Source: an optimization exercise on an open RTL-to-GDS flow (aim: small area, a short achievable clock period and few clock cycles). Production flows keep margins and buffers that such runs may drop.
Function was checked by simulation only, so behaviour that the tests miss may differ from the original.
The series may have gaps, and a smaller design here may also do less where the tests do not look.

==> flow/config.mk <==
export PLATFORM = sky130hd
export DESIGN_NAME = Multi_CPU
export DESIGN_NICKNAME = Multi_CPU
export VERILOG_FILES = /design/flow/design.v
export SDC_FILE = /design/flow/constraint.sdc
export NUM_CORES = 4
export LEC_CHECK = 0
export CAP_MARGIN = 20
export CORE_MARGIN = 2
export CORE_UTILIZATION = 40
export SLEW_MARGIN = 20
==> flow/constraint.sdc <==
create_clock -name core_clock -period 9.0 [get_ports {clk}]
set_input_delay 1.8000 -clock core_clock [delete_from_list [all_inputs] [get_ports {clk}]]
set_output_delay 1.8000 -clock core_clock [all_outputs]
set_load 0.01 [all_outputs]
==> flow/design.v <==
module alu(	input wire [31:0] A, B,
			input wire [2:0] ALU_operation,
			output reg [31:0] res,
			output wire zero, overflow,
			output reg C
		);
wire sign_xor;
parameter one = 32'h00000001, zero_0 = 32'h00000000;
assign zero = (res == zero_0)? 1'b1 : 1'b0;
assign sign_xor = A[31] ^ B[31];
assign overflow = (~sign_xor) & (A[31] ^ res[31]); 
always @(A, B, ALU_operation) begin
	C = 1'b0;
	case (ALU_operation)
		3'b000: res = A & B;
		3'b001: res = A | B;
		3'b010: {C, res} = A + B ;
		3'b011: res = A ^ B;
		3'b100: res = ~(A | B);
		3'b101: res = A >> B[10:6];
		3'b110: begin res = A - B; C = (A < B)? 1'b1 : 1'b0; end
		3'b111: res = (A < B) ? one : zero_0;
		default: res = {32{1'bx}};
	endcase
end
endmodule
`timescale 1ns / 1ps
module regs(
	input wire clk, rst, WE,
	input wire [4:0] R_addr_A, R_addr_B, W_addr,
	input wire [31:0] W_data,
	output wire [31:0] rdata_A, rdata_B
    );
reg [31:0] R_array [31:0];
integer i;
assign rdata_A = R_array[R_addr_A];
assign rdata_B = R_array[R_addr_B];
always @ (posedge clk) begin
	if (rst) begin
		for (i = 0; i < 32; i = i+1) begin
			R_array[i] <= 32'h00000000;
		end
	end
	else if (WE) begin
		R_array[W_addr] <= W_data;
	end
end
endmodule
`timescale 1ns / 1ps
module REG_32(
	input wire clk, rst, EN,
	input wire [31:0] D,
	output reg [31:0] Q
    );
always @ (posedge clk) begin
	if (rst) begin
		Q <= 32'h00000000;
	end
	else if (EN) begin
		Q <= D;
	end
end
endmodule
`timescale 1ns / 1ps
module Ext_32(
	imm_16, SorZ, imm_32
    );
input wire [15:0] imm_16;
input wire SorZ;  
output reg [31:0] imm_32;
always @* begin
	case (SorZ)
		1'b0: begin  
			imm_32 <= {{16'd0}, {imm_16}};
		end
		1'b1: begin  
			imm_32 <= {{16{imm_16[15]}}, {imm_16}};
		end
	endcase
end
endmodule
`timescale 1ns / 1ps
module ctrl(	input  clk,
				input  reset,
				input  [31:0] Inst_in,
				input  zero,
				input  overflow,
				input  MIO_ready,
				output reg MemRead,
				output reg MemWrite,
				output reg[2:0]ALU_operation,
				output [4:0]state_out,				
				output reg CPU_MIO,
				output reg IorD,
				output reg IRWrite,
				output reg [1:0]RegDst,
				output reg RegWrite,
				output reg [1:0]MemtoReg,
				output reg ALUSrcA,
				output reg [1:0]ALUSrcB,
				output reg [1:0]PCSource,
				output reg PCWrite,
				output reg [1:0] Branch,
				output reg SorZ
				);
parameter ST_IF = 5'd0;  
parameter ST_ID = 5'd1;  
parameter ST_ERR = 5'd31;  
parameter ST_JP = 5'd2;  
parameter ST_JAL_WB = 5'd10;  
parameter ST_JAL_CPL = 5'd11;  
parameter ST_BEQ = 5'd3;  
parameter ST_BNE = 5'd12;  
parameter ST_R_EXE = 5'd4;  
parameter ST_R_CPL = 5'd5;  
parameter ST_R_JR = 5'd13;  
parameter ST_R_JALR = 5'd14;  
parameter ST_R_SRL = 5'd18;  
parameter ST_I_EXE = 5'd15;  
parameter ST_I_CPL = 5'd16;  
parameter ST_LUI = 5'd17;  
parameter ST_M_ADDR = 5'd6;  
parameter ST_M_SW_ACS = 5'd7;  
parameter ST_M_LW_ACS = 5'd8;  
parameter ST_M_LW_WB = 5'd9;  
parameter ALU_AND = 3'b000;
parameter ALU_OR = 3'b001;
parameter ALU_ADD = 3'b010;
parameter ALU_XOR = 3'b011;
parameter ALU_NOR = 3'b100;
parameter ALU_SRL = 3'b101;
parameter ALU_SUB = 3'b110;
parameter ALU_SLT = 3'b111;
parameter JUMP_INS_OPCD = 6'b000010;
parameter BEQ_INS_OPCD = 6'b000100;
parameter BNE_INS_OPCD = 6'b000101;  
parameter LW_INS_OPCD = 6'b100011;
parameter SW_INS_OPCD = 6'b101011;
parameter R_TYPE_OPCD = 6'b000000;
parameter JAL_INS_OPCD = 6'b000011;
parameter ADDI_INS_OPCD = 6'b001000;  
parameter ANDI_INS_OPCD = 6'b001100;  
parameter ORI_INS_OPCD = 6'b001101;  
parameter XORI_INS_OPCD = 6'b001110;  
parameter SLTI_INS_OPCD = 6'b001010;  
parameter LUI_INS_OPCD = 6'b001111;  
parameter AND_INS_FUNC = 6'b100100;  
parameter OR_INS_FUNC = 6'b100101;  
parameter ADD_INS_FUNC = 6'b100000;  
parameter XOR_INS_FUNC = 6'b100110;  
parameter NOR_INS_FUNC = 6'b100111;  
parameter SUB_INS_FUNC = 6'b100010;  
parameter SLT_INS_FUNC = 6'b101010;  
parameter SRL_INS_FUNC = 6'b000010;  
parameter JR_INS_FUNC = 6'b001000;  
parameter JALR_INS_FUNC = 6'b001001;  
reg [4:0] State;
assign state_out = State;
always @(posedge clk) begin
	if (reset == 1'b1) begin
		State <= ST_IF;
	end
	else begin
		case (State)
			ST_IF: begin
				if (MIO_ready == 1'b1) begin
					State <= ST_ID;
				end
				else begin
					State <= ST_IF;
				end;
			end
			ST_LUI: begin
				State <= ST_IF;
			end
			ST_ID: begin  
				case (Inst_in[31:26])
					LUI_INS_OPCD: begin
						State <= ST_LUI;
					end
					ANDI_INS_OPCD: begin
						State <= ST_I_EXE;
					end
					ADDI_INS_OPCD: begin
						State <= ST_I_EXE;
					end
					ORI_INS_OPCD: begin
						State <= ST_I_EXE;
					end
					XORI_INS_OPCD: begin
						State <= ST_I_EXE;
					end
					SLTI_INS_OPCD: begin
						State <= ST_I_EXE;
					end
					R_TYPE_OPCD: begin
						State <= ST_R_EXE;
					end
					JUMP_INS_OPCD: begin
						State <= ST_JP;
					end
					JAL_INS_OPCD: begin
						State <= ST_JAL_WB;
					end
					BEQ_INS_OPCD: begin
						State <= ST_BEQ;
					end
					BNE_INS_OPCD: begin
						State <= ST_BNE;
					end
					SW_INS_OPCD: begin
						State <= ST_M_ADDR;
					end
					LW_INS_OPCD: begin
						State <= ST_M_ADDR;
					end
				endcase
			end
			ST_JP: begin
				State <= ST_IF;
			end
			ST_JAL_WB: begin
				State <= ST_JAL_CPL;
			end
			ST_JAL_CPL: begin
				State <= ST_IF;
			end
			ST_BEQ: begin
				State <= ST_IF;
			end
			ST_BNE: begin
				State <= ST_IF;
			end
			ST_I_EXE: begin
				State <= ST_I_CPL;
			end
			ST_I_CPL: begin
				State <= ST_IF;
			end
			ST_R_EXE: begin
				if (Inst_in[5:0] == JR_INS_FUNC)
					State <= ST_R_JR;
				else if (Inst_in[5:0] == JALR_INS_FUNC)
					State <= ST_R_JALR;
				else
					State <= ST_R_CPL;
			end
			ST_R_JR: begin
				State <= ST_IF;
			end
			ST_R_JALR: begin
				State <= ST_IF;
			end
			ST_R_CPL: begin
				State <= ST_IF;
			end
			ST_M_ADDR: begin
				if (Inst_in[31:26] == SW_INS_OPCD) begin
					State <= ST_M_SW_ACS;
				end
				else begin  
					State <= ST_M_LW_ACS;
				end;
			end
			ST_M_SW_ACS: begin
				State <= ST_IF;
			end
			ST_M_LW_ACS: begin
				State <= ST_M_LW_WB;
			end
			ST_M_LW_WB: begin
				State <= ST_IF;
			end
			default: State <= ST_ERR;
		endcase
	end;
end;
always @* begin
	ALU_operation <= ALU_ADD;  
	if (State == ST_BEQ || State == ST_BNE) begin
		ALU_operation <= ALU_SUB;
	end
	else if (State == ST_R_EXE) begin
		case (Inst_in[5:0])  
			AND_INS_FUNC: begin
				ALU_operation <= ALU_AND;
			end
			ADD_INS_FUNC: begin
				ALU_operation <= ALU_ADD;
			end
			SUB_INS_FUNC: begin
				ALU_operation <= ALU_SUB;
			end
			OR_INS_FUNC: begin
				ALU_operation <= ALU_OR;
			end
			SLT_INS_FUNC: begin
				ALU_operation <= ALU_SLT;
			end
			NOR_INS_FUNC: begin
				ALU_operation <= ALU_NOR;
			end
		endcase
	end
	else if (State == ST_I_EXE) begin
		case (Inst_in[31:26])
			ADDI_INS_OPCD: begin
				ALU_operation <= ALU_ADD;	
			end
			ANDI_INS_OPCD: begin
				ALU_operation <= ALU_AND;
			end
			ORI_INS_OPCD: begin
				ALU_operation <= ALU_OR;
			end
			XORI_INS_OPCD: begin
				ALU_operation <= ALU_XOR;
			end
			SLTI_INS_OPCD: begin  
				ALU_operation <= ALU_SLT;
			end
		endcase
	end
end
always @* begin
	RegDst <= 2'b00;
	if (State == ST_R_CPL)
		RegDst <= 2'b01;
	else if (State == ST_JAL_WB || State == ST_R_JALR)
		RegDst <= 2'b10;
end
always @* begin
	MemtoReg <= 2'b00;
	if (State == ST_M_LW_WB)
		MemtoReg <= 2'b01;
	else if (State == ST_JAL_WB || State == ST_R_JALR)
		MemtoReg <= 2'b11;
	else if (State == ST_LUI) 
		MemtoReg <= 2'b10;
end
always @* begin
	ALUSrcB <= 2'b00;
	if (State == ST_IF)
		ALUSrcB <= 2'b01;
	else if (State == ST_ID)  
		ALUSrcB <= 2'b11;
	else if (State == ST_M_ADDR || State == ST_I_EXE)  
		ALUSrcB <= 2'b10;
end
always @* begin
	PCSource <= 2'b00;
	if (State == ST_BEQ || State == ST_BNE)
		PCSource <= 2'b01;
	else if (State == ST_JP || State == ST_JAL_CPL)
		PCSource <= 2'b10;
	else if (State == ST_R_JR || State == ST_R_JALR)
		PCSource <= 2'b11;
end
always @* begin
	SorZ <= 1'b1;	 
	if (State == ST_I_EXE) begin
		case (Inst_in[31:26])
			ANDI_INS_OPCD: begin
				SorZ <= 1'b0;
			end
			ORI_INS_OPCD: begin
				SorZ <= 1'b0;
			end
			XORI_INS_OPCD: begin
				SorZ <= 1'b0;
			end
		endcase
	end
end
always @* begin
	MemRead <= (State == ST_IF) || (State == ST_M_LW_ACS);
	MemWrite <= (State == ST_M_SW_ACS);
	CPU_MIO <= 1'b0;
	IorD <= (State == ST_M_LW_ACS) || (State == ST_M_SW_ACS);
	IRWrite <= (State == ST_IF);
	RegWrite <= (State == ST_R_CPL) || (State == ST_M_LW_WB) || (State == ST_JAL_WB) || (State == ST_R_JALR) || (State == ST_LUI) || (State == ST_I_CPL);
	PCWrite <= (State == ST_IF) || (State == ST_JP) || (State == ST_JAL_CPL) || (State == ST_R_JR) || (State == ST_R_JALR);  
	ALUSrcA <= (State == ST_R_EXE) || (State == ST_M_ADDR) || (State == ST_BEQ) || (State == ST_BNE) || (State == ST_I_EXE);
	Branch[0] <= (State == ST_BEQ);
	Branch[1] <= (State == ST_BNE);
end
endmodule
`timescale 1ns / 1ps
module M_datapath(	   input clk,
					   input reset,
					   input MIO_ready,		 
					   input IorD,
					   input IRWrite,
					   input[1:0] RegDst,
					   input RegWrite,
					   input[1:0]MemtoReg,
					   input ALUSrcA,
					   input[1:0]ALUSrcB,
					   input[1:0]PCSource,
					   input PCWrite,
					   input [1:0] Branch,
					   input[2:0]ALU_operation,
					   input[31:0]data2CPU,
					   input wire SorZ,
					   output[31:0]PC_Current,  
					   output[31:0]Inst,  
					   output[31:0]data_out,  
					   output[31:0]M_addr,  
					   output zero,
					   output overflow
					  );	
wire [31:0] 
	alu_O_result,
	rf_O_A, rf_O_B,
	alu_reg_O,
	IR_O,
	DR_O,
	ext_O, ext_O_sl2,
	lui,
	jump_addr;
wire [4:0]
	rf_I_addrA, rf_I_addrB;
wire 
	alu_O_zero, alu_O_overflow, alu_O_carry;
reg 
	_PCWrite;
reg [4:0]
	rf_I_addrW;
reg [31:0]
	alu_I_opA, alu_I_opB, rf_I_data, PC_I;
assign rf_I_addrA = Inst[25:21];  
assign rf_I_addrB = Inst[20:16];  
assign ext_O_sl2 = {ext_O[29:0], 2'b00};
assign lui = {Inst[15:0], 16'h0000};
assign jump_addr = {PC_Current[31:28], Inst[25:0], 2'b00};
assign zero = alu_O_zero;
assign Inst = IR_O; 
assign overflow = alu_O_overflow;
assign data_out = rf_O_B;
assign M_addr = (IorD == 1'b0)? PC_Current : alu_reg_O;
REG_32
IR(	
	.clk(clk), .rst(reset), .EN(IRWrite), 
	.D(data2CPU), 
	.Q(IR_O)
	);
REG_32
DR(	
	.clk(clk), .rst(reset), .EN(1'b1),
	.D(data2CPU), 
	.Q(DR_O)
	);
REG_32
ALUOut(	
	.clk(clk), .rst(reset), .EN(1'b1),
	.D(alu_O_result),
	.Q(alu_reg_O)
	);
REG_32 
PC(	
	.clk(clk), .rst(reset), .EN(_PCWrite),
	.D(PC_I), 
	.Q(PC_Current)
	);
alu
alu_unit(
	.ALU_operation(ALU_operation),
	.A(alu_I_opA), .B(alu_I_opB), 
	.res(alu_O_result), .zero(alu_O_zero), .overflow(alu_O_overflow), .C(alu_O_carry)
	);
regs
register_file(
	.clk(clk), .rst(reset), .WE(RegWrite),
	.R_addr_A(rf_I_addrA), .R_addr_B(rf_I_addrB), .W_addr(rf_I_addrW), .W_data(rf_I_data),
	.rdata_A(rf_O_A), .rdata_B(rf_O_B)
	);
Ext_32
ext(
	.imm_16(Inst[15:0]), .SorZ(SorZ),
	.imm_32(ext_O)
		);
always @* begin
	if (MIO_ready == 1'b0) begin
		_PCWrite <= 1'b0;
	end
	else if (PCWrite == 1'b1) begin
		_PCWrite <= 1'b1;
	end
	else begin
		_PCWrite <= (Branch[0] && alu_O_zero) || (Branch[1] && (!alu_O_zero));  
	end
end
always @* begin
	case (PCSource)
		2'b00: begin
			PC_I <= alu_O_result;
		end
		2'b01: begin
			PC_I <= alu_reg_O;
		end
		2'b10: begin
			PC_I <= jump_addr;
		end
		2'b11: begin
			PC_I <= alu_reg_O;
		end
	endcase
end
always @* begin
	case (ALUSrcA) 
		1'b0: begin
			alu_I_opA <= PC_Current;
		end
		1'b1: begin
			alu_I_opA <= rf_O_A;
		end
	endcase
end
always @* begin
	case (ALUSrcB) 
		2'b00: begin
			alu_I_opB <= rf_O_B;
		end
		2'b01: begin
			alu_I_opB <= 32'd4;
		end
		2'b10: begin
			alu_I_opB <= ext_O;
		end
		2'b11: begin
			alu_I_opB <= ext_O_sl2;
		end
	endcase
end
always @* begin
	case (RegDst)
		2'b00: begin  
			rf_I_addrW <= Inst[20:16];
		end
		2'b01: begin  
			rf_I_addrW <= Inst[15:11];
		end
		2'b10: begin  
			rf_I_addrW <= 5'b11111;
		end
		2'b11: begin  
			rf_I_addrW <= 5'd0;
		end
	endcase
end
always @* begin 
	case(MemtoReg)
		2'b00: begin  
			rf_I_data <= alu_reg_O;
		end
		2'b01: begin  
			rf_I_data <= DR_O;
		end
		2'b10: begin  
			rf_I_data <= lui; 
		end
		2'b11: begin  
			rf_I_data <= PC_Current;
		end
	endcase
end
endmodule
`timescale 1ns / 1ps
module Multi_CPU(
	input wire clk, reset,
	input wire [31:0] Data_in, 
	output wire mem_w,
	output wire [31:0] Data_out, Addr_out
    );
wire MIO_ready = 1'b1;
wire CPU_MIO;
wire [31:0] PC_out, inst_out;
wire [4:0] state;
wire zero, overflow, MemRead, MemWrite, IorD, IRWrite, RegWrite, ALUSrcA, PCWrite, SorZ;
wire [1:0] RegDst, MemtoReg, ALUSrcB, PCSource, Branch;
wire [2:0] ALU_operation;
assign mem_w = MemWrite & (~MemRead);
ctrl
ctrl_multi_cycle(.clk(clk), .reset(reset), .zero(zero), .overflow(overflow), .MIO_ready(MIO_ready), .Inst_in(inst_out),
				.MemRead(MemRead), .MemWrite(MemWrite), .CPU_MIO(CPU_MIO), .IorD(IorD), .IRWrite(IRWrite), .RegWrite(RegWrite), .ALUSrcA(ALUSrcA),
				.PCWrite(PCWrite), .Branch(Branch), .RegDst(RegDst), .MemtoReg(MemtoReg), .ALUSrcB(ALUSrcB), .PCSource(PCSource), .SorZ(SorZ),
				.ALU_operation(ALU_operation), .state_out(state));
M_datapath
M_datapath_multi_cycle(.clk(clk), .reset(reset), .MIO_ready(MIO_ready), .IorD(IorD), .IRWrite(IRWrite), .RegWrite(RegWrite), .ALUSrcA(ALUSrcA),
				.PCWrite(PCWrite), .Branch(Branch), .RegDst(RegDst), .MemtoReg(MemtoReg) , .ALUSrcB(ALUSrcB), .PCSource(PCSource),
				.ALU_operation(ALU_operation), .data2CPU(Data_in), .SorZ(SorZ),
				.zero(zero), .overflow(overflow), .PC_Current(PC_out), .Inst(inst_out), .data_out(Data_out) , .M_addr(Addr_out)) ;
endmodule
==> flow/run.sh <==
#!/bin/bash
# synth_recipe.tcl (not shown) runs the flow's synth.tcl, then flattens the netlist and writes it again
# the make line also repeats each setting of config.mk as NAME=value (left out here)
make -C /OpenROAD-flow-scripts/flow DESIGN_CONFIG=/design/flow/config.mk WORK_HOME=/design/flow/orfs CLKGATE_MAP_FILE= SYNTH_SCRIPT=/design/flow/synth_recipe.tcl finish
==> flow_summary.yaml, run 1 <==
synth:
  syn_area_um2: 64700
  synth-seq-area-share_pct: 51.9
  synth_top_family_by_area: "multiplexers"
  synth_cell_type_count: 95
  synth_xor_area_share_pct: 0.135
  yosys-top-cells-area: "edfxtp_1 (48%), mux4_2 (22%), nor2_1 (6.9%), dfxtp_1 (4.4%), clkbuf_1 (2.2%)"
  synth_commonest_cells: "nor2_1 (1,195), edfxtp_1 (1,024), mux4_2 (640)"
  ys.flop_type: "edfxtp_1"
  yosysTopAreaCell: "edfxtp_1"
  synth_edf_count: 1024
worst_setup_path:
  worstPathMaxFanout: 28
  cpPeakStageDelay_ns: 0.77
  cp-start-kind: "flop"
  crit_type: "flop to flop"
  worstSetupEndpointType: "flop"
  cp.depth: 23
  cp_cell_sequence: "buf_4, mux4_2, mux4_2, mux2_2, and2_1, a221oi_1, ha_1, a211oi_1, o21ai_1, a31oi_2, o211ai_1, a2111oi_0, a211oi_1, nand3_1, or4_1, nor4_1, o2111ai_1, nor4b_2, buf_4, a21o_1, and2_1, buf_12, a311oi_1"
place:
  portBuffers: 98
  place_inst: 6953
  place_congestion: 0.995
route:
  drtIter0Drc: 8146
  drt_pass1_iterations: 12
  ant_nets: 0
final_layout:
  multiInputGateArea_um2: 29100
  final_common_cell: "nor2_1"
  syn2layout_area_growth_pct: 12.1
  regArea_um2: 33600
  layout_common_cells: "nor2_1 (1,189), edfxtp_1 (1,024), mux4_2 (640), buf_4 (197), a21oi_1 (195)"
floorplan:
  io_pins: 99
  die_w_um: 406
  core_area_um2: 161000
  die_h_um: 406
global_route:
  grt_util_all_layers_pct: 30.8
  antenna_found_initial: 6
  grt_max_degree: 72
  overflow: 0
clock_network:
  clock_path_buffers: 3
  postCtsSetupBuffers: 0
  clkTransAtPathRegs_ns: 0.06
worst_hold_path:
  whs_endpoint: "M_datapath_multi_cycle.IR.Q[30]"
status:
  status: "no timing/DRC/antenna violations"
sta:
  slew_violations: 0
Testbench counts for the RTL of run 1, summed over its fixed seeds: cycles 253,570.
run 1: registers in the layout, indices dropped and copies added (netlist names), named ones only:
signal                                        count
M_datapath_multi_cycle.PC.Q                      32
ctrl_multi_cycle.State                            5
M_datapath_multi_cycle.DR.Q                      32
M_datapath_multi_cycle.register_file.R_array   1024
M_datapath_multi_cycle.IR.Q                      32
M_datapath_multi_cycle.ALUOut.Q                  32
run 1: per-stage QoR:
stage	worst slack [ns]	cell area (um^2)	util, %
after floorplan	1.88	64700	-
after global placement	0.466	68600	42.7
after detailed placement	0.364	68600	42.7
after CTS	0.332	72500	45.2
after global routing	0.0673	72500	45.2
final	0.254	72500	45.2
run 1: final cells by class:
type                       count  area share (%)
sequential                  1167            46.4
multi-input combinational   3218            40.2
clock buffer                 154            4.53
timing repair buffer         310            3.82
tap                         2160            3.73
clock inverter                73           0.825
inverter                      98           0.507
antenna                        7          0.0242
run 1: metal layers:
metal,global-route usage [%],up-vias,wire [um]
met5,0,-,13
met4,15.1,2,14900
met3,8.03,732,33500
met2,46.9,3659,115000
met1,41.1,24531,92700
li1,-,18931,-
==> run_1/routed.png <==
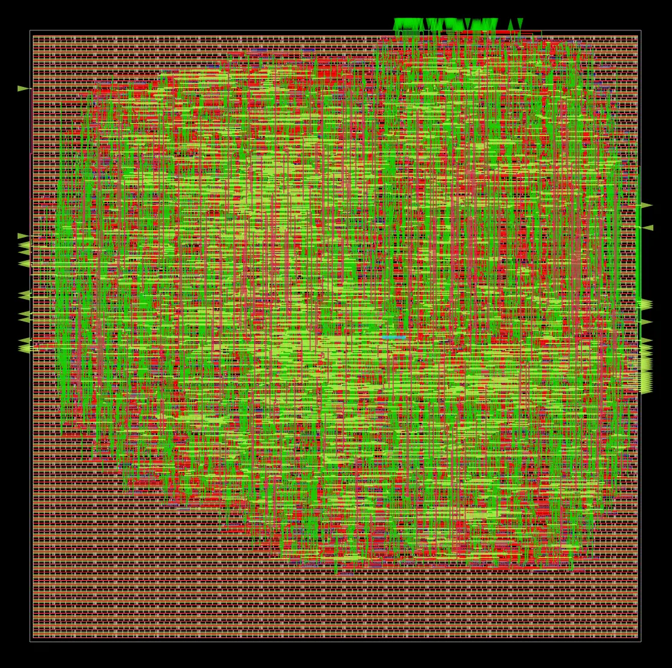
final WL: 256,000 um
Via Count: 47,855
drt wl/cell: 35.6 um

==> run_1/sizing.png <==
The bar under the picture is 100 um long.
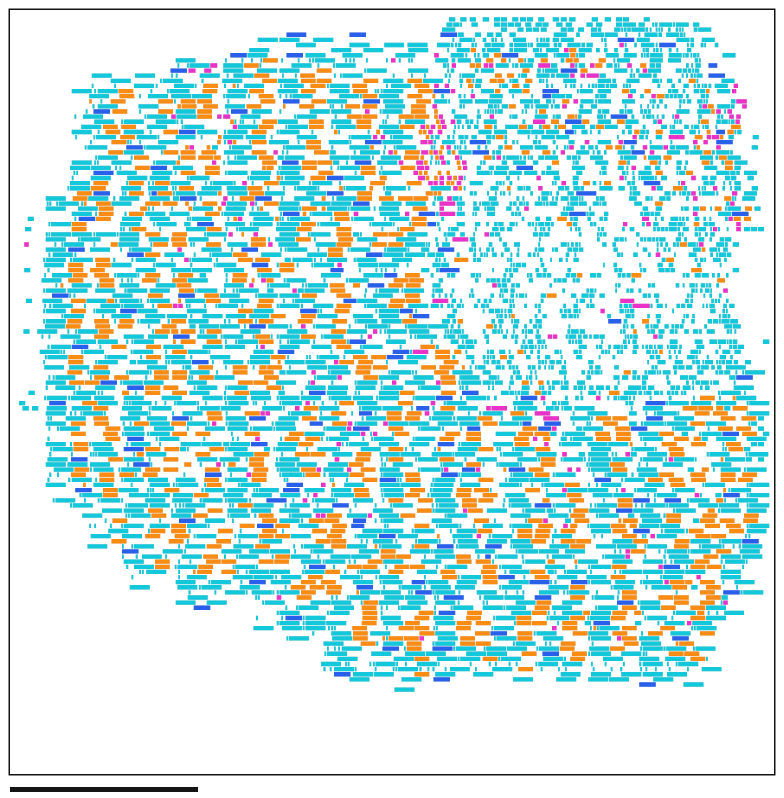
x2 -> orange  # cells 867
x1 and smaller -> cyan  # cells 3,766
x6 and larger -> blue  # cells 158
x3 and x4 -> magenta  # cells 229

==> run_1/m3.png <==
The bar under the picture is 100 um long. Cells faint in the background.
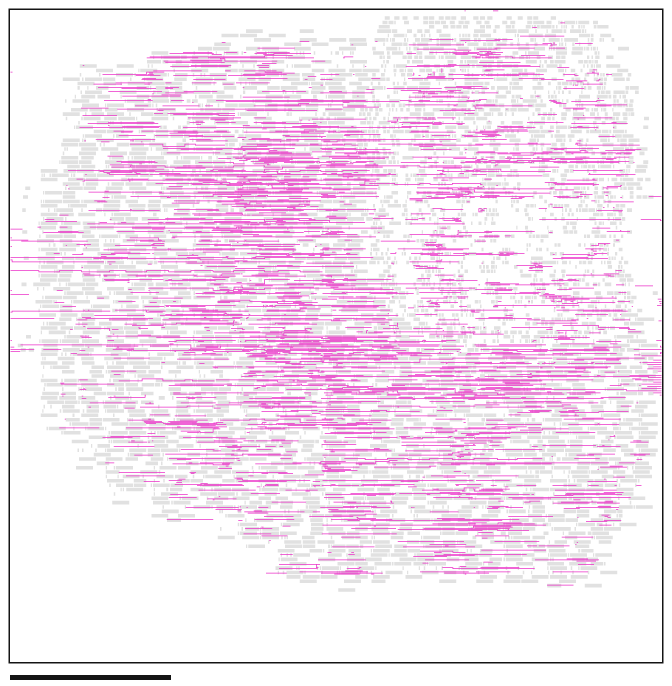
wire length on this layer = 33.5 mm
longest straight run = 176 um
nets with wire on the layer = 653
share of all routed wire = 13%
main direction = horizontal
M3 GR Usage: 8.03%

==> run_1/layers.png <==
The bar under the picture is 100 um long. Two of the layers only.
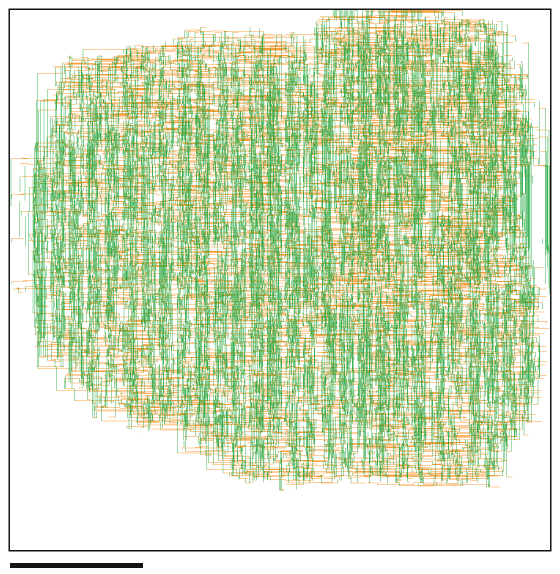

--- run 2 (diff from run 1) ---
==> flow/design.v (replaced) <==
`timescale 1ns / 1ps
module regs(
	input wire clk, rst, WE,
	input wire [4:0] R_addr_A, R_addr_B, W_addr,
	input wire [31:0] W_data,
	output wire [31:0] rdata_A, rdata_B
    );
wire [31:0] wd = W_data & {32{~rst}};
wire [31:0] wsel = 32'd1 << W_addr;
wire [31:0] asel = 32'd1 << R_addr_A;
wire [31:0] bsel = 32'd1 << R_addr_B;
reg [31:0] R [0:31];
wire [31:0] ta [0:32];
wire [31:0] tb [0:32];
assign ta[0] = 32'd0;
assign tb[0] = 32'd0;
genvar i;
generate for (i = 0; i < 32; i = i + 1) begin : g
	always @(posedge clk)
		if (rst | (WE & wsel[i])) R[i] <= wd;
	assign ta[i+1] = ta[i] | (R[i] & {32{asel[i]}});
	assign tb[i+1] = tb[i] | (R[i] & {32{bsel[i]}});
end endgenerate
assign rdata_A = ta[32];
assign rdata_B = tb[32];
endmodule
`timescale 1ns / 1ps
module Multi_CPU(
	input wire clk, reset,
	input wire [31:0] Data_in,
	output wire mem_w,
	output wire [31:0] Data_out, Addr_out
    );
reg  [31:0] PC, IR, maddr, sd;
reg         irv, memph, mst;
reg  [4:0]  mrt;
wire [5:0]  op = IR[31:26];
wire [5:0]  fn = IR[5:0];
wire [4:0]  rs = IR[25:21];
wire [4:0]  rt = IR[20:16];
wire [4:0]  rd = IR[15:11];
wire [15:0] imm = IR[15:0];
wire [31:0] A, B;
wire rtype = (op == 6'h00);
wire f_jr   = rtype & (fn[5:1] == 5'b00100);    
wire f_jalr = f_jr & fn[0];
wire f_alu  = rtype & fn[5];                    
wire i_alu  = (op[5:3] == 3'b001);              
wire o_j    = (op[5:1] == 5'b00001);            
wire o_jal  = o_j & op[0];
wire o_br   = (op[5:1] == 5'b00010);            
wire o_mem  = op[5];                            
wire o_sw   = op[5] & op[3];
wire is_sub = rtype ? (fn[1]) : (op[2:0] == 3'b010);
wire is_slt = rtype ? fn[3] : (op[2:0] == 3'b010);
wire [31:0] immx = (op[2] & ~o_mem) ? {16'd0, imm} : {{16{imm[15]}}, imm};
wire [31:0] opB = (rtype | o_br) ? B : immx;
wire [31:0] opBx = opB ^ {32{is_sub}};
wire [32:0] sum = {1'b0, A} + {1'b0, opBx} + {32'd0, is_sub};
reg [31:0] res;
always @* begin
	if (is_slt) res = {31'd0, ~sum[32]};
	else if (rtype ? ~fn[2] : (op[2:0] == 3'b000)) res = sum[31:0];
	else case (rtype ? fn[1:0] : op[1:0])
		2'b00: res = A & opB;
		2'b01: res = A | opB;
		2'b10: res = A ^ opB;
		default: res = rtype ? ~(A | opB) : {imm, 16'd0};
	endcase
end
wire eq = (A == B);
wire taken = o_br & (eq ^ op[0]);
wire [31:0] brt = PC + {{14{imm[15]}}, imm, 2'b00};
wire [31:0] jt = {PC[31:28], IR[25:0], 2'b00};
wire ex_we = irv & (f_alu | i_alu | f_jalr | o_jal);
wire [4:0] ex_wa = (f_jalr | o_jal) ? 5'd31 : (rtype ? rd : rt);
wire [31:0] ex_wd = (f_jalr | o_jal) ? PC : res;
wire ld_we = memph & ~mst;
wire rf_we = memph ? ld_we : ex_we;
wire [4:0] rf_wa = memph ? mrt : ex_wa;
wire [31:0] rf_wd = memph ? Data_in : ex_wd;
regs register_file(
	.clk(clk), .rst(reset), .WE(rf_we),
	.R_addr_A(rs), .R_addr_B(rt), .W_addr(rf_wa), .W_data(rf_wd),
	.rdata_A(A), .rdata_B(B)
	);
wire redirect = irv & (taken | o_j | f_jr);
always @(posedge clk) begin
	maddr <= sum[31:0];
	sd <= B;
	mrt <= rt;
	mst <= o_sw;
	if (reset) begin
		PC <= 32'd0;
		irv <= 1'b0;
		memph <= 1'b0;
	end else if (memph) begin
		memph <= 1'b0;
	end else begin
		IR <= Data_in;
		irv <= ~redirect;
		memph <= irv & o_mem;
		if (irv & taken) PC <= brt;
		else if (irv & o_j) PC <= jt;
		else if (irv & f_jr) PC <= sum[31:0];
		else PC <= PC + 32'd4;
	end
end
assign Addr_out = memph ? maddr : PC;
assign mem_w = memph & mst;
assign Data_out = sd;
endmodule
==> run_2/layers.png <==
The bar under the picture is 100 um long. Two of the layers only.
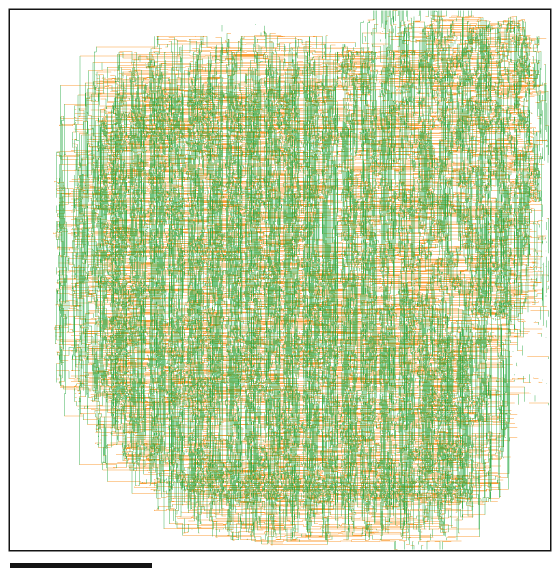
M1 -> orange  # wire length 104 mm
M2 -> green  # wire length 122 mm

==> run_2/m3.png <==
The bar under the picture is 100 um long. Cells faint in the background.
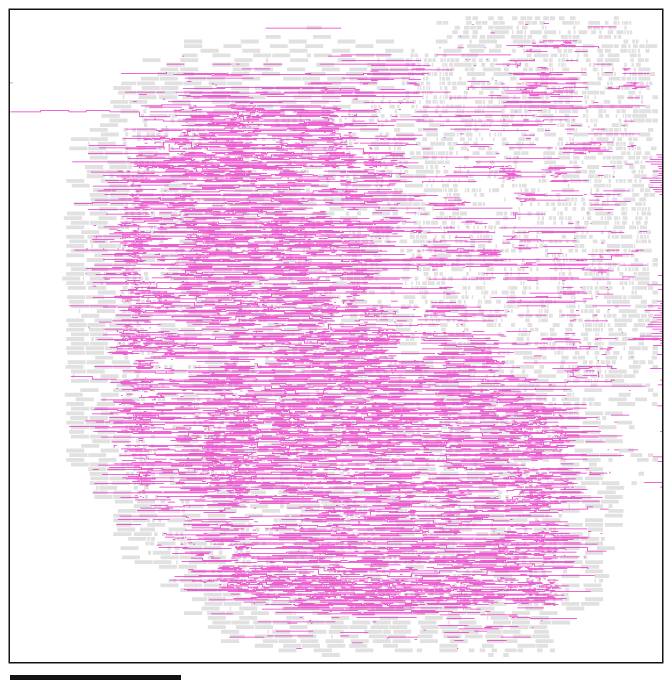
wire length on this layer = 56.9 mm
longest straight run = 195 um
share of all routed wire = 18%
main direction = horizontal
nets with wire on the layer = 1,111
final WL: 316,000 um
M3 GR Usage: 20.9%
Via Count: 53,652

==> run_2/routed.png <==
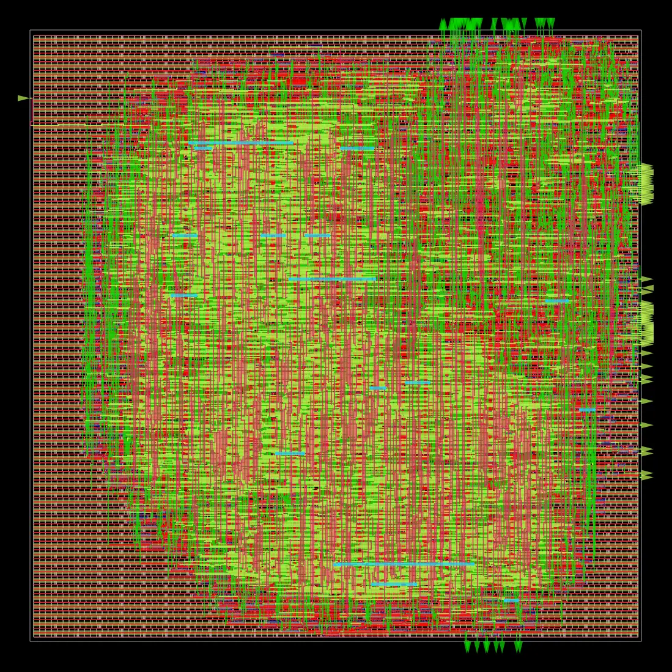
GRT Total Usage: 41.7%
met2 wire length: 122,000 um
drt wl/cell: 45.5 um
WL met3: 56,900 um

==> run_2/sizing.png <==
The bar under the picture is 100 um long.
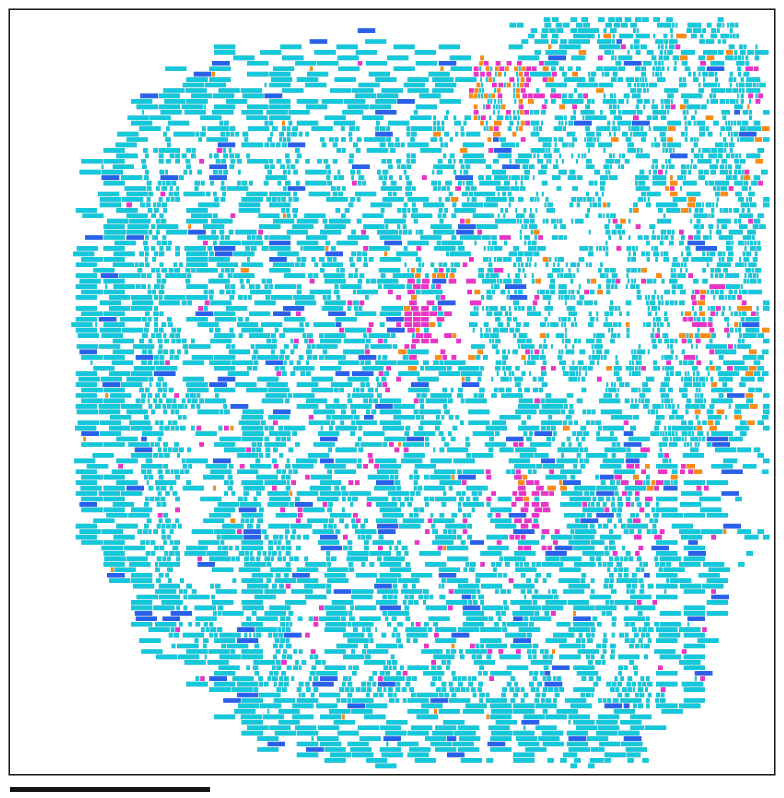
x6 and larger -> blue  # cells 165
x2 -> orange  # cells 165
x3 and x4 -> magenta  # cells 339
x1 and smaller -> cyan  # cells 4,344
cell area after layout: 66,100 um^2
worst setup margin: 0.814 ns

==> run 2 against run 1 <==
Non-clock buffer count increased by 40. Setup slack improved by 0.56 ns. Highest routed layer unchanged. Clock-buffer cell count decreased by 19. Hold slack got worse by 0.056 ns. Sequential share of layout area increased by 4.7 points. Still clean on timing, DRC and antenna. Flip-flop and latch count decreased by 7.
==> flow_summary.yaml, run 2 <==
final_layout:
  largest-register: "register_file.R"
  finish.utilization_pct: 46.7
  clkCellAreaFrac_pct: 6.39
  layout_common_cells: "edfxtp_1 (1,056), a22oi_1 (683), and3_1 (487), nand2_1 (252), buf_4 (244)"
  largest_reg_flops: 1024
  regArea_um2: 33800
  syn2layout_area_growth_pct: 15.9
  multi_input_area_share_pct: 33.6
  multiInputGateArea_um2: 22200
status:
  status: "no timing/DRC/antenna violations"
floorplan:
  core_area_um2: 142000
  die_w_um: 382
  io_pins: 99
worst_setup_path:
  crit_type: "flop to flop"
  worstSetupEndpointType: "flop"
synth:
  synth_commonest_cells: "edfxtp_1 (1,056), a22oi_1 (683), and3_1 (488)"
  syn_area_um2: 57000
  yosysTopAreaCell: "edfxtp_1"
  ys.flop_type: "edfxtp_1"
global_route:
  met1_usage_pct: 50.2
  grt_max_degree: 73
  grt_most_used_layer: "met2"
  antenna_found_initial: 34
sta:
  slew_violations: 0
route:
  drtIter0Drc: 12231
  maxUsedRoutingLayer: "met5"
  drt-met1-wl_um: 104000
  drt_pass1_iterations: 13
clock_network:
  clkTransAtPathRegs_ns: 0.07
  postCtsSetupBuffers: 0
place:
  place_inst: 6675
  place_area_um2: 61700
Testbench counts for the RTL of run 2, summed over its fixed seeds: cycles 85,724.
==> run 2: cell types whose count changed in the layout (fill, tap and decap cells not counted), moves of 58 or more <==
cell       before  now
and3_1         12  487
xnor2_1         6   83
a21oi_1       195  127
nor2_1       1189  114
a2111oi_0       7  158
nor2_4          2   60
nand4_1        16  153
nand2_1       164  252
mux4_2        640    0
nand3_1        49  160
a22oi_1        14  683
==> run 2: cell families (layout without fill, tap and decap cells) <==
family                   Yosys count  after routing  synth area share, %
multiplexers                      50             50                0.939
adder cells (fa/ha/maj)          127            127                 2.81
buffers and inverters            466            688                 3.16
XOR/XNOR                         138            138                 2.12
AND/OR/NAND/NOR                 1488           1488                 14.2
AO/OA/AOI/OAI                   1362           1362                 17.5
other                              0             41                    0
flip-flops                      1160           1160                 59.3
==> run 2: final timing paths <==
path,startpoint,endpoint,slack [ns],cells after the start
setup reg to reg,IR[16],register_file.R[26][30],0.81,23
setup / recovery,IR[16],register_file.R[26][30],0.81,23
hold reg to reg,PC[1],PC[1],0.48,2
hold / removal,PC[1],PC[1],0.48,2
==> run 2: worst min-delay path: stages, from the launching register on <==
cell	delay [ns]
dfxtp_1	0.33
nand2_1	0.06
a21oi_1	0.05
==> run_2/route_heat.png <==
The bar under the picture is 100 um long. The die is cut into 38 by 38 equal tiles; black is low, pale yellow is high, scaled to the fullest tile. Values are wire area over tile area, all layers added.
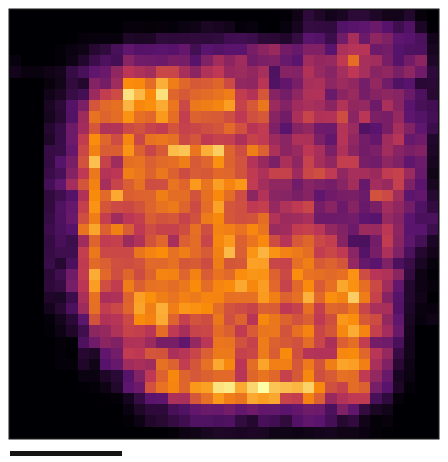

--- run 3 (changed files replaced; the others as in run 2) ---
==> flow/design.v <==
`timescale 1ns / 1ps
module adder32(
	input wire [31:0] a, b,
	input wire cin,
	output wire [31:0] s,
	output wire cout
    );
wire [31:0] p0 = a ^ b;
wire [31:0] g0 = a & b;
wire [31:0] g [0:5];
wire [31:0] p [0:5];
assign g[0] = {g0[31:1], g0[0] | (p0[0] & cin)};
assign p[0] = p0;
genvar l, i;
generate for (l = 0; l < 5; l = l + 1) begin : lv
	for (i = 0; i < 32; i = i + 1) begin : bt
		if (((i >> l) & 1) == 1) begin : m
			localparam integer j = ((i >> l) << l) - 1;
			assign g[l+1][i] = g[l][i] | (p[l][i] & g[l][j]);
			assign p[l+1][i] = p[l][i] & p[l][j];
		end else begin : k
			assign g[l+1][i] = g[l][i];
			assign p[l+1][i] = p[l][i];
		end
	end
end endgenerate
assign s = p0 ^ {g[5][30:0], cin};
assign cout = g[5][31];
endmodule
`timescale 1ns / 1ps
module regs(
	input wire clk, rst, WE,
	input wire [31:0] asel, bsel,
	input wire [4:0] W_addr,
	input wire [31:0] W_data,
	output wire [31:0] rdata_A, rdata_B
    );
wire [31:0] wd = W_data & {32{~rst}};
wire [31:0] wsel = 32'd1 << W_addr;
reg [31:0] R [0:31];
wire [31:0] ta [0:32];
wire [31:0] tb [0:32];
assign ta[0] = 32'd0;
assign tb[0] = 32'd0;
genvar i;
generate for (i = 0; i < 32; i = i + 1) begin : g
	always @(posedge clk)
		if (rst | (WE & wsel[i])) R[i] <= wd;
	assign ta[i+1] = ta[i] | (R[i] & {32{asel[i]}});
	assign tb[i+1] = tb[i] | (R[i] & {32{bsel[i]}});
end endgenerate
assign rdata_A = ta[32];
assign rdata_B = tb[32];
endmodule
`timescale 1ns / 1ps
module Multi_CPU(
	input wire clk, reset,
	input wire [31:0] Data_in,
	output wire mem_w,
	output wire [31:0] Data_out, Addr_out
    );
reg  [31:0] PC, IR, maddr, alt;
reg  [31:0] asel, bsel;
reg         irv, memph, mst;
reg  [4:0]  mrt;
wire [5:0]  op = IR[31:26];
wire [5:0]  fn = IR[5:0];
wire [4:0]  rt = IR[20:16];
wire [4:0]  rd = IR[15:11];
wire [15:0] imm = IR[15:0];
wire [31:0] A, B;
wire rtype  = (op == 6'h00);
wire f_jr   = rtype & (fn[5:1] == 5'b00100);    
wire f_jalr = f_jr & fn[0];
wire f_alu  = rtype & fn[5];                    
wire i_alu  = (op[5:3] == 3'b001);              
wire o_j    = (op[5:1] == 5'b00001);            
wire o_jal  = o_j & op[0];
wire o_br   = (op[5:1] == 5'b00010);            
wire o_mem  = op[5];                            
wire o_sw   = op[5] & op[3];
wire o_lui  = i_alu & (op[2:0] == 3'b111);
wire is_sub = rtype ? fn[1] : (op[2:0] == 3'b010);
wire is_slt = rtype ? fn[3] : (op[2:0] == 3'b010);
wire is_add = rtype ? ~fn[2] : (op[2:0] == 3'b000) | o_mem;
wire [1:0] lop = rtype ? fn[1:0] : (o_lui ? 2'b01 : op[1:0]);    
wire [31:0] immx = o_lui ? {imm, 16'd0} :
                   (op[2] & ~o_mem) ? {16'd0, imm} : {{16{imm[15]}}, imm};
wire [31:0] opB = B | (immx & {32{~(rtype | o_br)}});
wire [31:0] sum;
wire        cout;
adder32 add_u(.a(A), .b(opB ^ {32{is_sub}}), .cin(is_sub), .s(sum), .cout(cout));
wire [31:0] lg = (lop == 2'b00) ? (A & opB) :
                 (lop == 2'b01) ? (A | opB) :
                 (lop == 2'b10) ? (A ^ opB) : ~(A | opB);
wire eq = (A == B);
wire taken = eq ^ op[0];
wire mispred = o_br & (taken ^ imm[15]);
wire ex_link = f_jalr | o_jal;
wire ex_we = irv & (f_alu | i_alu | ex_link);
wire [4:0] ex_wa = ex_link ? 5'd31 : (rtype ? rd : rt);
wire ld_we = memph & ~mst;
wire rf_we = memph ? ld_we : ex_we;
wire [4:0] rf_wa = memph ? mrt : ex_wa;
wire w_ld  = memph;
wire w_lk  = ~memph & ex_link;
wire w_sum = ~memph & ~ex_link & ~is_slt & is_add;
wire w_slt = ~memph & ~ex_link & is_slt;
wire w_lg  = ~memph & ~ex_link & ~is_slt & ~is_add;
wire [31:0] rf_wd = ({32{w_ld}} & Data_in) | ({32{w_lk}} & alt) |
                    ({32{w_sum}} & sum) | ({32{w_lg}} & lg) | {31'd0, w_slt & ~cout};
regs register_file(
	.clk(clk), .rst(reset), .WE(rf_we),
	.asel(asel), .bsel(bsel), .W_addr(rf_wa), .W_data(rf_wd),
	.rdata_A(A), .rdata_B(B)
	);
wire [31:0] pc4 = PC + 32'd4;
wire [5:0]  fop = Data_in[31:26];
wire f_j  = (fop[5:1] == 5'b00001);
wire f_br = (fop[5:1] == 5'b00010);
wire f_bt = f_br & Data_in[15];
wire [31:0] fbrt = pc4 + {{14{Data_in[15]}}, Data_in[15:0], 2'b00};
wire [31:0] fjt = {pc4[31:28], Data_in[25:0], 2'b00};
wire st_next = ~memph & irv & o_sw;
wire [31:0] nxt = memph ? IR : Data_in;
wire usesA = (nxt[31:26] != 6'h0F);                                
wire usesB = (nxt[31:26] == 6'h00) | (nxt[31:27] == 5'b00010);      
wire [31:0] adec = 32'd1 << nxt[25:21];
wire [31:0] bdec = 32'd1 << (st_next ? rt : nxt[20:16]);
wire redirect = irv & (mispred | f_jr);
always @(posedge clk) begin
	maddr <= sum;
	mrt <= rt;
	mst <= o_sw;
	asel <= adec & {32{usesA}};
	bsel <= bdec & {32{usesB | st_next}};
	if (reset) begin
		PC <= 32'd0;
		irv <= 1'b0;
		memph <= 1'b0;
	end else if (memph) begin
		memph <= 1'b0;
	end else begin
		IR <= Data_in;
		irv <= ~redirect;
		memph <= irv & o_mem;
		alt <= (f_j | f_bt | ~f_br) ? pc4 : fbrt;
		if (irv & mispred) PC <= alt;
		else if (irv & f_jr) PC <= sum;
		else if (f_j) PC <= fjt;
		else if (f_bt) PC <= fbrt;
		else PC <= pc4;
	end
end
assign Addr_out = memph ? maddr : PC;
assign mem_w = memph & mst;
assign Data_out = B;
endmodule
==> flow/config.mk <==
export PLATFORM = sky130hd
export DESIGN_NAME = Multi_CPU
export DESIGN_NICKNAME = Multi_CPU
export VERILOG_FILES = /design/flow/design.v
export SDC_FILE = /design/flow/constraint.sdc
export NUM_CORES = 4
export LEC_CHECK = 0
export CAP_MARGIN = 20
export CORE_MARGIN = 2
export CORE_UTILIZATION = 40
export SETUP_SLACK_MARGIN = 4.0
export SLEW_MARGIN = 20
==> run_3/route_heat.png <==
The bar under the picture is 100 um long. The die is cut into 38 by 38 equal tiles; black is low, pale yellow is high, scaled to the fullest tile. Values are wire area over tile area, all layers added.
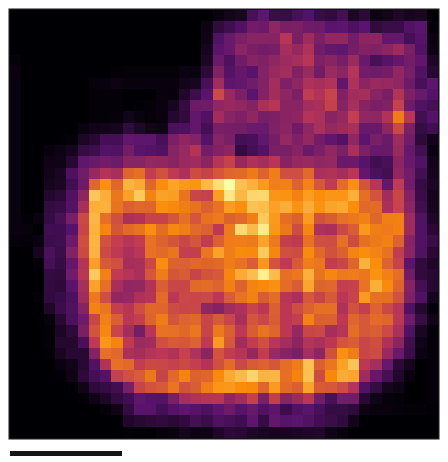
tiles over half the peak = 32%
fullest tile = 1.1
densest ninth of the die = centre
emptiest ninth of the die = upper left
nearly empty tiles = 20%

==> run_3/layers.png <==
The bar under the picture is 100 um long. Two of the layers only.
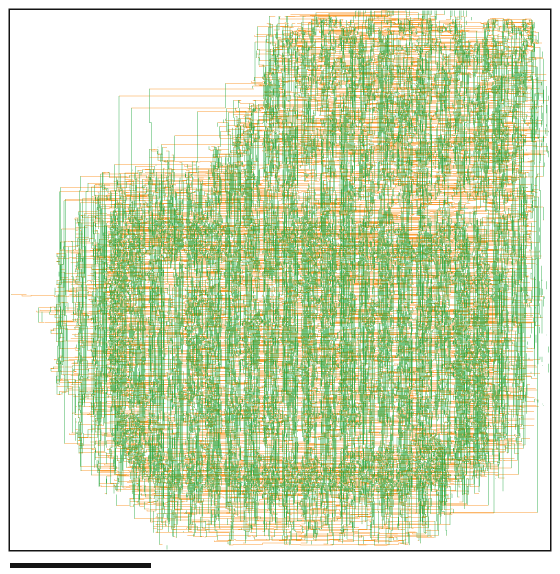
final WL: 296,000 um
GRT Total Usage: 38.9%
drt wl/cell: 43.3 um
Via Count: 51,819

==> run_3/sizing.png <==
The bar under the picture is 100 um long.
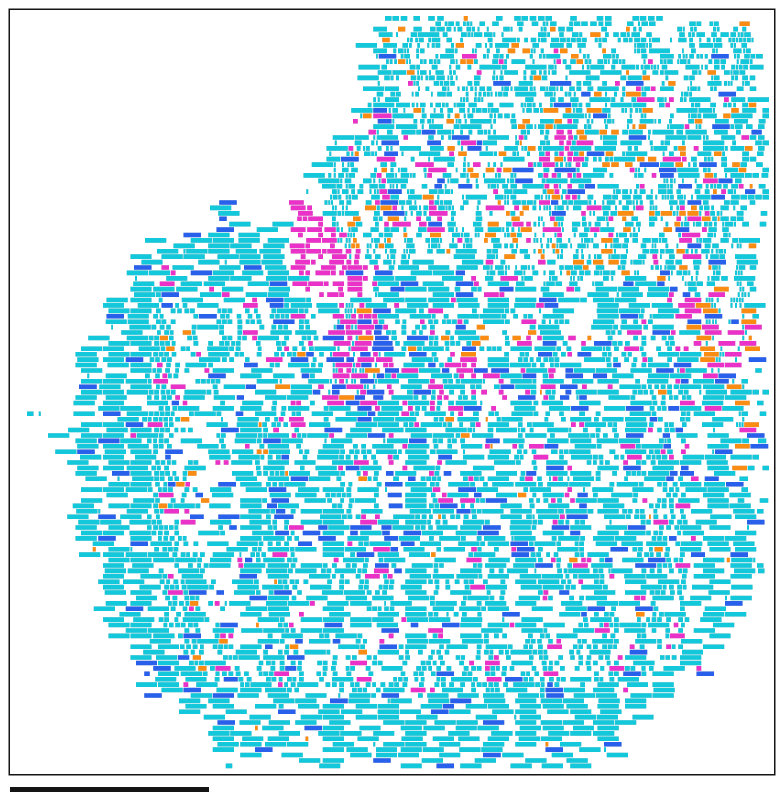
x2 -> orange  # cells 206
x3 and x4 -> magenta  # cells 453
x6 and larger -> blue  # cells 307
x1 and smaller -> cyan  # cells 3,959
Buffers, non-clock: 483
Area growth, synth to finish: 21.6%
cell area after layout: 70,100 um^2
worst setup margin: 3.88 ns

==> run_3/routed.png <==
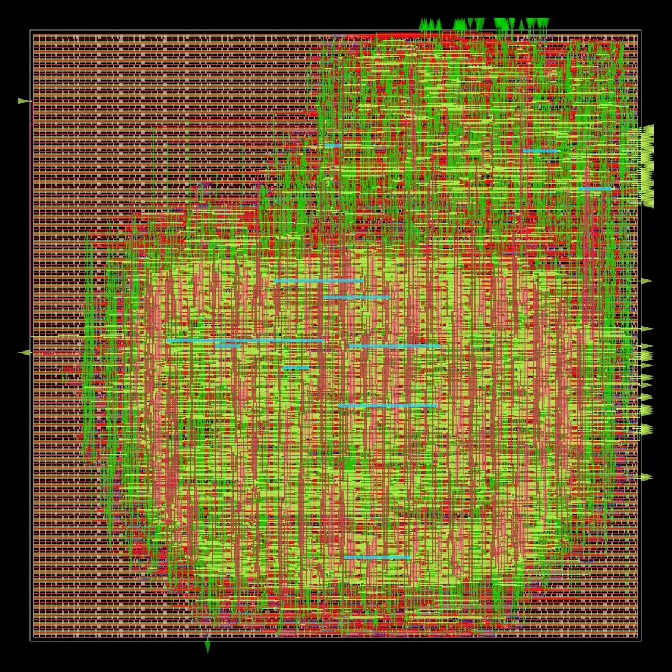
Met1 Wirelength: 99,600 um
WL met3: 53,600 um

==> run 3 against run 2 <==
Clock skew up 0.00092 ns. Hold slack worse by 0.057 ns. Synthesized area up 1.1%. Core utilization up 2.2 points. Via count down 3.4%. Critical path depth down 4. Synthesized cell count down 6.4%. Final cell count down 1.5%. Die area up 1.1%. Critical path type unchanged.
==> flow_summary.yaml, run 3 <==
status:
  status: "no timing/DRC/antenna violations"
synth:
  syn_area_um2: 57600
  synthMuxAreaShare_pct: 1.75
  synth-seq-area-share_pct: 61.4
  synth_xor_area_share_pct: 2.66
  yosys.area_share.adder_pct: 2.90
place:
  portBuffers: 98
  place_worst_setup_slack_ns: 2.17
  place_congestion: 1.02
floorplan:
  die_h_um: 384
  io_pins: 99
  die_w_um: 384
final_layout:
  final_common_cell: "edfxtp_1"
  layout_common_cells: "edfxtp_1 (1,088), a22oi_1 (1,020), nand4_1 (282), buf_4 (253), nor2_1 (203)"
clock_network:
  clock_path_buffers: 3
  postCtsSetupBuffers: 95
worst_setup_path:
  cp.depth: 19
  worstSetupEndpointType: "flop"
  r2r_slack_ns: 3.88
  reg2reg_to: "register_file.R[24][27]"
  worstPathMaxFanout: 18
  crit_type: "flop to flop"
worst_hold_path:
  worstHoldStart: "IR[20]"
  whs_endpoint: "mrt[4]"
route:
  drtIter0Drc: 12849
Testbench counts for the RTL of run 3, summed over its fixed seeds: cycles 82,021.
==> run 3: final cells by class <==
class	count	area (um^2)	area share (%)
Sequential cell	1224	35600	50.8
Multi-Input combinational cell	2823	22000	31.3
Timing Repair Buffer	483	4970	7.09
Clock buffer	167	3580	5.11
Tap cell	1903	2380	3.40
Clock inverter	77	1030	1.47
Inverter	151	579	0.826
Antenna cell	10	25.0	0.0357
==> run 3: worst max-delay path by stage <==
stage,slack (ns),endpoint,start
floorplan,3.79,register_file.R[22][0],IR[31]
global placement,1.92,register_file.R[12][20],bsel[25]
detailed placement,2.17,register_file.R[4][27],IR[31]
finish,3.88,register_file.R[24][27],asel[18]
global route,3.86,register_file.R[24][27],IR[29]
CTS,4.00,register_file.R[11][30],bsel[1]
==> run 3: metal layers <==
metal  vias to the layer above  share of wire, %  global-route usage [%]
li1                      18850                 -                       -
met1                     24935                34                    48.2
met2                      6099                39                    52.6
met3                      1913                18                    19.7
met4                        22               9.5                    25.8
met5                         -              0.14                   0.520
==> run 3: stage by stage <==
stage	std cells	area (um^2)
floorplan	4485	57800
global placement	6378	61700
detailed placement	6380	61800
CTS	6733	68600
global route	6828	70100
finish	6838	70100
==> run_3/m3.png <==
The bar under the picture is 100 um long. Cells faint in the background.
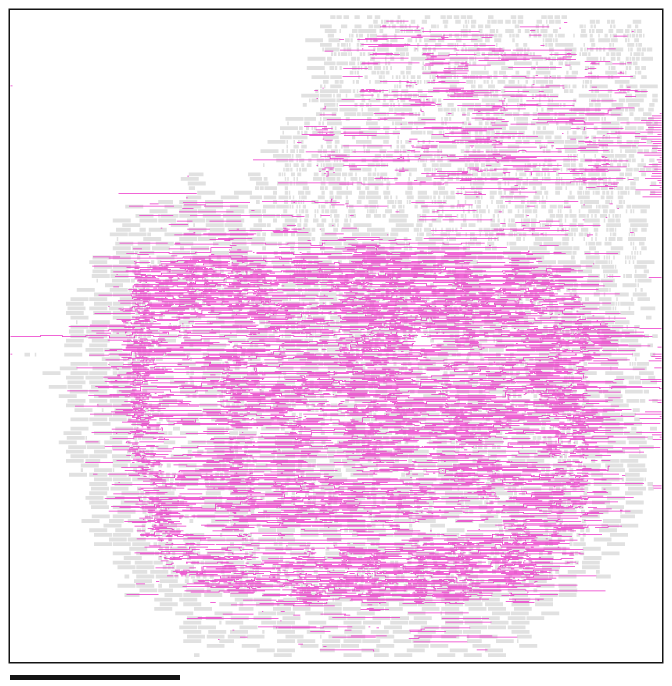

==> run 4: a larger rewrite; changed files in full <==
==> flow/design.v <==
`timescale 1ns / 1ps
module adder32(input wire [31:0] a, b, input wire cin, output wire [31:0] s, output wire cout);
wire [31:0] x = a ^ b;
wire [32:0] g [0:6];
wire [32:0] p [0:6];
assign g[0] = {a & b, cin};
assign p[0] = {a | b, 1'b0};
genvar l, i;
generate for (l = 0; l < 6; l = l + 1) begin : lv
	for (i = 0; i < 33; i = i + 1) begin : bt
		if (i >= (1 << l)) begin : m
			assign g[l+1][i] = g[l][i] | (p[l][i] & g[l][i - (1 << l)]);
			assign p[l+1][i] = p[l][i] & p[l][i - (1 << l)];
		end else begin : k
			assign g[l+1][i] = g[l][i];
			assign p[l+1][i] = p[l][i];
		end
	end
end endgenerate
assign s = x ^ g[6][31:0];
assign cout = g[6][32];
endmodule
`timescale 1ns / 1ps
module regs(
	input wire clk, rst, WE,
	input wire [4:0] R_addr_A, R_addr_B, W_addr,
	input wire [31:0] W_data,
	output wire [31:0] rdata_A, rdata_B
    );
wire [31:0] wd = W_data & {32{~rst}};
wire [31:0] wsel = 32'd1 << W_addr;
wire [31:0] asel = 32'd1 << R_addr_A;
wire [31:0] bsel = 32'd1 << R_addr_B;
reg [31:0] R [0:31];
wire [31:0] ta [0:32];
wire [31:0] tb [0:32];
assign ta[0] = 32'd0;
assign tb[0] = 32'd0;
genvar i;
generate for (i = 0; i < 32; i = i + 1) begin : g
	always @(posedge clk)
		if (rst | (WE & wsel[i])) R[i] <= wd;
	assign ta[i+1] = ta[i] | (R[i] & {32{asel[i]}});
	assign tb[i+1] = tb[i] | (R[i] & {32{bsel[i]}});
end endgenerate
assign rdata_A = ta[32];
assign rdata_B = tb[32];
endmodule
`timescale 1ns / 1ps
module Multi_CPU(
	input wire clk, reset,
	input wire [31:0] Data_in,
	output wire mem_w,
	output wire [31:0] Data_out, Addr_out
    );
reg  [31:0] PC, IR, aout, alt, A_r, B_r, S_r, sd, W_r;
reg  [4:0]  W_a;
reg         W_e;
reg         irv, memph, mst;
reg  [4:0]  mrt;
wire [5:0]  op = IR[31:26];
wire [5:0]  fn = IR[5:0];
wire [4:0]  rs = IR[25:21];
wire [4:0]  rt = IR[20:16];
wire [4:0]  rd = IR[15:11];
wire [15:0] imm = IR[15:0];
reg c_rtype, c_jr, c_jalr, c_we, c_link, c_j, c_br, c_mem, c_sw, c_lui;
reg c_selB, c_sub, c_slt, c_add, c_wsum, c_wlg;
reg [1:0] c_lop;
reg [4:0] c_wa;
wire rtype = c_rtype, f_jr = c_jr, o_br = c_br, o_mem = c_mem, o_sw = c_sw, o_lui = c_lui;
wire is_sub = c_sub, is_slt = c_slt, is_add = c_add;
wire [1:0] lop = c_lop;
wire [31:0] opB = B_r;
wire [31:0] sum;
wire        cout;
adder32 add_u(.a(A_r), .b(opB ^ {32{is_sub}}), .cin(is_sub), .s(sum), .cout(cout));
wire [31:0] lg = (lop == 2'b00) ? (A_r & opB) :
                 (lop == 2'b01) ? (A_r | opB) :
                 (lop == 2'b10) ? (A_r ^ opB) : ~(A_r | opB);
wire eq = (A_r == B_r);
wire taken = eq ^ op[0];
wire mispred = o_br & (taken ^ imm[15]);
wire ex_we = irv & ~memph & c_we;
wire [4:0] ex_wa = c_wa;
wire w_lk  = c_link;
wire w_sum = c_wsum;
wire w_slt = c_slt;
wire w_lg  = c_wlg;
wire [31:0] ex_wd = ({32{w_lk}} & alt) | ({32{w_sum}} & sum) |
                    ({32{w_lg}} & lg) | {31'd0, w_slt & ~cout};
wire ld_we = memph & ~mst;
wire rf_we = memph ? ld_we : ex_we;
wire [4:0] rf_wa = memph ? mrt : ex_wa;
wire [31:0] rf_wd = memph ? Data_in : ex_wd;
wire [5:0] fop = Data_in[31:26];
wire [4:0] frs = Data_in[25:21];
wire [4:0] frt = Data_in[20:16];
wire f_usesA = (fop != 6'h0F);                                     
wire f_usesB = (fop == 6'h00) | (fop[5:1] == 5'b00010) | (fop == 6'h2B);  
wire [31:0] RA, RB;
wire [5:0] ffn = Data_in[5:0];
wire d_rtype = (fop == 6'h00);
wire d_jr    = d_rtype & (ffn[5:1] == 5'b00100);
wire d_jalr  = d_jr & ffn[0];
wire d_falu  = d_rtype & ffn[5];
wire d_ialu  = (fop[5:3] == 3'b001);
wire d_jal   = (fop == 6'h03);
wire d_br    = (fop[5:1] == 5'b00010);
wire d_mem   = fop[5];
wire d_sw    = fop[5] & fop[3];
wire d_lui   = (fop == 6'h0F);
wire d_link  = d_jalr | d_jal;
wire d_sub   = d_rtype ? ffn[1] : (fop[2:0] == 3'b010);
wire d_slt   = ~d_link & (d_rtype ? ffn[3] : (fop[2:0] == 3'b010));
wire d_add   = d_rtype ? ~ffn[2] : (fop[2:0] == 3'b000) | d_mem;
regs register_file(
	.clk(clk), .rst(reset), .WE(W_e),
	.R_addr_A(frs), .R_addr_B(frt), .W_addr(W_a), .W_data(W_r),
	.rdata_A(RA), .rdata_B(RB)
	);
wire fwdA = ex_we & (ex_wa == frs);
wire fwdB = ex_we & (ex_wa == frt);
wire wfA = W_e & (W_a == frs);
wire wfB = W_e & (W_a == frt);
wire [31:0] fA = fwdA ? ex_wd : (wfA ? W_r : RA);
wire [31:0] fB = fwdB ? ex_wd : (wfB ? W_r : RB);
wire usesA = ~c_lui;
wire ldA = ~mst & usesA & (rs == mrt);
wire ldB = ~mst & c_selB & (rt == mrt);
wire ldS = ~mst & c_sw & (rt == mrt);
wire [31:0] pc4 = PC + 32'd4;
wire f_j  = (fop[5:1] == 5'b00001);
wire f_br = (fop[5:1] == 5'b00010);
wire f_bt = f_br & Data_in[15];
wire [31:0] fbs;
adder32 add_b(.a({PC[31:2], 2'b11}), .b({{14{Data_in[15]}}, Data_in[15:0], 2'b01}), .cin(1'b0), .s(fbs), .cout());
wire [31:0] fbrt = {fbs[31:2], PC[1:0]};
wire [31:0] fjt = {pc4[31:28], Data_in[25:0], 2'b00};
wire d_zx = fop[2] & ~d_mem;
wire [15:0] fimm = Data_in[15:0];
wire [31:0] fimmx = d_lui ? {fimm, 16'd0} : d_zx ? {16'd0, fimm} : {{16{fimm[15]}}, fimm};
wire d_selB = d_rtype | d_br;
wire redirect = irv & (mispred | f_jr);
wire [31:0] pc_next = (irv & mispred) ? alt : (irv & f_jr) ? sum :
                      f_j ? fjt : f_bt ? fbrt : pc4;
always @(posedge clk) begin
	mrt <= rt;
	mst <= o_sw;
	sd <= S_r;
	W_r <= rf_wd;
	W_a <= rf_wa;
	W_e <= rf_we & ~reset;
	if (reset) begin
		PC <= 32'd0;
		aout <= 32'd0;
		irv <= 1'b0;
		memph <= 1'b0;
	end else if (memph) begin
		memph <= 1'b0;
		aout <= PC;
		if (ldA) A_r <= Data_in;
		if (ldB) B_r <= Data_in;
		if (ldS) S_r <= Data_in;
	end else begin
		IR <= Data_in;
		c_rtype <= d_rtype; c_jr <= d_jr; c_jalr <= d_jalr; c_j <= f_j;
		c_we <= d_falu | d_ialu | d_link; c_link <= d_link;
		c_br <= d_br; c_mem <= d_mem; c_sw <= d_sw; c_lui <= d_lui;
		c_selB <= d_selB;
		c_sub <= d_sub; c_slt <= d_slt; c_add <= d_add;
		c_wsum <= ~d_link & ~d_slt & d_add;
		c_wlg <= ~d_link & ~d_slt & ~d_add;
		c_lop <= d_rtype ? ffn[1:0] : (d_lui ? 2'b01 : fop[1:0]);
		c_wa <= d_link ? 5'd31 : (d_rtype ? Data_in[15:11] : Data_in[20:16]);
		A_r <= f_usesA ? fA : 32'd0;
		B_r <= d_selB ? fB : fimmx;
		S_r <= fB;
		irv <= ~redirect;
		memph <= irv & o_mem;
		alt <= (f_j | f_bt | ~f_br) ? pc4 : fbrt;
		PC <= pc_next;
		aout <= (irv & o_mem) ? sum : pc_next;
	end
end
assign Addr_out = aout;
assign mem_w = memph & mst;
assign Data_out = sd;
endmodule
==> flow/config.mk <==
export PLATFORM = sky130hd
export DESIGN_NAME = Multi_CPU
export DESIGN_NICKNAME = Multi_CPU
export VERILOG_FILES = /design/flow/design.v
export SDC_FILE = /design/flow/constraint.sdc
export NUM_CORES = 4
export LEC_CHECK = 0
export CAP_MARGIN = 20
export CORE_MARGIN = 2
export CORE_UTILIZATION = 40
export SETUP_SLACK_MARGIN = 5.0
export SLEW_MARGIN = 20
==> run_4/m3.png <==
The bar under the picture is 100 um long. Cells faint in the background.
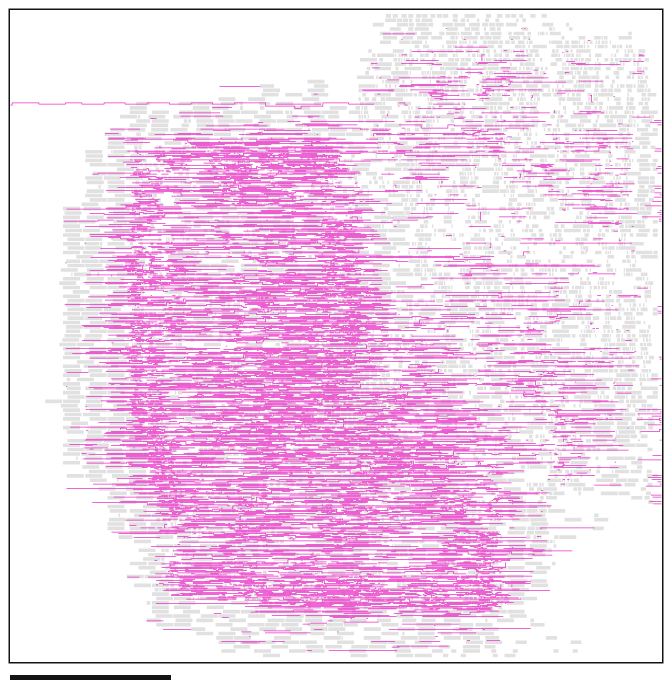
wire length on this layer = 58.9 mm
nets with wire on the layer = 1,359
share of all routed wire = 18%

==> run_4/sizing.png <==
The bar under the picture is 100 um long.
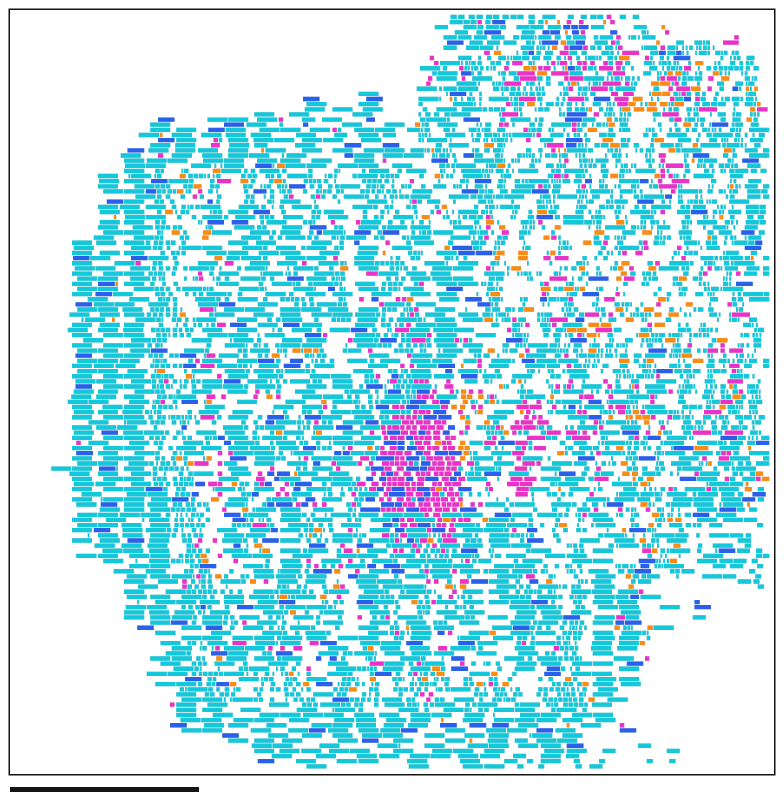
x1 and smaller -> cyan  # cells 4,793
x3 and x4 -> magenta  # cells 589
x2 -> orange  # cells 274
x6 and larger -> blue  # cells 292
Buffers, non-clock: 565
worst setup margin: 4.84 ns
cell area after layout: 78,200 um^2

==> run_4/route_heat.png <==
The bar under the picture is 100 um long. The die is cut into 20 by 20 equal tiles; black is low, pale yellow is high, scaled to the fullest tile. Values are wire area over tile area, all layers added.
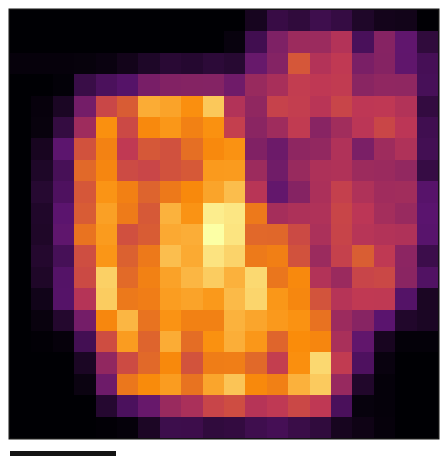
emptiest ninth of the die = upper left
fullest tile = 0.98
nearly empty tiles = 18%
tiles over half the peak = 40%
densest ninth of the die = centre

==> run_4/layers.png <==
The bar under the picture is 100 um long. Two of the layers only.
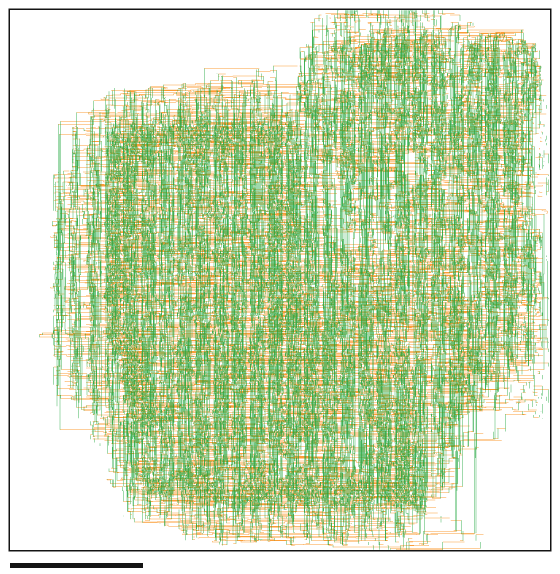
M1 -> orange  # wire length 108 mm
M2 -> green  # wire length 130 mm
drt wl/cell: 40.9 um
final WL: 329,000 um
GRT Total Usage: 38.7%

==> run 4 against run 3 <==
Hold slack got worse by 0.085 ns. Synthesized cell count rose by 22%. First-iteration DRC count grew 11%. Core utilization down 0.062 points. Critical path depth down 7.
==> flow_summary.yaml, run 4 <==
clock_network:
  clkTransAtPathRegs_ns: 0.07
  clock_path_buffers: 3
worst_setup_path:
  worstSetupEndpointType: "flop"
  worstRegToRegCells: 14
  r2r_slack_ns: 4.95
  cpPeakStageDelay_ns: 0.64
final_layout:
  layout_common_cells: "edfxtp_1 (1,183), a22oi_1 (1,027), nand2_1 (382), buf_4 (366), nor2_1 (276)"
  final_common_cell: "edfxtp_1"
  fin_cells: 8044
  regArea_um2: 38400
global_route:
  grt_max_degree: 85
  overflow: 0
floorplan:
  core_area_um2: 160000
  io_pins: 99
  die_w_um: 405
synth:
  yosys-top-cells-area: "edfxtp_1 (55%), a22oi_1 (12%), dfxtp_1 (4.4%), ha_1 (3.7%), nand2_1 (2.3%)"
  syn_area_um2: 64300
  synth_commonest_cells: "edfxtp_1 (1,183), a22oi_1 (1,033), nand2_1 (389)"
  synthMuxAreaShare_pct: 0.905
  synthSimpleGateAreaFrac_pct: 9.82
  yosys.area_share.adder_pct: 3.70
  synth_cell_type_count: 91
  synth_top_family_by_area: "compound AO/OA/AOI/OAI gates"
  synth_xor_area_share_pct: 1.95
worst_hold_path:
  worstHoldStart: "S_r[22]"
route:
  drt_pass1_iterations: 13
  ant_nets: 0
place:
  place_inst: 7516
  portBuffers: 98
status:
  status: "no timing/DRC/antenna violations"
Testbench counts for the RTL of run 4, summed over its fixed seeds: cycles 82,021.
## run 4: changes by cell type after synthesis, sizes merged, moves of 66 or more
cell / previous run / this run
nand2: 188 / 389
buf: 217 / 37
inv: 151 / 240
nand4: 282 / 172
nor2: 228 / 349
nor3: 24 / 103
edfxtp: 1088 / 1183
a21oi: 111 / 202
ha: 124 / 190
clkbuf: 85 / 318
o21ai: 97 / 188
## run 4: worst max-delay path by stage
| stage | start | end | slack [ns] |
|---|---|---|---|
| floorplan | Data_in[15] | aout[23] | 4.83 |
| global placement | Data_in[20] | B_r[26] | 2.71 |
| detailed placement | Data_in[20] | B_r[25] | 2.63 |
| CTS | c_sub | S_r[30] | 4.92 |
| global route | Data_in[6] | aout[23] | 4.86 |
| finish | Data_in[16] | B_r[21] | 4.84 |
## run 4: per-layer routing
metal  GRT usage [%]  share of wire, %
met3            19.4                18
met2            54.1                40
met5           0.565             0.094
met4            26.4               9.5
met1            46.4                33
## run 4: final cells by class
class	instances	share of cell area, %
clock inverter	82	0.986
tap	2086	3.34
sequential	1325	49.1
multi-input combinational	3559	33.7
antenna	10	0.0320
clock buffer	176	4.90
timing repair buffer	565	6.76
inverter	241	1.23
==> run_4/routed.png <==
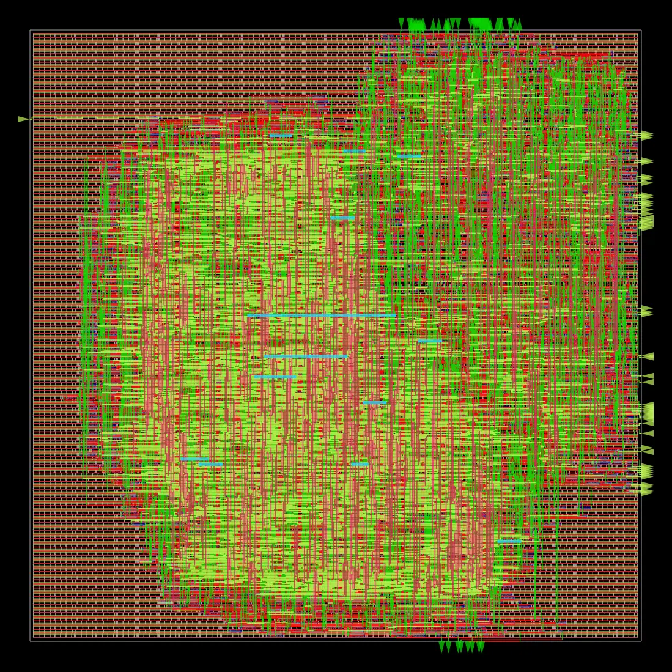

--- run 5 (diff from run 4) ---
==> flow/flow/run.sh (new file) <==
#!/bin/bash
# The standard layout, with two changes to how hard and with what it
# buffers:
# - the input and output ports are buffered with buf_4 cells; left to itself
#   buffer_ports picks a delay cell (clkdlybuf4s50_1) that the
#   footprint-matching repair cannot resize later;
# - timing repair aims for 5.5 ns of setup slack at the 9 ns clock.
# The whole make output goes to standard.log in the work folder; ORFS keeps
# its per-step logs under orfs/logs.
set -euo pipefail
cd "$(dirname "$0")/.."
export BUFFER_PORTS_ARGS="-buffer_cell sky130_fd_sc_hd__buf_4"
export SETUP_SLACK_MARGIN=5.5
bash standard.sh finish > standard.log 2>&1
==> flow/standard.sh (new file) <==
#!/bin/bash
# synth_recipe.tcl (not shown) runs the flow's synth.tcl, then flattens the netlist and writes it again
# the make line also repeats each setting of config.mk as NAME=value (left out here)
make -C /OpenROAD-flow-scripts/flow DESIGN_CONFIG=/design/flow/config.mk WORK_HOME=/design/flow/orfs CLKGATE_MAP_FILE= SYNTH_SCRIPT=/design/flow/synth_recipe.tcl "${@:-finish}"
--- a/flow/config.mk
+++ b/flow/config.mk
@@ -9,4 +9,4 @@
 export CORE_MARGIN = 2
 export CORE_UTILIZATION = 40
-export SETUP_SLACK_MARGIN = 5.0
+export CTS_BUF_LIST = sky130_fd_sc_hd__clkbuf_8
 export SLEW_MARGIN = 20
removed: flow/run.sh
==> run_5/routed.png <==
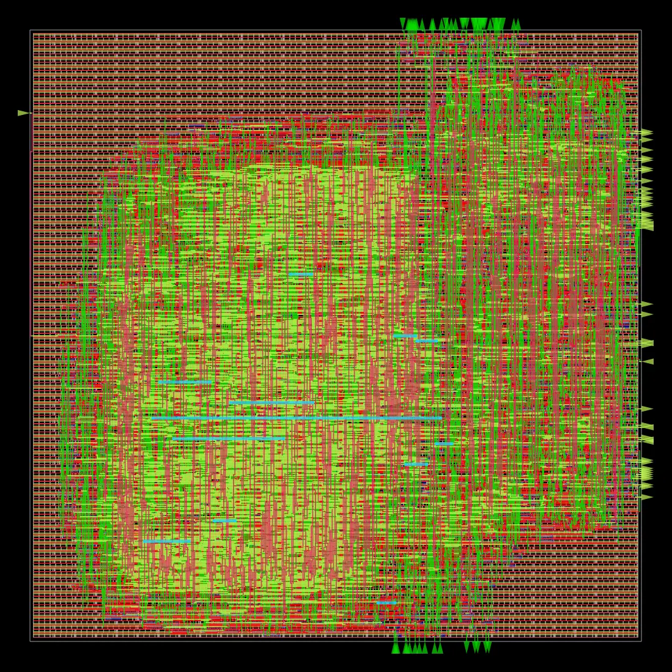
drt wl/cell: 40.7 um
DR top layer: met5
Met1 Wirelength: 106,000 um

==> run_5/route_heat.png <==
The bar under the picture is 100 um long. The die is cut into 20 by 20 equal tiles; black is low, pale yellow is high, scaled to the fullest tile. Values are wire area over tile area, all layers added.
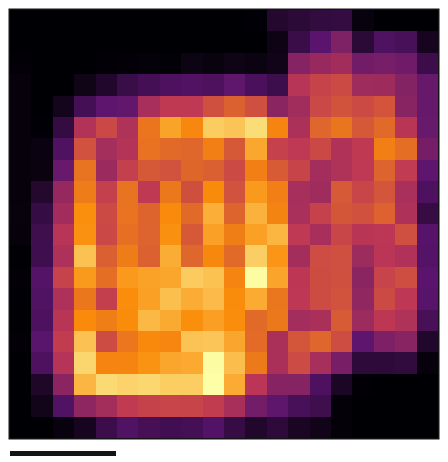
emptiest ninth of the die = upper left
tiles over half the peak = 45%
nearly empty tiles = 18%
mean over tiles = 0.39
fullest tile = 0.95

==> run 5 against run 4 <==
Wire length is 0.42% higher. Clock-buffer cell count rose by 53. Cell area grew 0.41%. Critical path depth down 1. First-iteration DRC count shrank 11%. Setup slack better by 0.22 ns. Critical path type unchanged. Critical endpoint is now A_r[21]. Largest cell class unchanged.
==> flow_summary.yaml, run 5 <==
route:
  ant_nets: 0
  dr_wl_met2_um: 133000
  route.met3.wl_um: 55500
  drt_pass1_iterations: 15
final_layout:
  buffers_excl_clock: 504
  diodes: 14
  post-route-cell-area_um2: 78500
  design.seq.count: 1325
  fin_cells: 8115
  inverters: 241
  multi_input_cells: 3558
  clkCellAreaFrac_pct: 5.56
  syn2layout_area_growth_pct: 22.2
  regArea_um2: 38400
  largest-register: "register_file.R"
global_route:
  grt_most_used_layer: "met2"
  use_met2_pct: 55.4
status:
  status: "no timing/DRC/antenna violations"
synth:
  syn_area_um2: 64300
  synth_cell_type_count: 91
  synth-seq-area-share_pct: 59.7
  yosysTopAreaCell: "edfxtp_1"
worst_setup_path:
  reg2reg_to: "A_r[21]"
floorplan:
  core_area_um2: 160000
worst_hold_path:
  holdPathStages: 0
sta:
  slew_violations: 0
==> run_5/sizing.png <==
The bar under the picture is 100 um long.
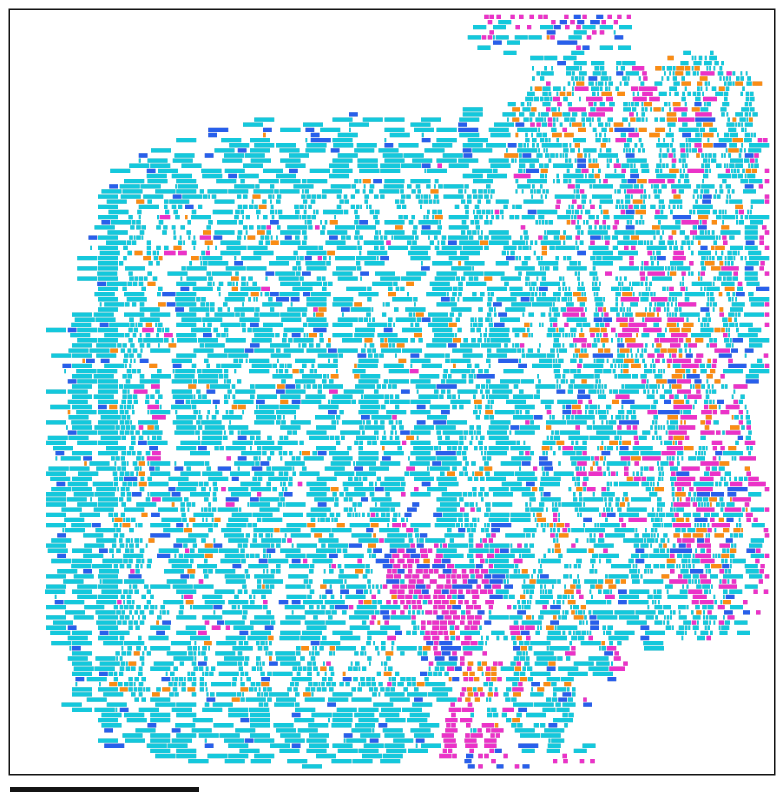
x1 and smaller -> cyan  # cells 4,604
x3 and x4 -> magenta  # cells 661
x2 -> orange  # cells 375
x6 and larger -> blue  # cells 375

==> run_5/layers.png <==
The bar under the picture is 100 um long. Two of the layers only.
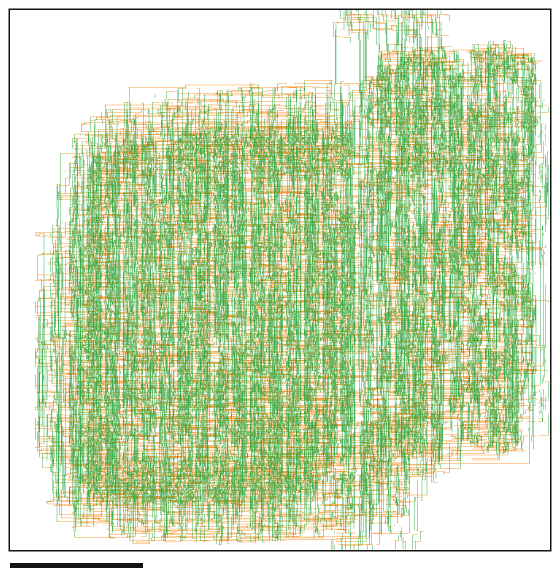
Via Count: 58,852
final WL: 330,000 um
GRT Total Usage: 39.1%

[run 5: changes by cell type in the layout (fill, tap and decap cells not counted), sizes merged, moves of 5 or more]
cell | before | now
dlymetal6s2s | 5 | 0
clkinv | 50 | 77
bufinv | 5 | 12
clkinvlp | 16 | 11
clkbuf | 185 | 230
inv | 252 | 299
clkdlybuf4s50 | 68 | 0
buf | 476 | 501
[run 5: logic make-up after synthesis]
group	Yosys count	share of synthesized area [%]
multiplexers	56	0.905
flip-flops	1325	59.7
buffers and inverters	596	3.52
AND/OR/NAND/NOR	1321	9.82
adder cells (fa/ha/maj)	190	3.70
AO/OA/AOI/OAI	1846	20.4
XOR/XNOR	143	1.95
[run 5: worst max-delay path by stage]
stage	endpoint	slack, ns	depth (start not counted)
2_1_floorplan	aout[20]	4.82	11
3_3_place_gp	aout[23]	3.27	12
3_5_place_dp	B_r[28]	3.47	11
4_1_cts	B_r[29]	5.17	17
5_1_grt	A_r[21]	5.08	19
6_report	A_r[21]	5.06	11
[run 5: timing repair]
action	4_1_cts	5_1_grt
pin swaps	124	108
resized for setup	378	207
endpoints found under the setup margin	187	240
buffers inserted	160	55
gates cloned	4	0
==> run_5/m3.png <==
The bar under the picture is 100 um long. Cells faint in the background.
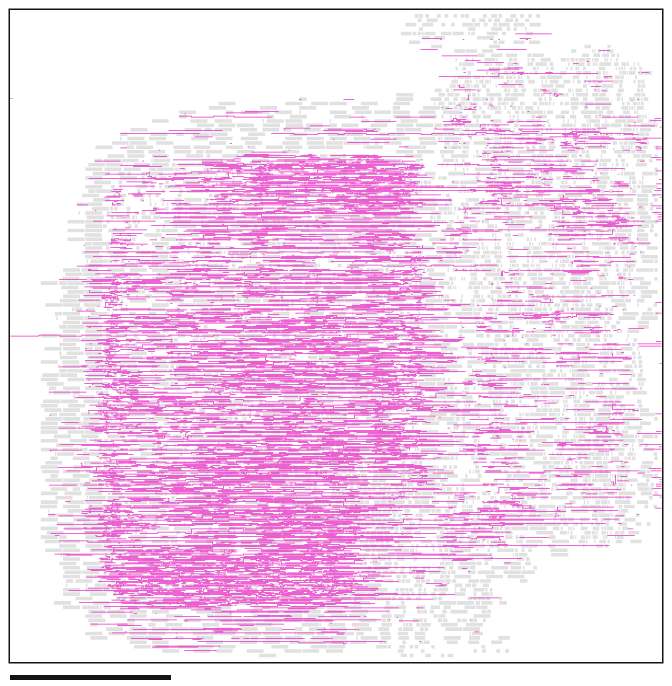

--- run 6 (diff from run 5) ---
--- a/flow/design.v
+++ b/flow/design.v
@@ -75,5 +75,5 @@
 wire [31:0] sum;
 wire        cout;
-adder32 add_u(.a(A_r), .b(opB ^ {32{is_sub}}), .cin(is_sub), .s(sum), .cout(cout));
+adder32 add_u(.a(A_r), .b(opB), .cin(is_sub), .s(sum), .cout(cout));
 wire [31:0] lg = (lop == 2'b00) ? (A_r & opB) :
                  (lop == 2'b01) ? (A_r | opB) :
@@ -112,5 +112,5 @@
 wire d_lui   = (fop == 6'h0F);
 wire d_link  = d_jalr | d_jal;
-wire d_sub   = d_rtype ? ffn[1] : (fop[2:0] == 3'b010);
+wire d_sub   = d_rtype ? (ffn[1:0] == 2'b10) : (fop[2:0] == 3'b010);
 wire d_slt   = ~d_link & (d_rtype ? ffn[3] : (fop[2:0] == 3'b010));
 wire d_add   = d_rtype ? ~ffn[2] : (fop[2:0] == 3'b000) | d_mem;
@@ -161,5 +161,5 @@
 		aout <= PC;
 		if (ldA) A_r <= Data_in;
-		if (ldB) B_r <= Data_in;
+		if (ldB) B_r <= Data_in ^ {32{c_sub}};
 		if (ldS) S_r <= Data_in;
 	end else begin
@@ -175,5 +175,5 @@
 		c_wa <= d_link ? 5'd31 : (d_rtype ? Data_in[15:11] : Data_in[20:16]);
 		A_r <= f_usesA ? fA : 32'd0;
-		B_r <= d_selB ? fB : fimmx;
+		B_r <= (d_selB ? fB : fimmx) ^ {32{d_sub}};
 		S_r <= fB;
 		irv <= ~redirect;
==> flow/flow/run.sh (replaced) <==
#!/bin/bash
# The standard layout, except that the input and output ports are buffered
# with buf_4 cells: left to itself buffer_ports picks a delay cell
# (clkdlybuf4s50_1) that the footprint-matching repair cannot resize later.
# The whole make output goes to standard.log in the work folder; ORFS keeps
# its per-step logs under orfs/logs.
set -euo pipefail
cd "$(dirname "$0")/.."
export BUFFER_PORTS_ARGS="-buffer_cell sky130_fd_sc_hd__buf_4"
bash standard.sh finish > standard.log 2>&1
--- a/flow/config.mk
+++ b/flow/config.mk
@@ -10,3 +10,4 @@
 export CORE_UTILIZATION = 40
 export CTS_BUF_LIST = sky130_fd_sc_hd__clkbuf_8
+export SETUP_SLACK_MARGIN = 5.0
 export SLEW_MARGIN = 20
==> run_6/m3.png <==
The bar under the picture is 100 um long. Cells faint in the background.
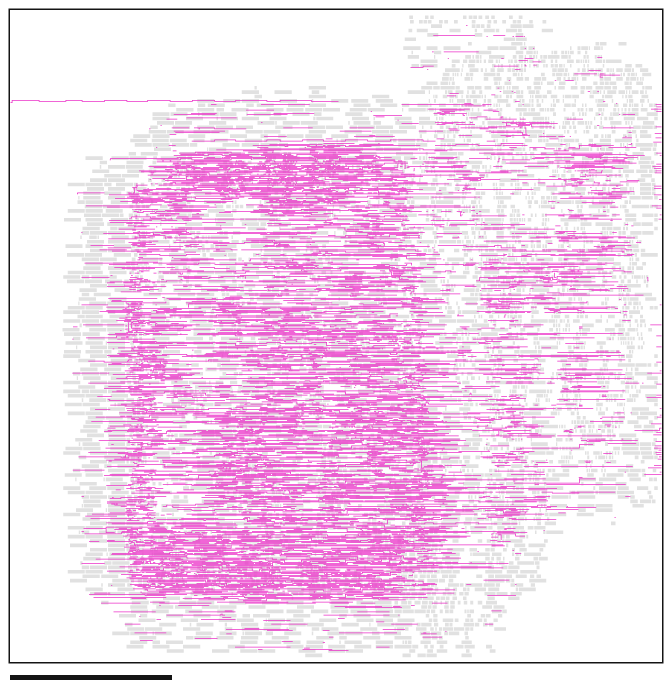
wire length on this layer = 54.4 mm
main direction = horizontal
share of all routed wire = 17%
longest straight run = 212 um
nets with wire on the layer = 1,278

==> run_6/layers.png <==
The bar under the picture is 100 um long. Two of the layers only.
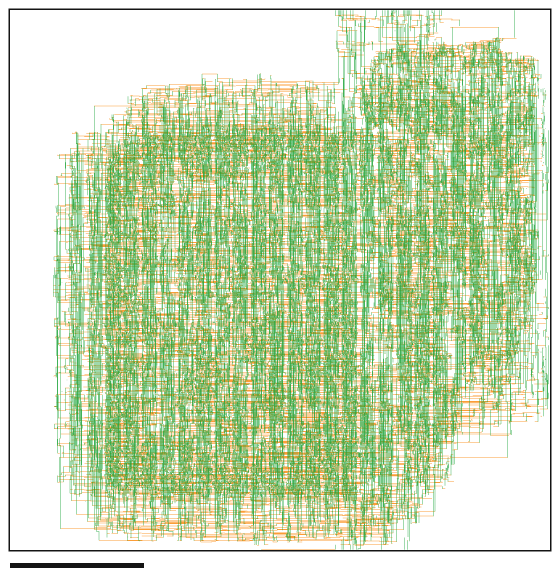
final WL: 321,000 um
GRT Total Usage: 38.0%
Via Count: 57,685
drt wl/cell: 40.8 um

==> run_6/sizing.png <==
The bar under the picture is 100 um long.
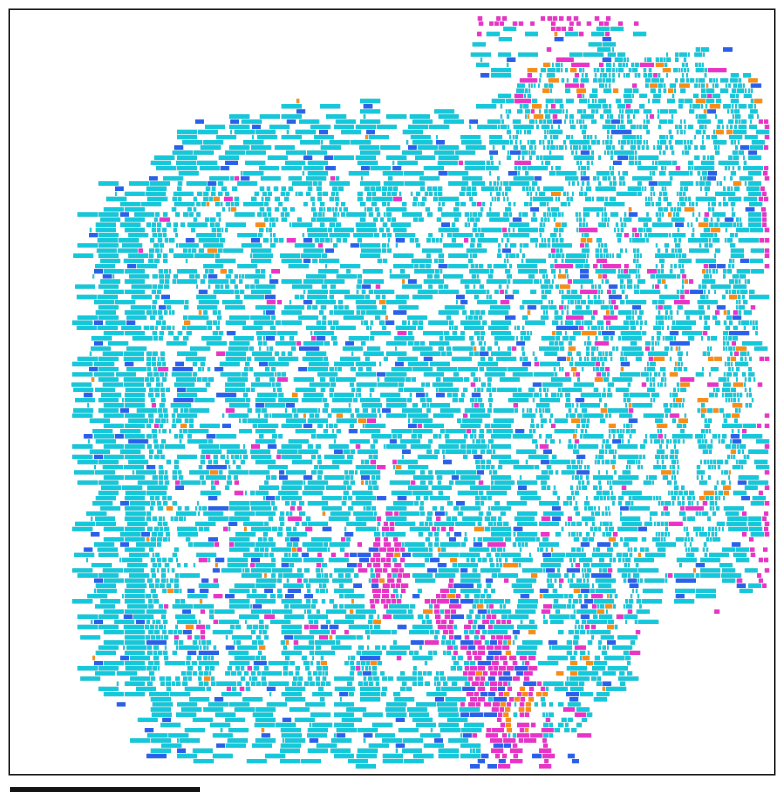
x2 -> orange  # cells 174
x1 and smaller -> cyan  # cells 4,788
x6 and larger -> blue  # cells 328
x3 and x4 -> magenta  # cells 496

==> run_6/route_heat.png <==
The bar under the picture is 100 um long. The die is cut into 20 by 20 equal tiles; black is low, pale yellow is high, scaled to the fullest tile. Values are wire area over tile area, all layers added.
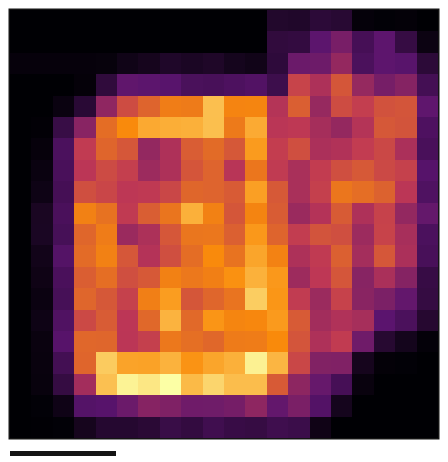
emptiest ninth of the die = upper left
nearly empty tiles = 19%
tiles over half the peak = 40%

==> run 6 against run 5 <==
Still clean on timing, DRC and antenna. Synthesized cell count down 1.9%. Wire length down 2.8%. Via count down 2.0%. Register-to-register slack worse by 0.22 ns. Flip-flop and latch count unchanged. Non-clock buffer count down 109.
==> flow_summary.yaml, run 6 <==
status:
  status: "no timing/DRC/antenna violations"
place:
  place_congestion: 1.02
  portBuffers: 98
  place_inst: 7322
  place_worst_setup_slack_ns: 3.15
  place_area_um2: 67700
synth:
  syn_area_um2: 63700
  yosys-top-cells-area: "edfxtp_1 (56%), a22oi_1 (8.6%), dfxtp_1 (4.5%), ha_1 (2.5%), a22o_1 (2.2%)"
  yosys.area_share.adder_pct: 2.51
  synth_compound_area_share_pct: 21.1
  synth-seq-area-share_pct: 60.3
  synth_cell_type_count: 95
  yosysTopAreaCell: "edfxtp_1"
  synth_commonest_cells: "edfxtp_1 (1,183), a22oi_1 (731), nor2_1 (343)"
  synth_xor_area_share_pct: 2.10
  synthSimpleGateAreaFrac_pct: 9.54
  ys.flop_type: "edfxtp_1"
worst_setup_path:
  startpoint: "Data_in[18]"
  endpoint: "B_r[28]"
  r2r_slack_ns: 4.91
  worstRegToRegCells: 10
  cp.depth: 13
  reg2reg_to: "B_r[13]"
  crit_type: "input pin to flop"
  r2r_start: "memph"
  cp-start-kind: "input pin"
  worstSetupEndpointType: "flop"
floorplan:
  die_w_um: 403
  die_h_um: 403
  core_area_um2: 158000
final_layout:
  syn2layout_area_growth_pct: 17.2
  post-route-cell-area_um2: 74600
  multiInputGateArea_um2: 25000
  largest-register: "register_file.R"
  finish.utilization_pct: 47.2
  layout_common_cells: "edfxtp_1 (1,183), a22oi_1 (729), nand2_1 (327), buf_4 (325), nor2_1 (285)"
  fin_cells: 7863
  final_common_cell: "edfxtp_1"
global_route:
  overflow: 0
  antenna_found_initial: 10
route:
  ant_nets: 0
  drtIter0Drc: 13481
clock_network:
  clock_path_buffers: 3
sta:
  slew_violations: 0
Testbench counts for the RTL of run 6, summed over its fixed seeds: cycles 82,021.
run 6: cell types whose count changed after synthesis, moves of 22 or more:
cell / change
a22oi_1: -302
a221oi_1: +134
a22o_1: +132
o21ai_1: +97
ha_1: -64
inv_1: -55
nand2_1: -55
o21ai_0: -39
xnor2_1: +31
clkbuf_1: +22
run 6: layout make-up:
type,count,area share [%]
clock buffer,224,4.13
tap,2072,3.48
clock inverter,167,1.71
inverter,195,1.05
antenna,5,0.0168
sequential,1325,51.4
multi-input combinational,3480,33.5
timing repair buffer,395,4.67
run 6: worst min path at each step:
stage                       start  endpoint  slack, ns  cells past startpoint
after floorplan            S_r[0]     sd[0]       0.32                      0
after global placement    S_r[11]    sd[11]       0.33                      0
after detailed placement   S_r[1]     sd[1]       0.33                      0
after CTS                 S_r[27]    sd[27]       0.32                      0
after global routing      S_r[27]    sd[27]       0.31                      0
final                     S_r[27]    sd[27]       0.32                      0
run 6: layer usage:
layer	routed length, um	GRT usage (%)
met1	104000	44.9
met4	33400	28.4
met2	129000	54.2
met5	342	0.684
met3	54400	16.8
run 6: repair_timing:
item / CTS / global route
resized for setup: 114 / 119
setup buffers: 78 / 62
pin swaps: 39 / 34
cloned: 3 / 2
endpoints found under the setup margin: 122 / 98

## static timing again, ports no longer ideal
No port has a modelled driver above. Below, the same layouts with a new extraction and two added sets of constraints. Step 1 (the two cells are an assumption about what drives the block):
set clk [get_ports {clk}]
set_driving_cell -lib_cell sky130_fd_sc_hd__clkbuf_16 $clk
set_driving_cell -lib_cell sky130_fd_sc_hd__buf_2 [delete_from_list [all_inputs] $clk]
Step 2 adds t to the input delays and takes it off the output delays; t is the mean of the earliest and latest rising clock arrival at the registers after step 1. Input paths then give back, and output paths get back, about the clock's delay inside the block. Three values: ideal, step 1, step 2; two values: the first two.
run	t (ns)	setup slack, ns	worst setup path at the end	slew at the worst register clock pin (ns)
run 1	0.827	0.254 / 0.254 / 0.254	register to register	0.07 / 0.07
run 2	0.873	0.814 / 0.814 / 0.814	register to register	0.08 / 0.08
run 3	0.881	3.878 / 3.873 / 3.224	input to register	0.07 / 0.07
run 4	0.923	4.836 / 4.896 / 3.973	input to register	0.08 / 0.08
run 5	1.079	5.058 / 5.105 / 4.025	input to register	0.08 / 0.08
run 6	1.055	4.782 / 4.815 / 3.760	input to register	0.07 / 0.07
After both steps every run listed still meets setup and hold. For run 5, which loses most, drivers alone change the setup slack by +0.047 ns; drivers and shift together by -1.033 ns.
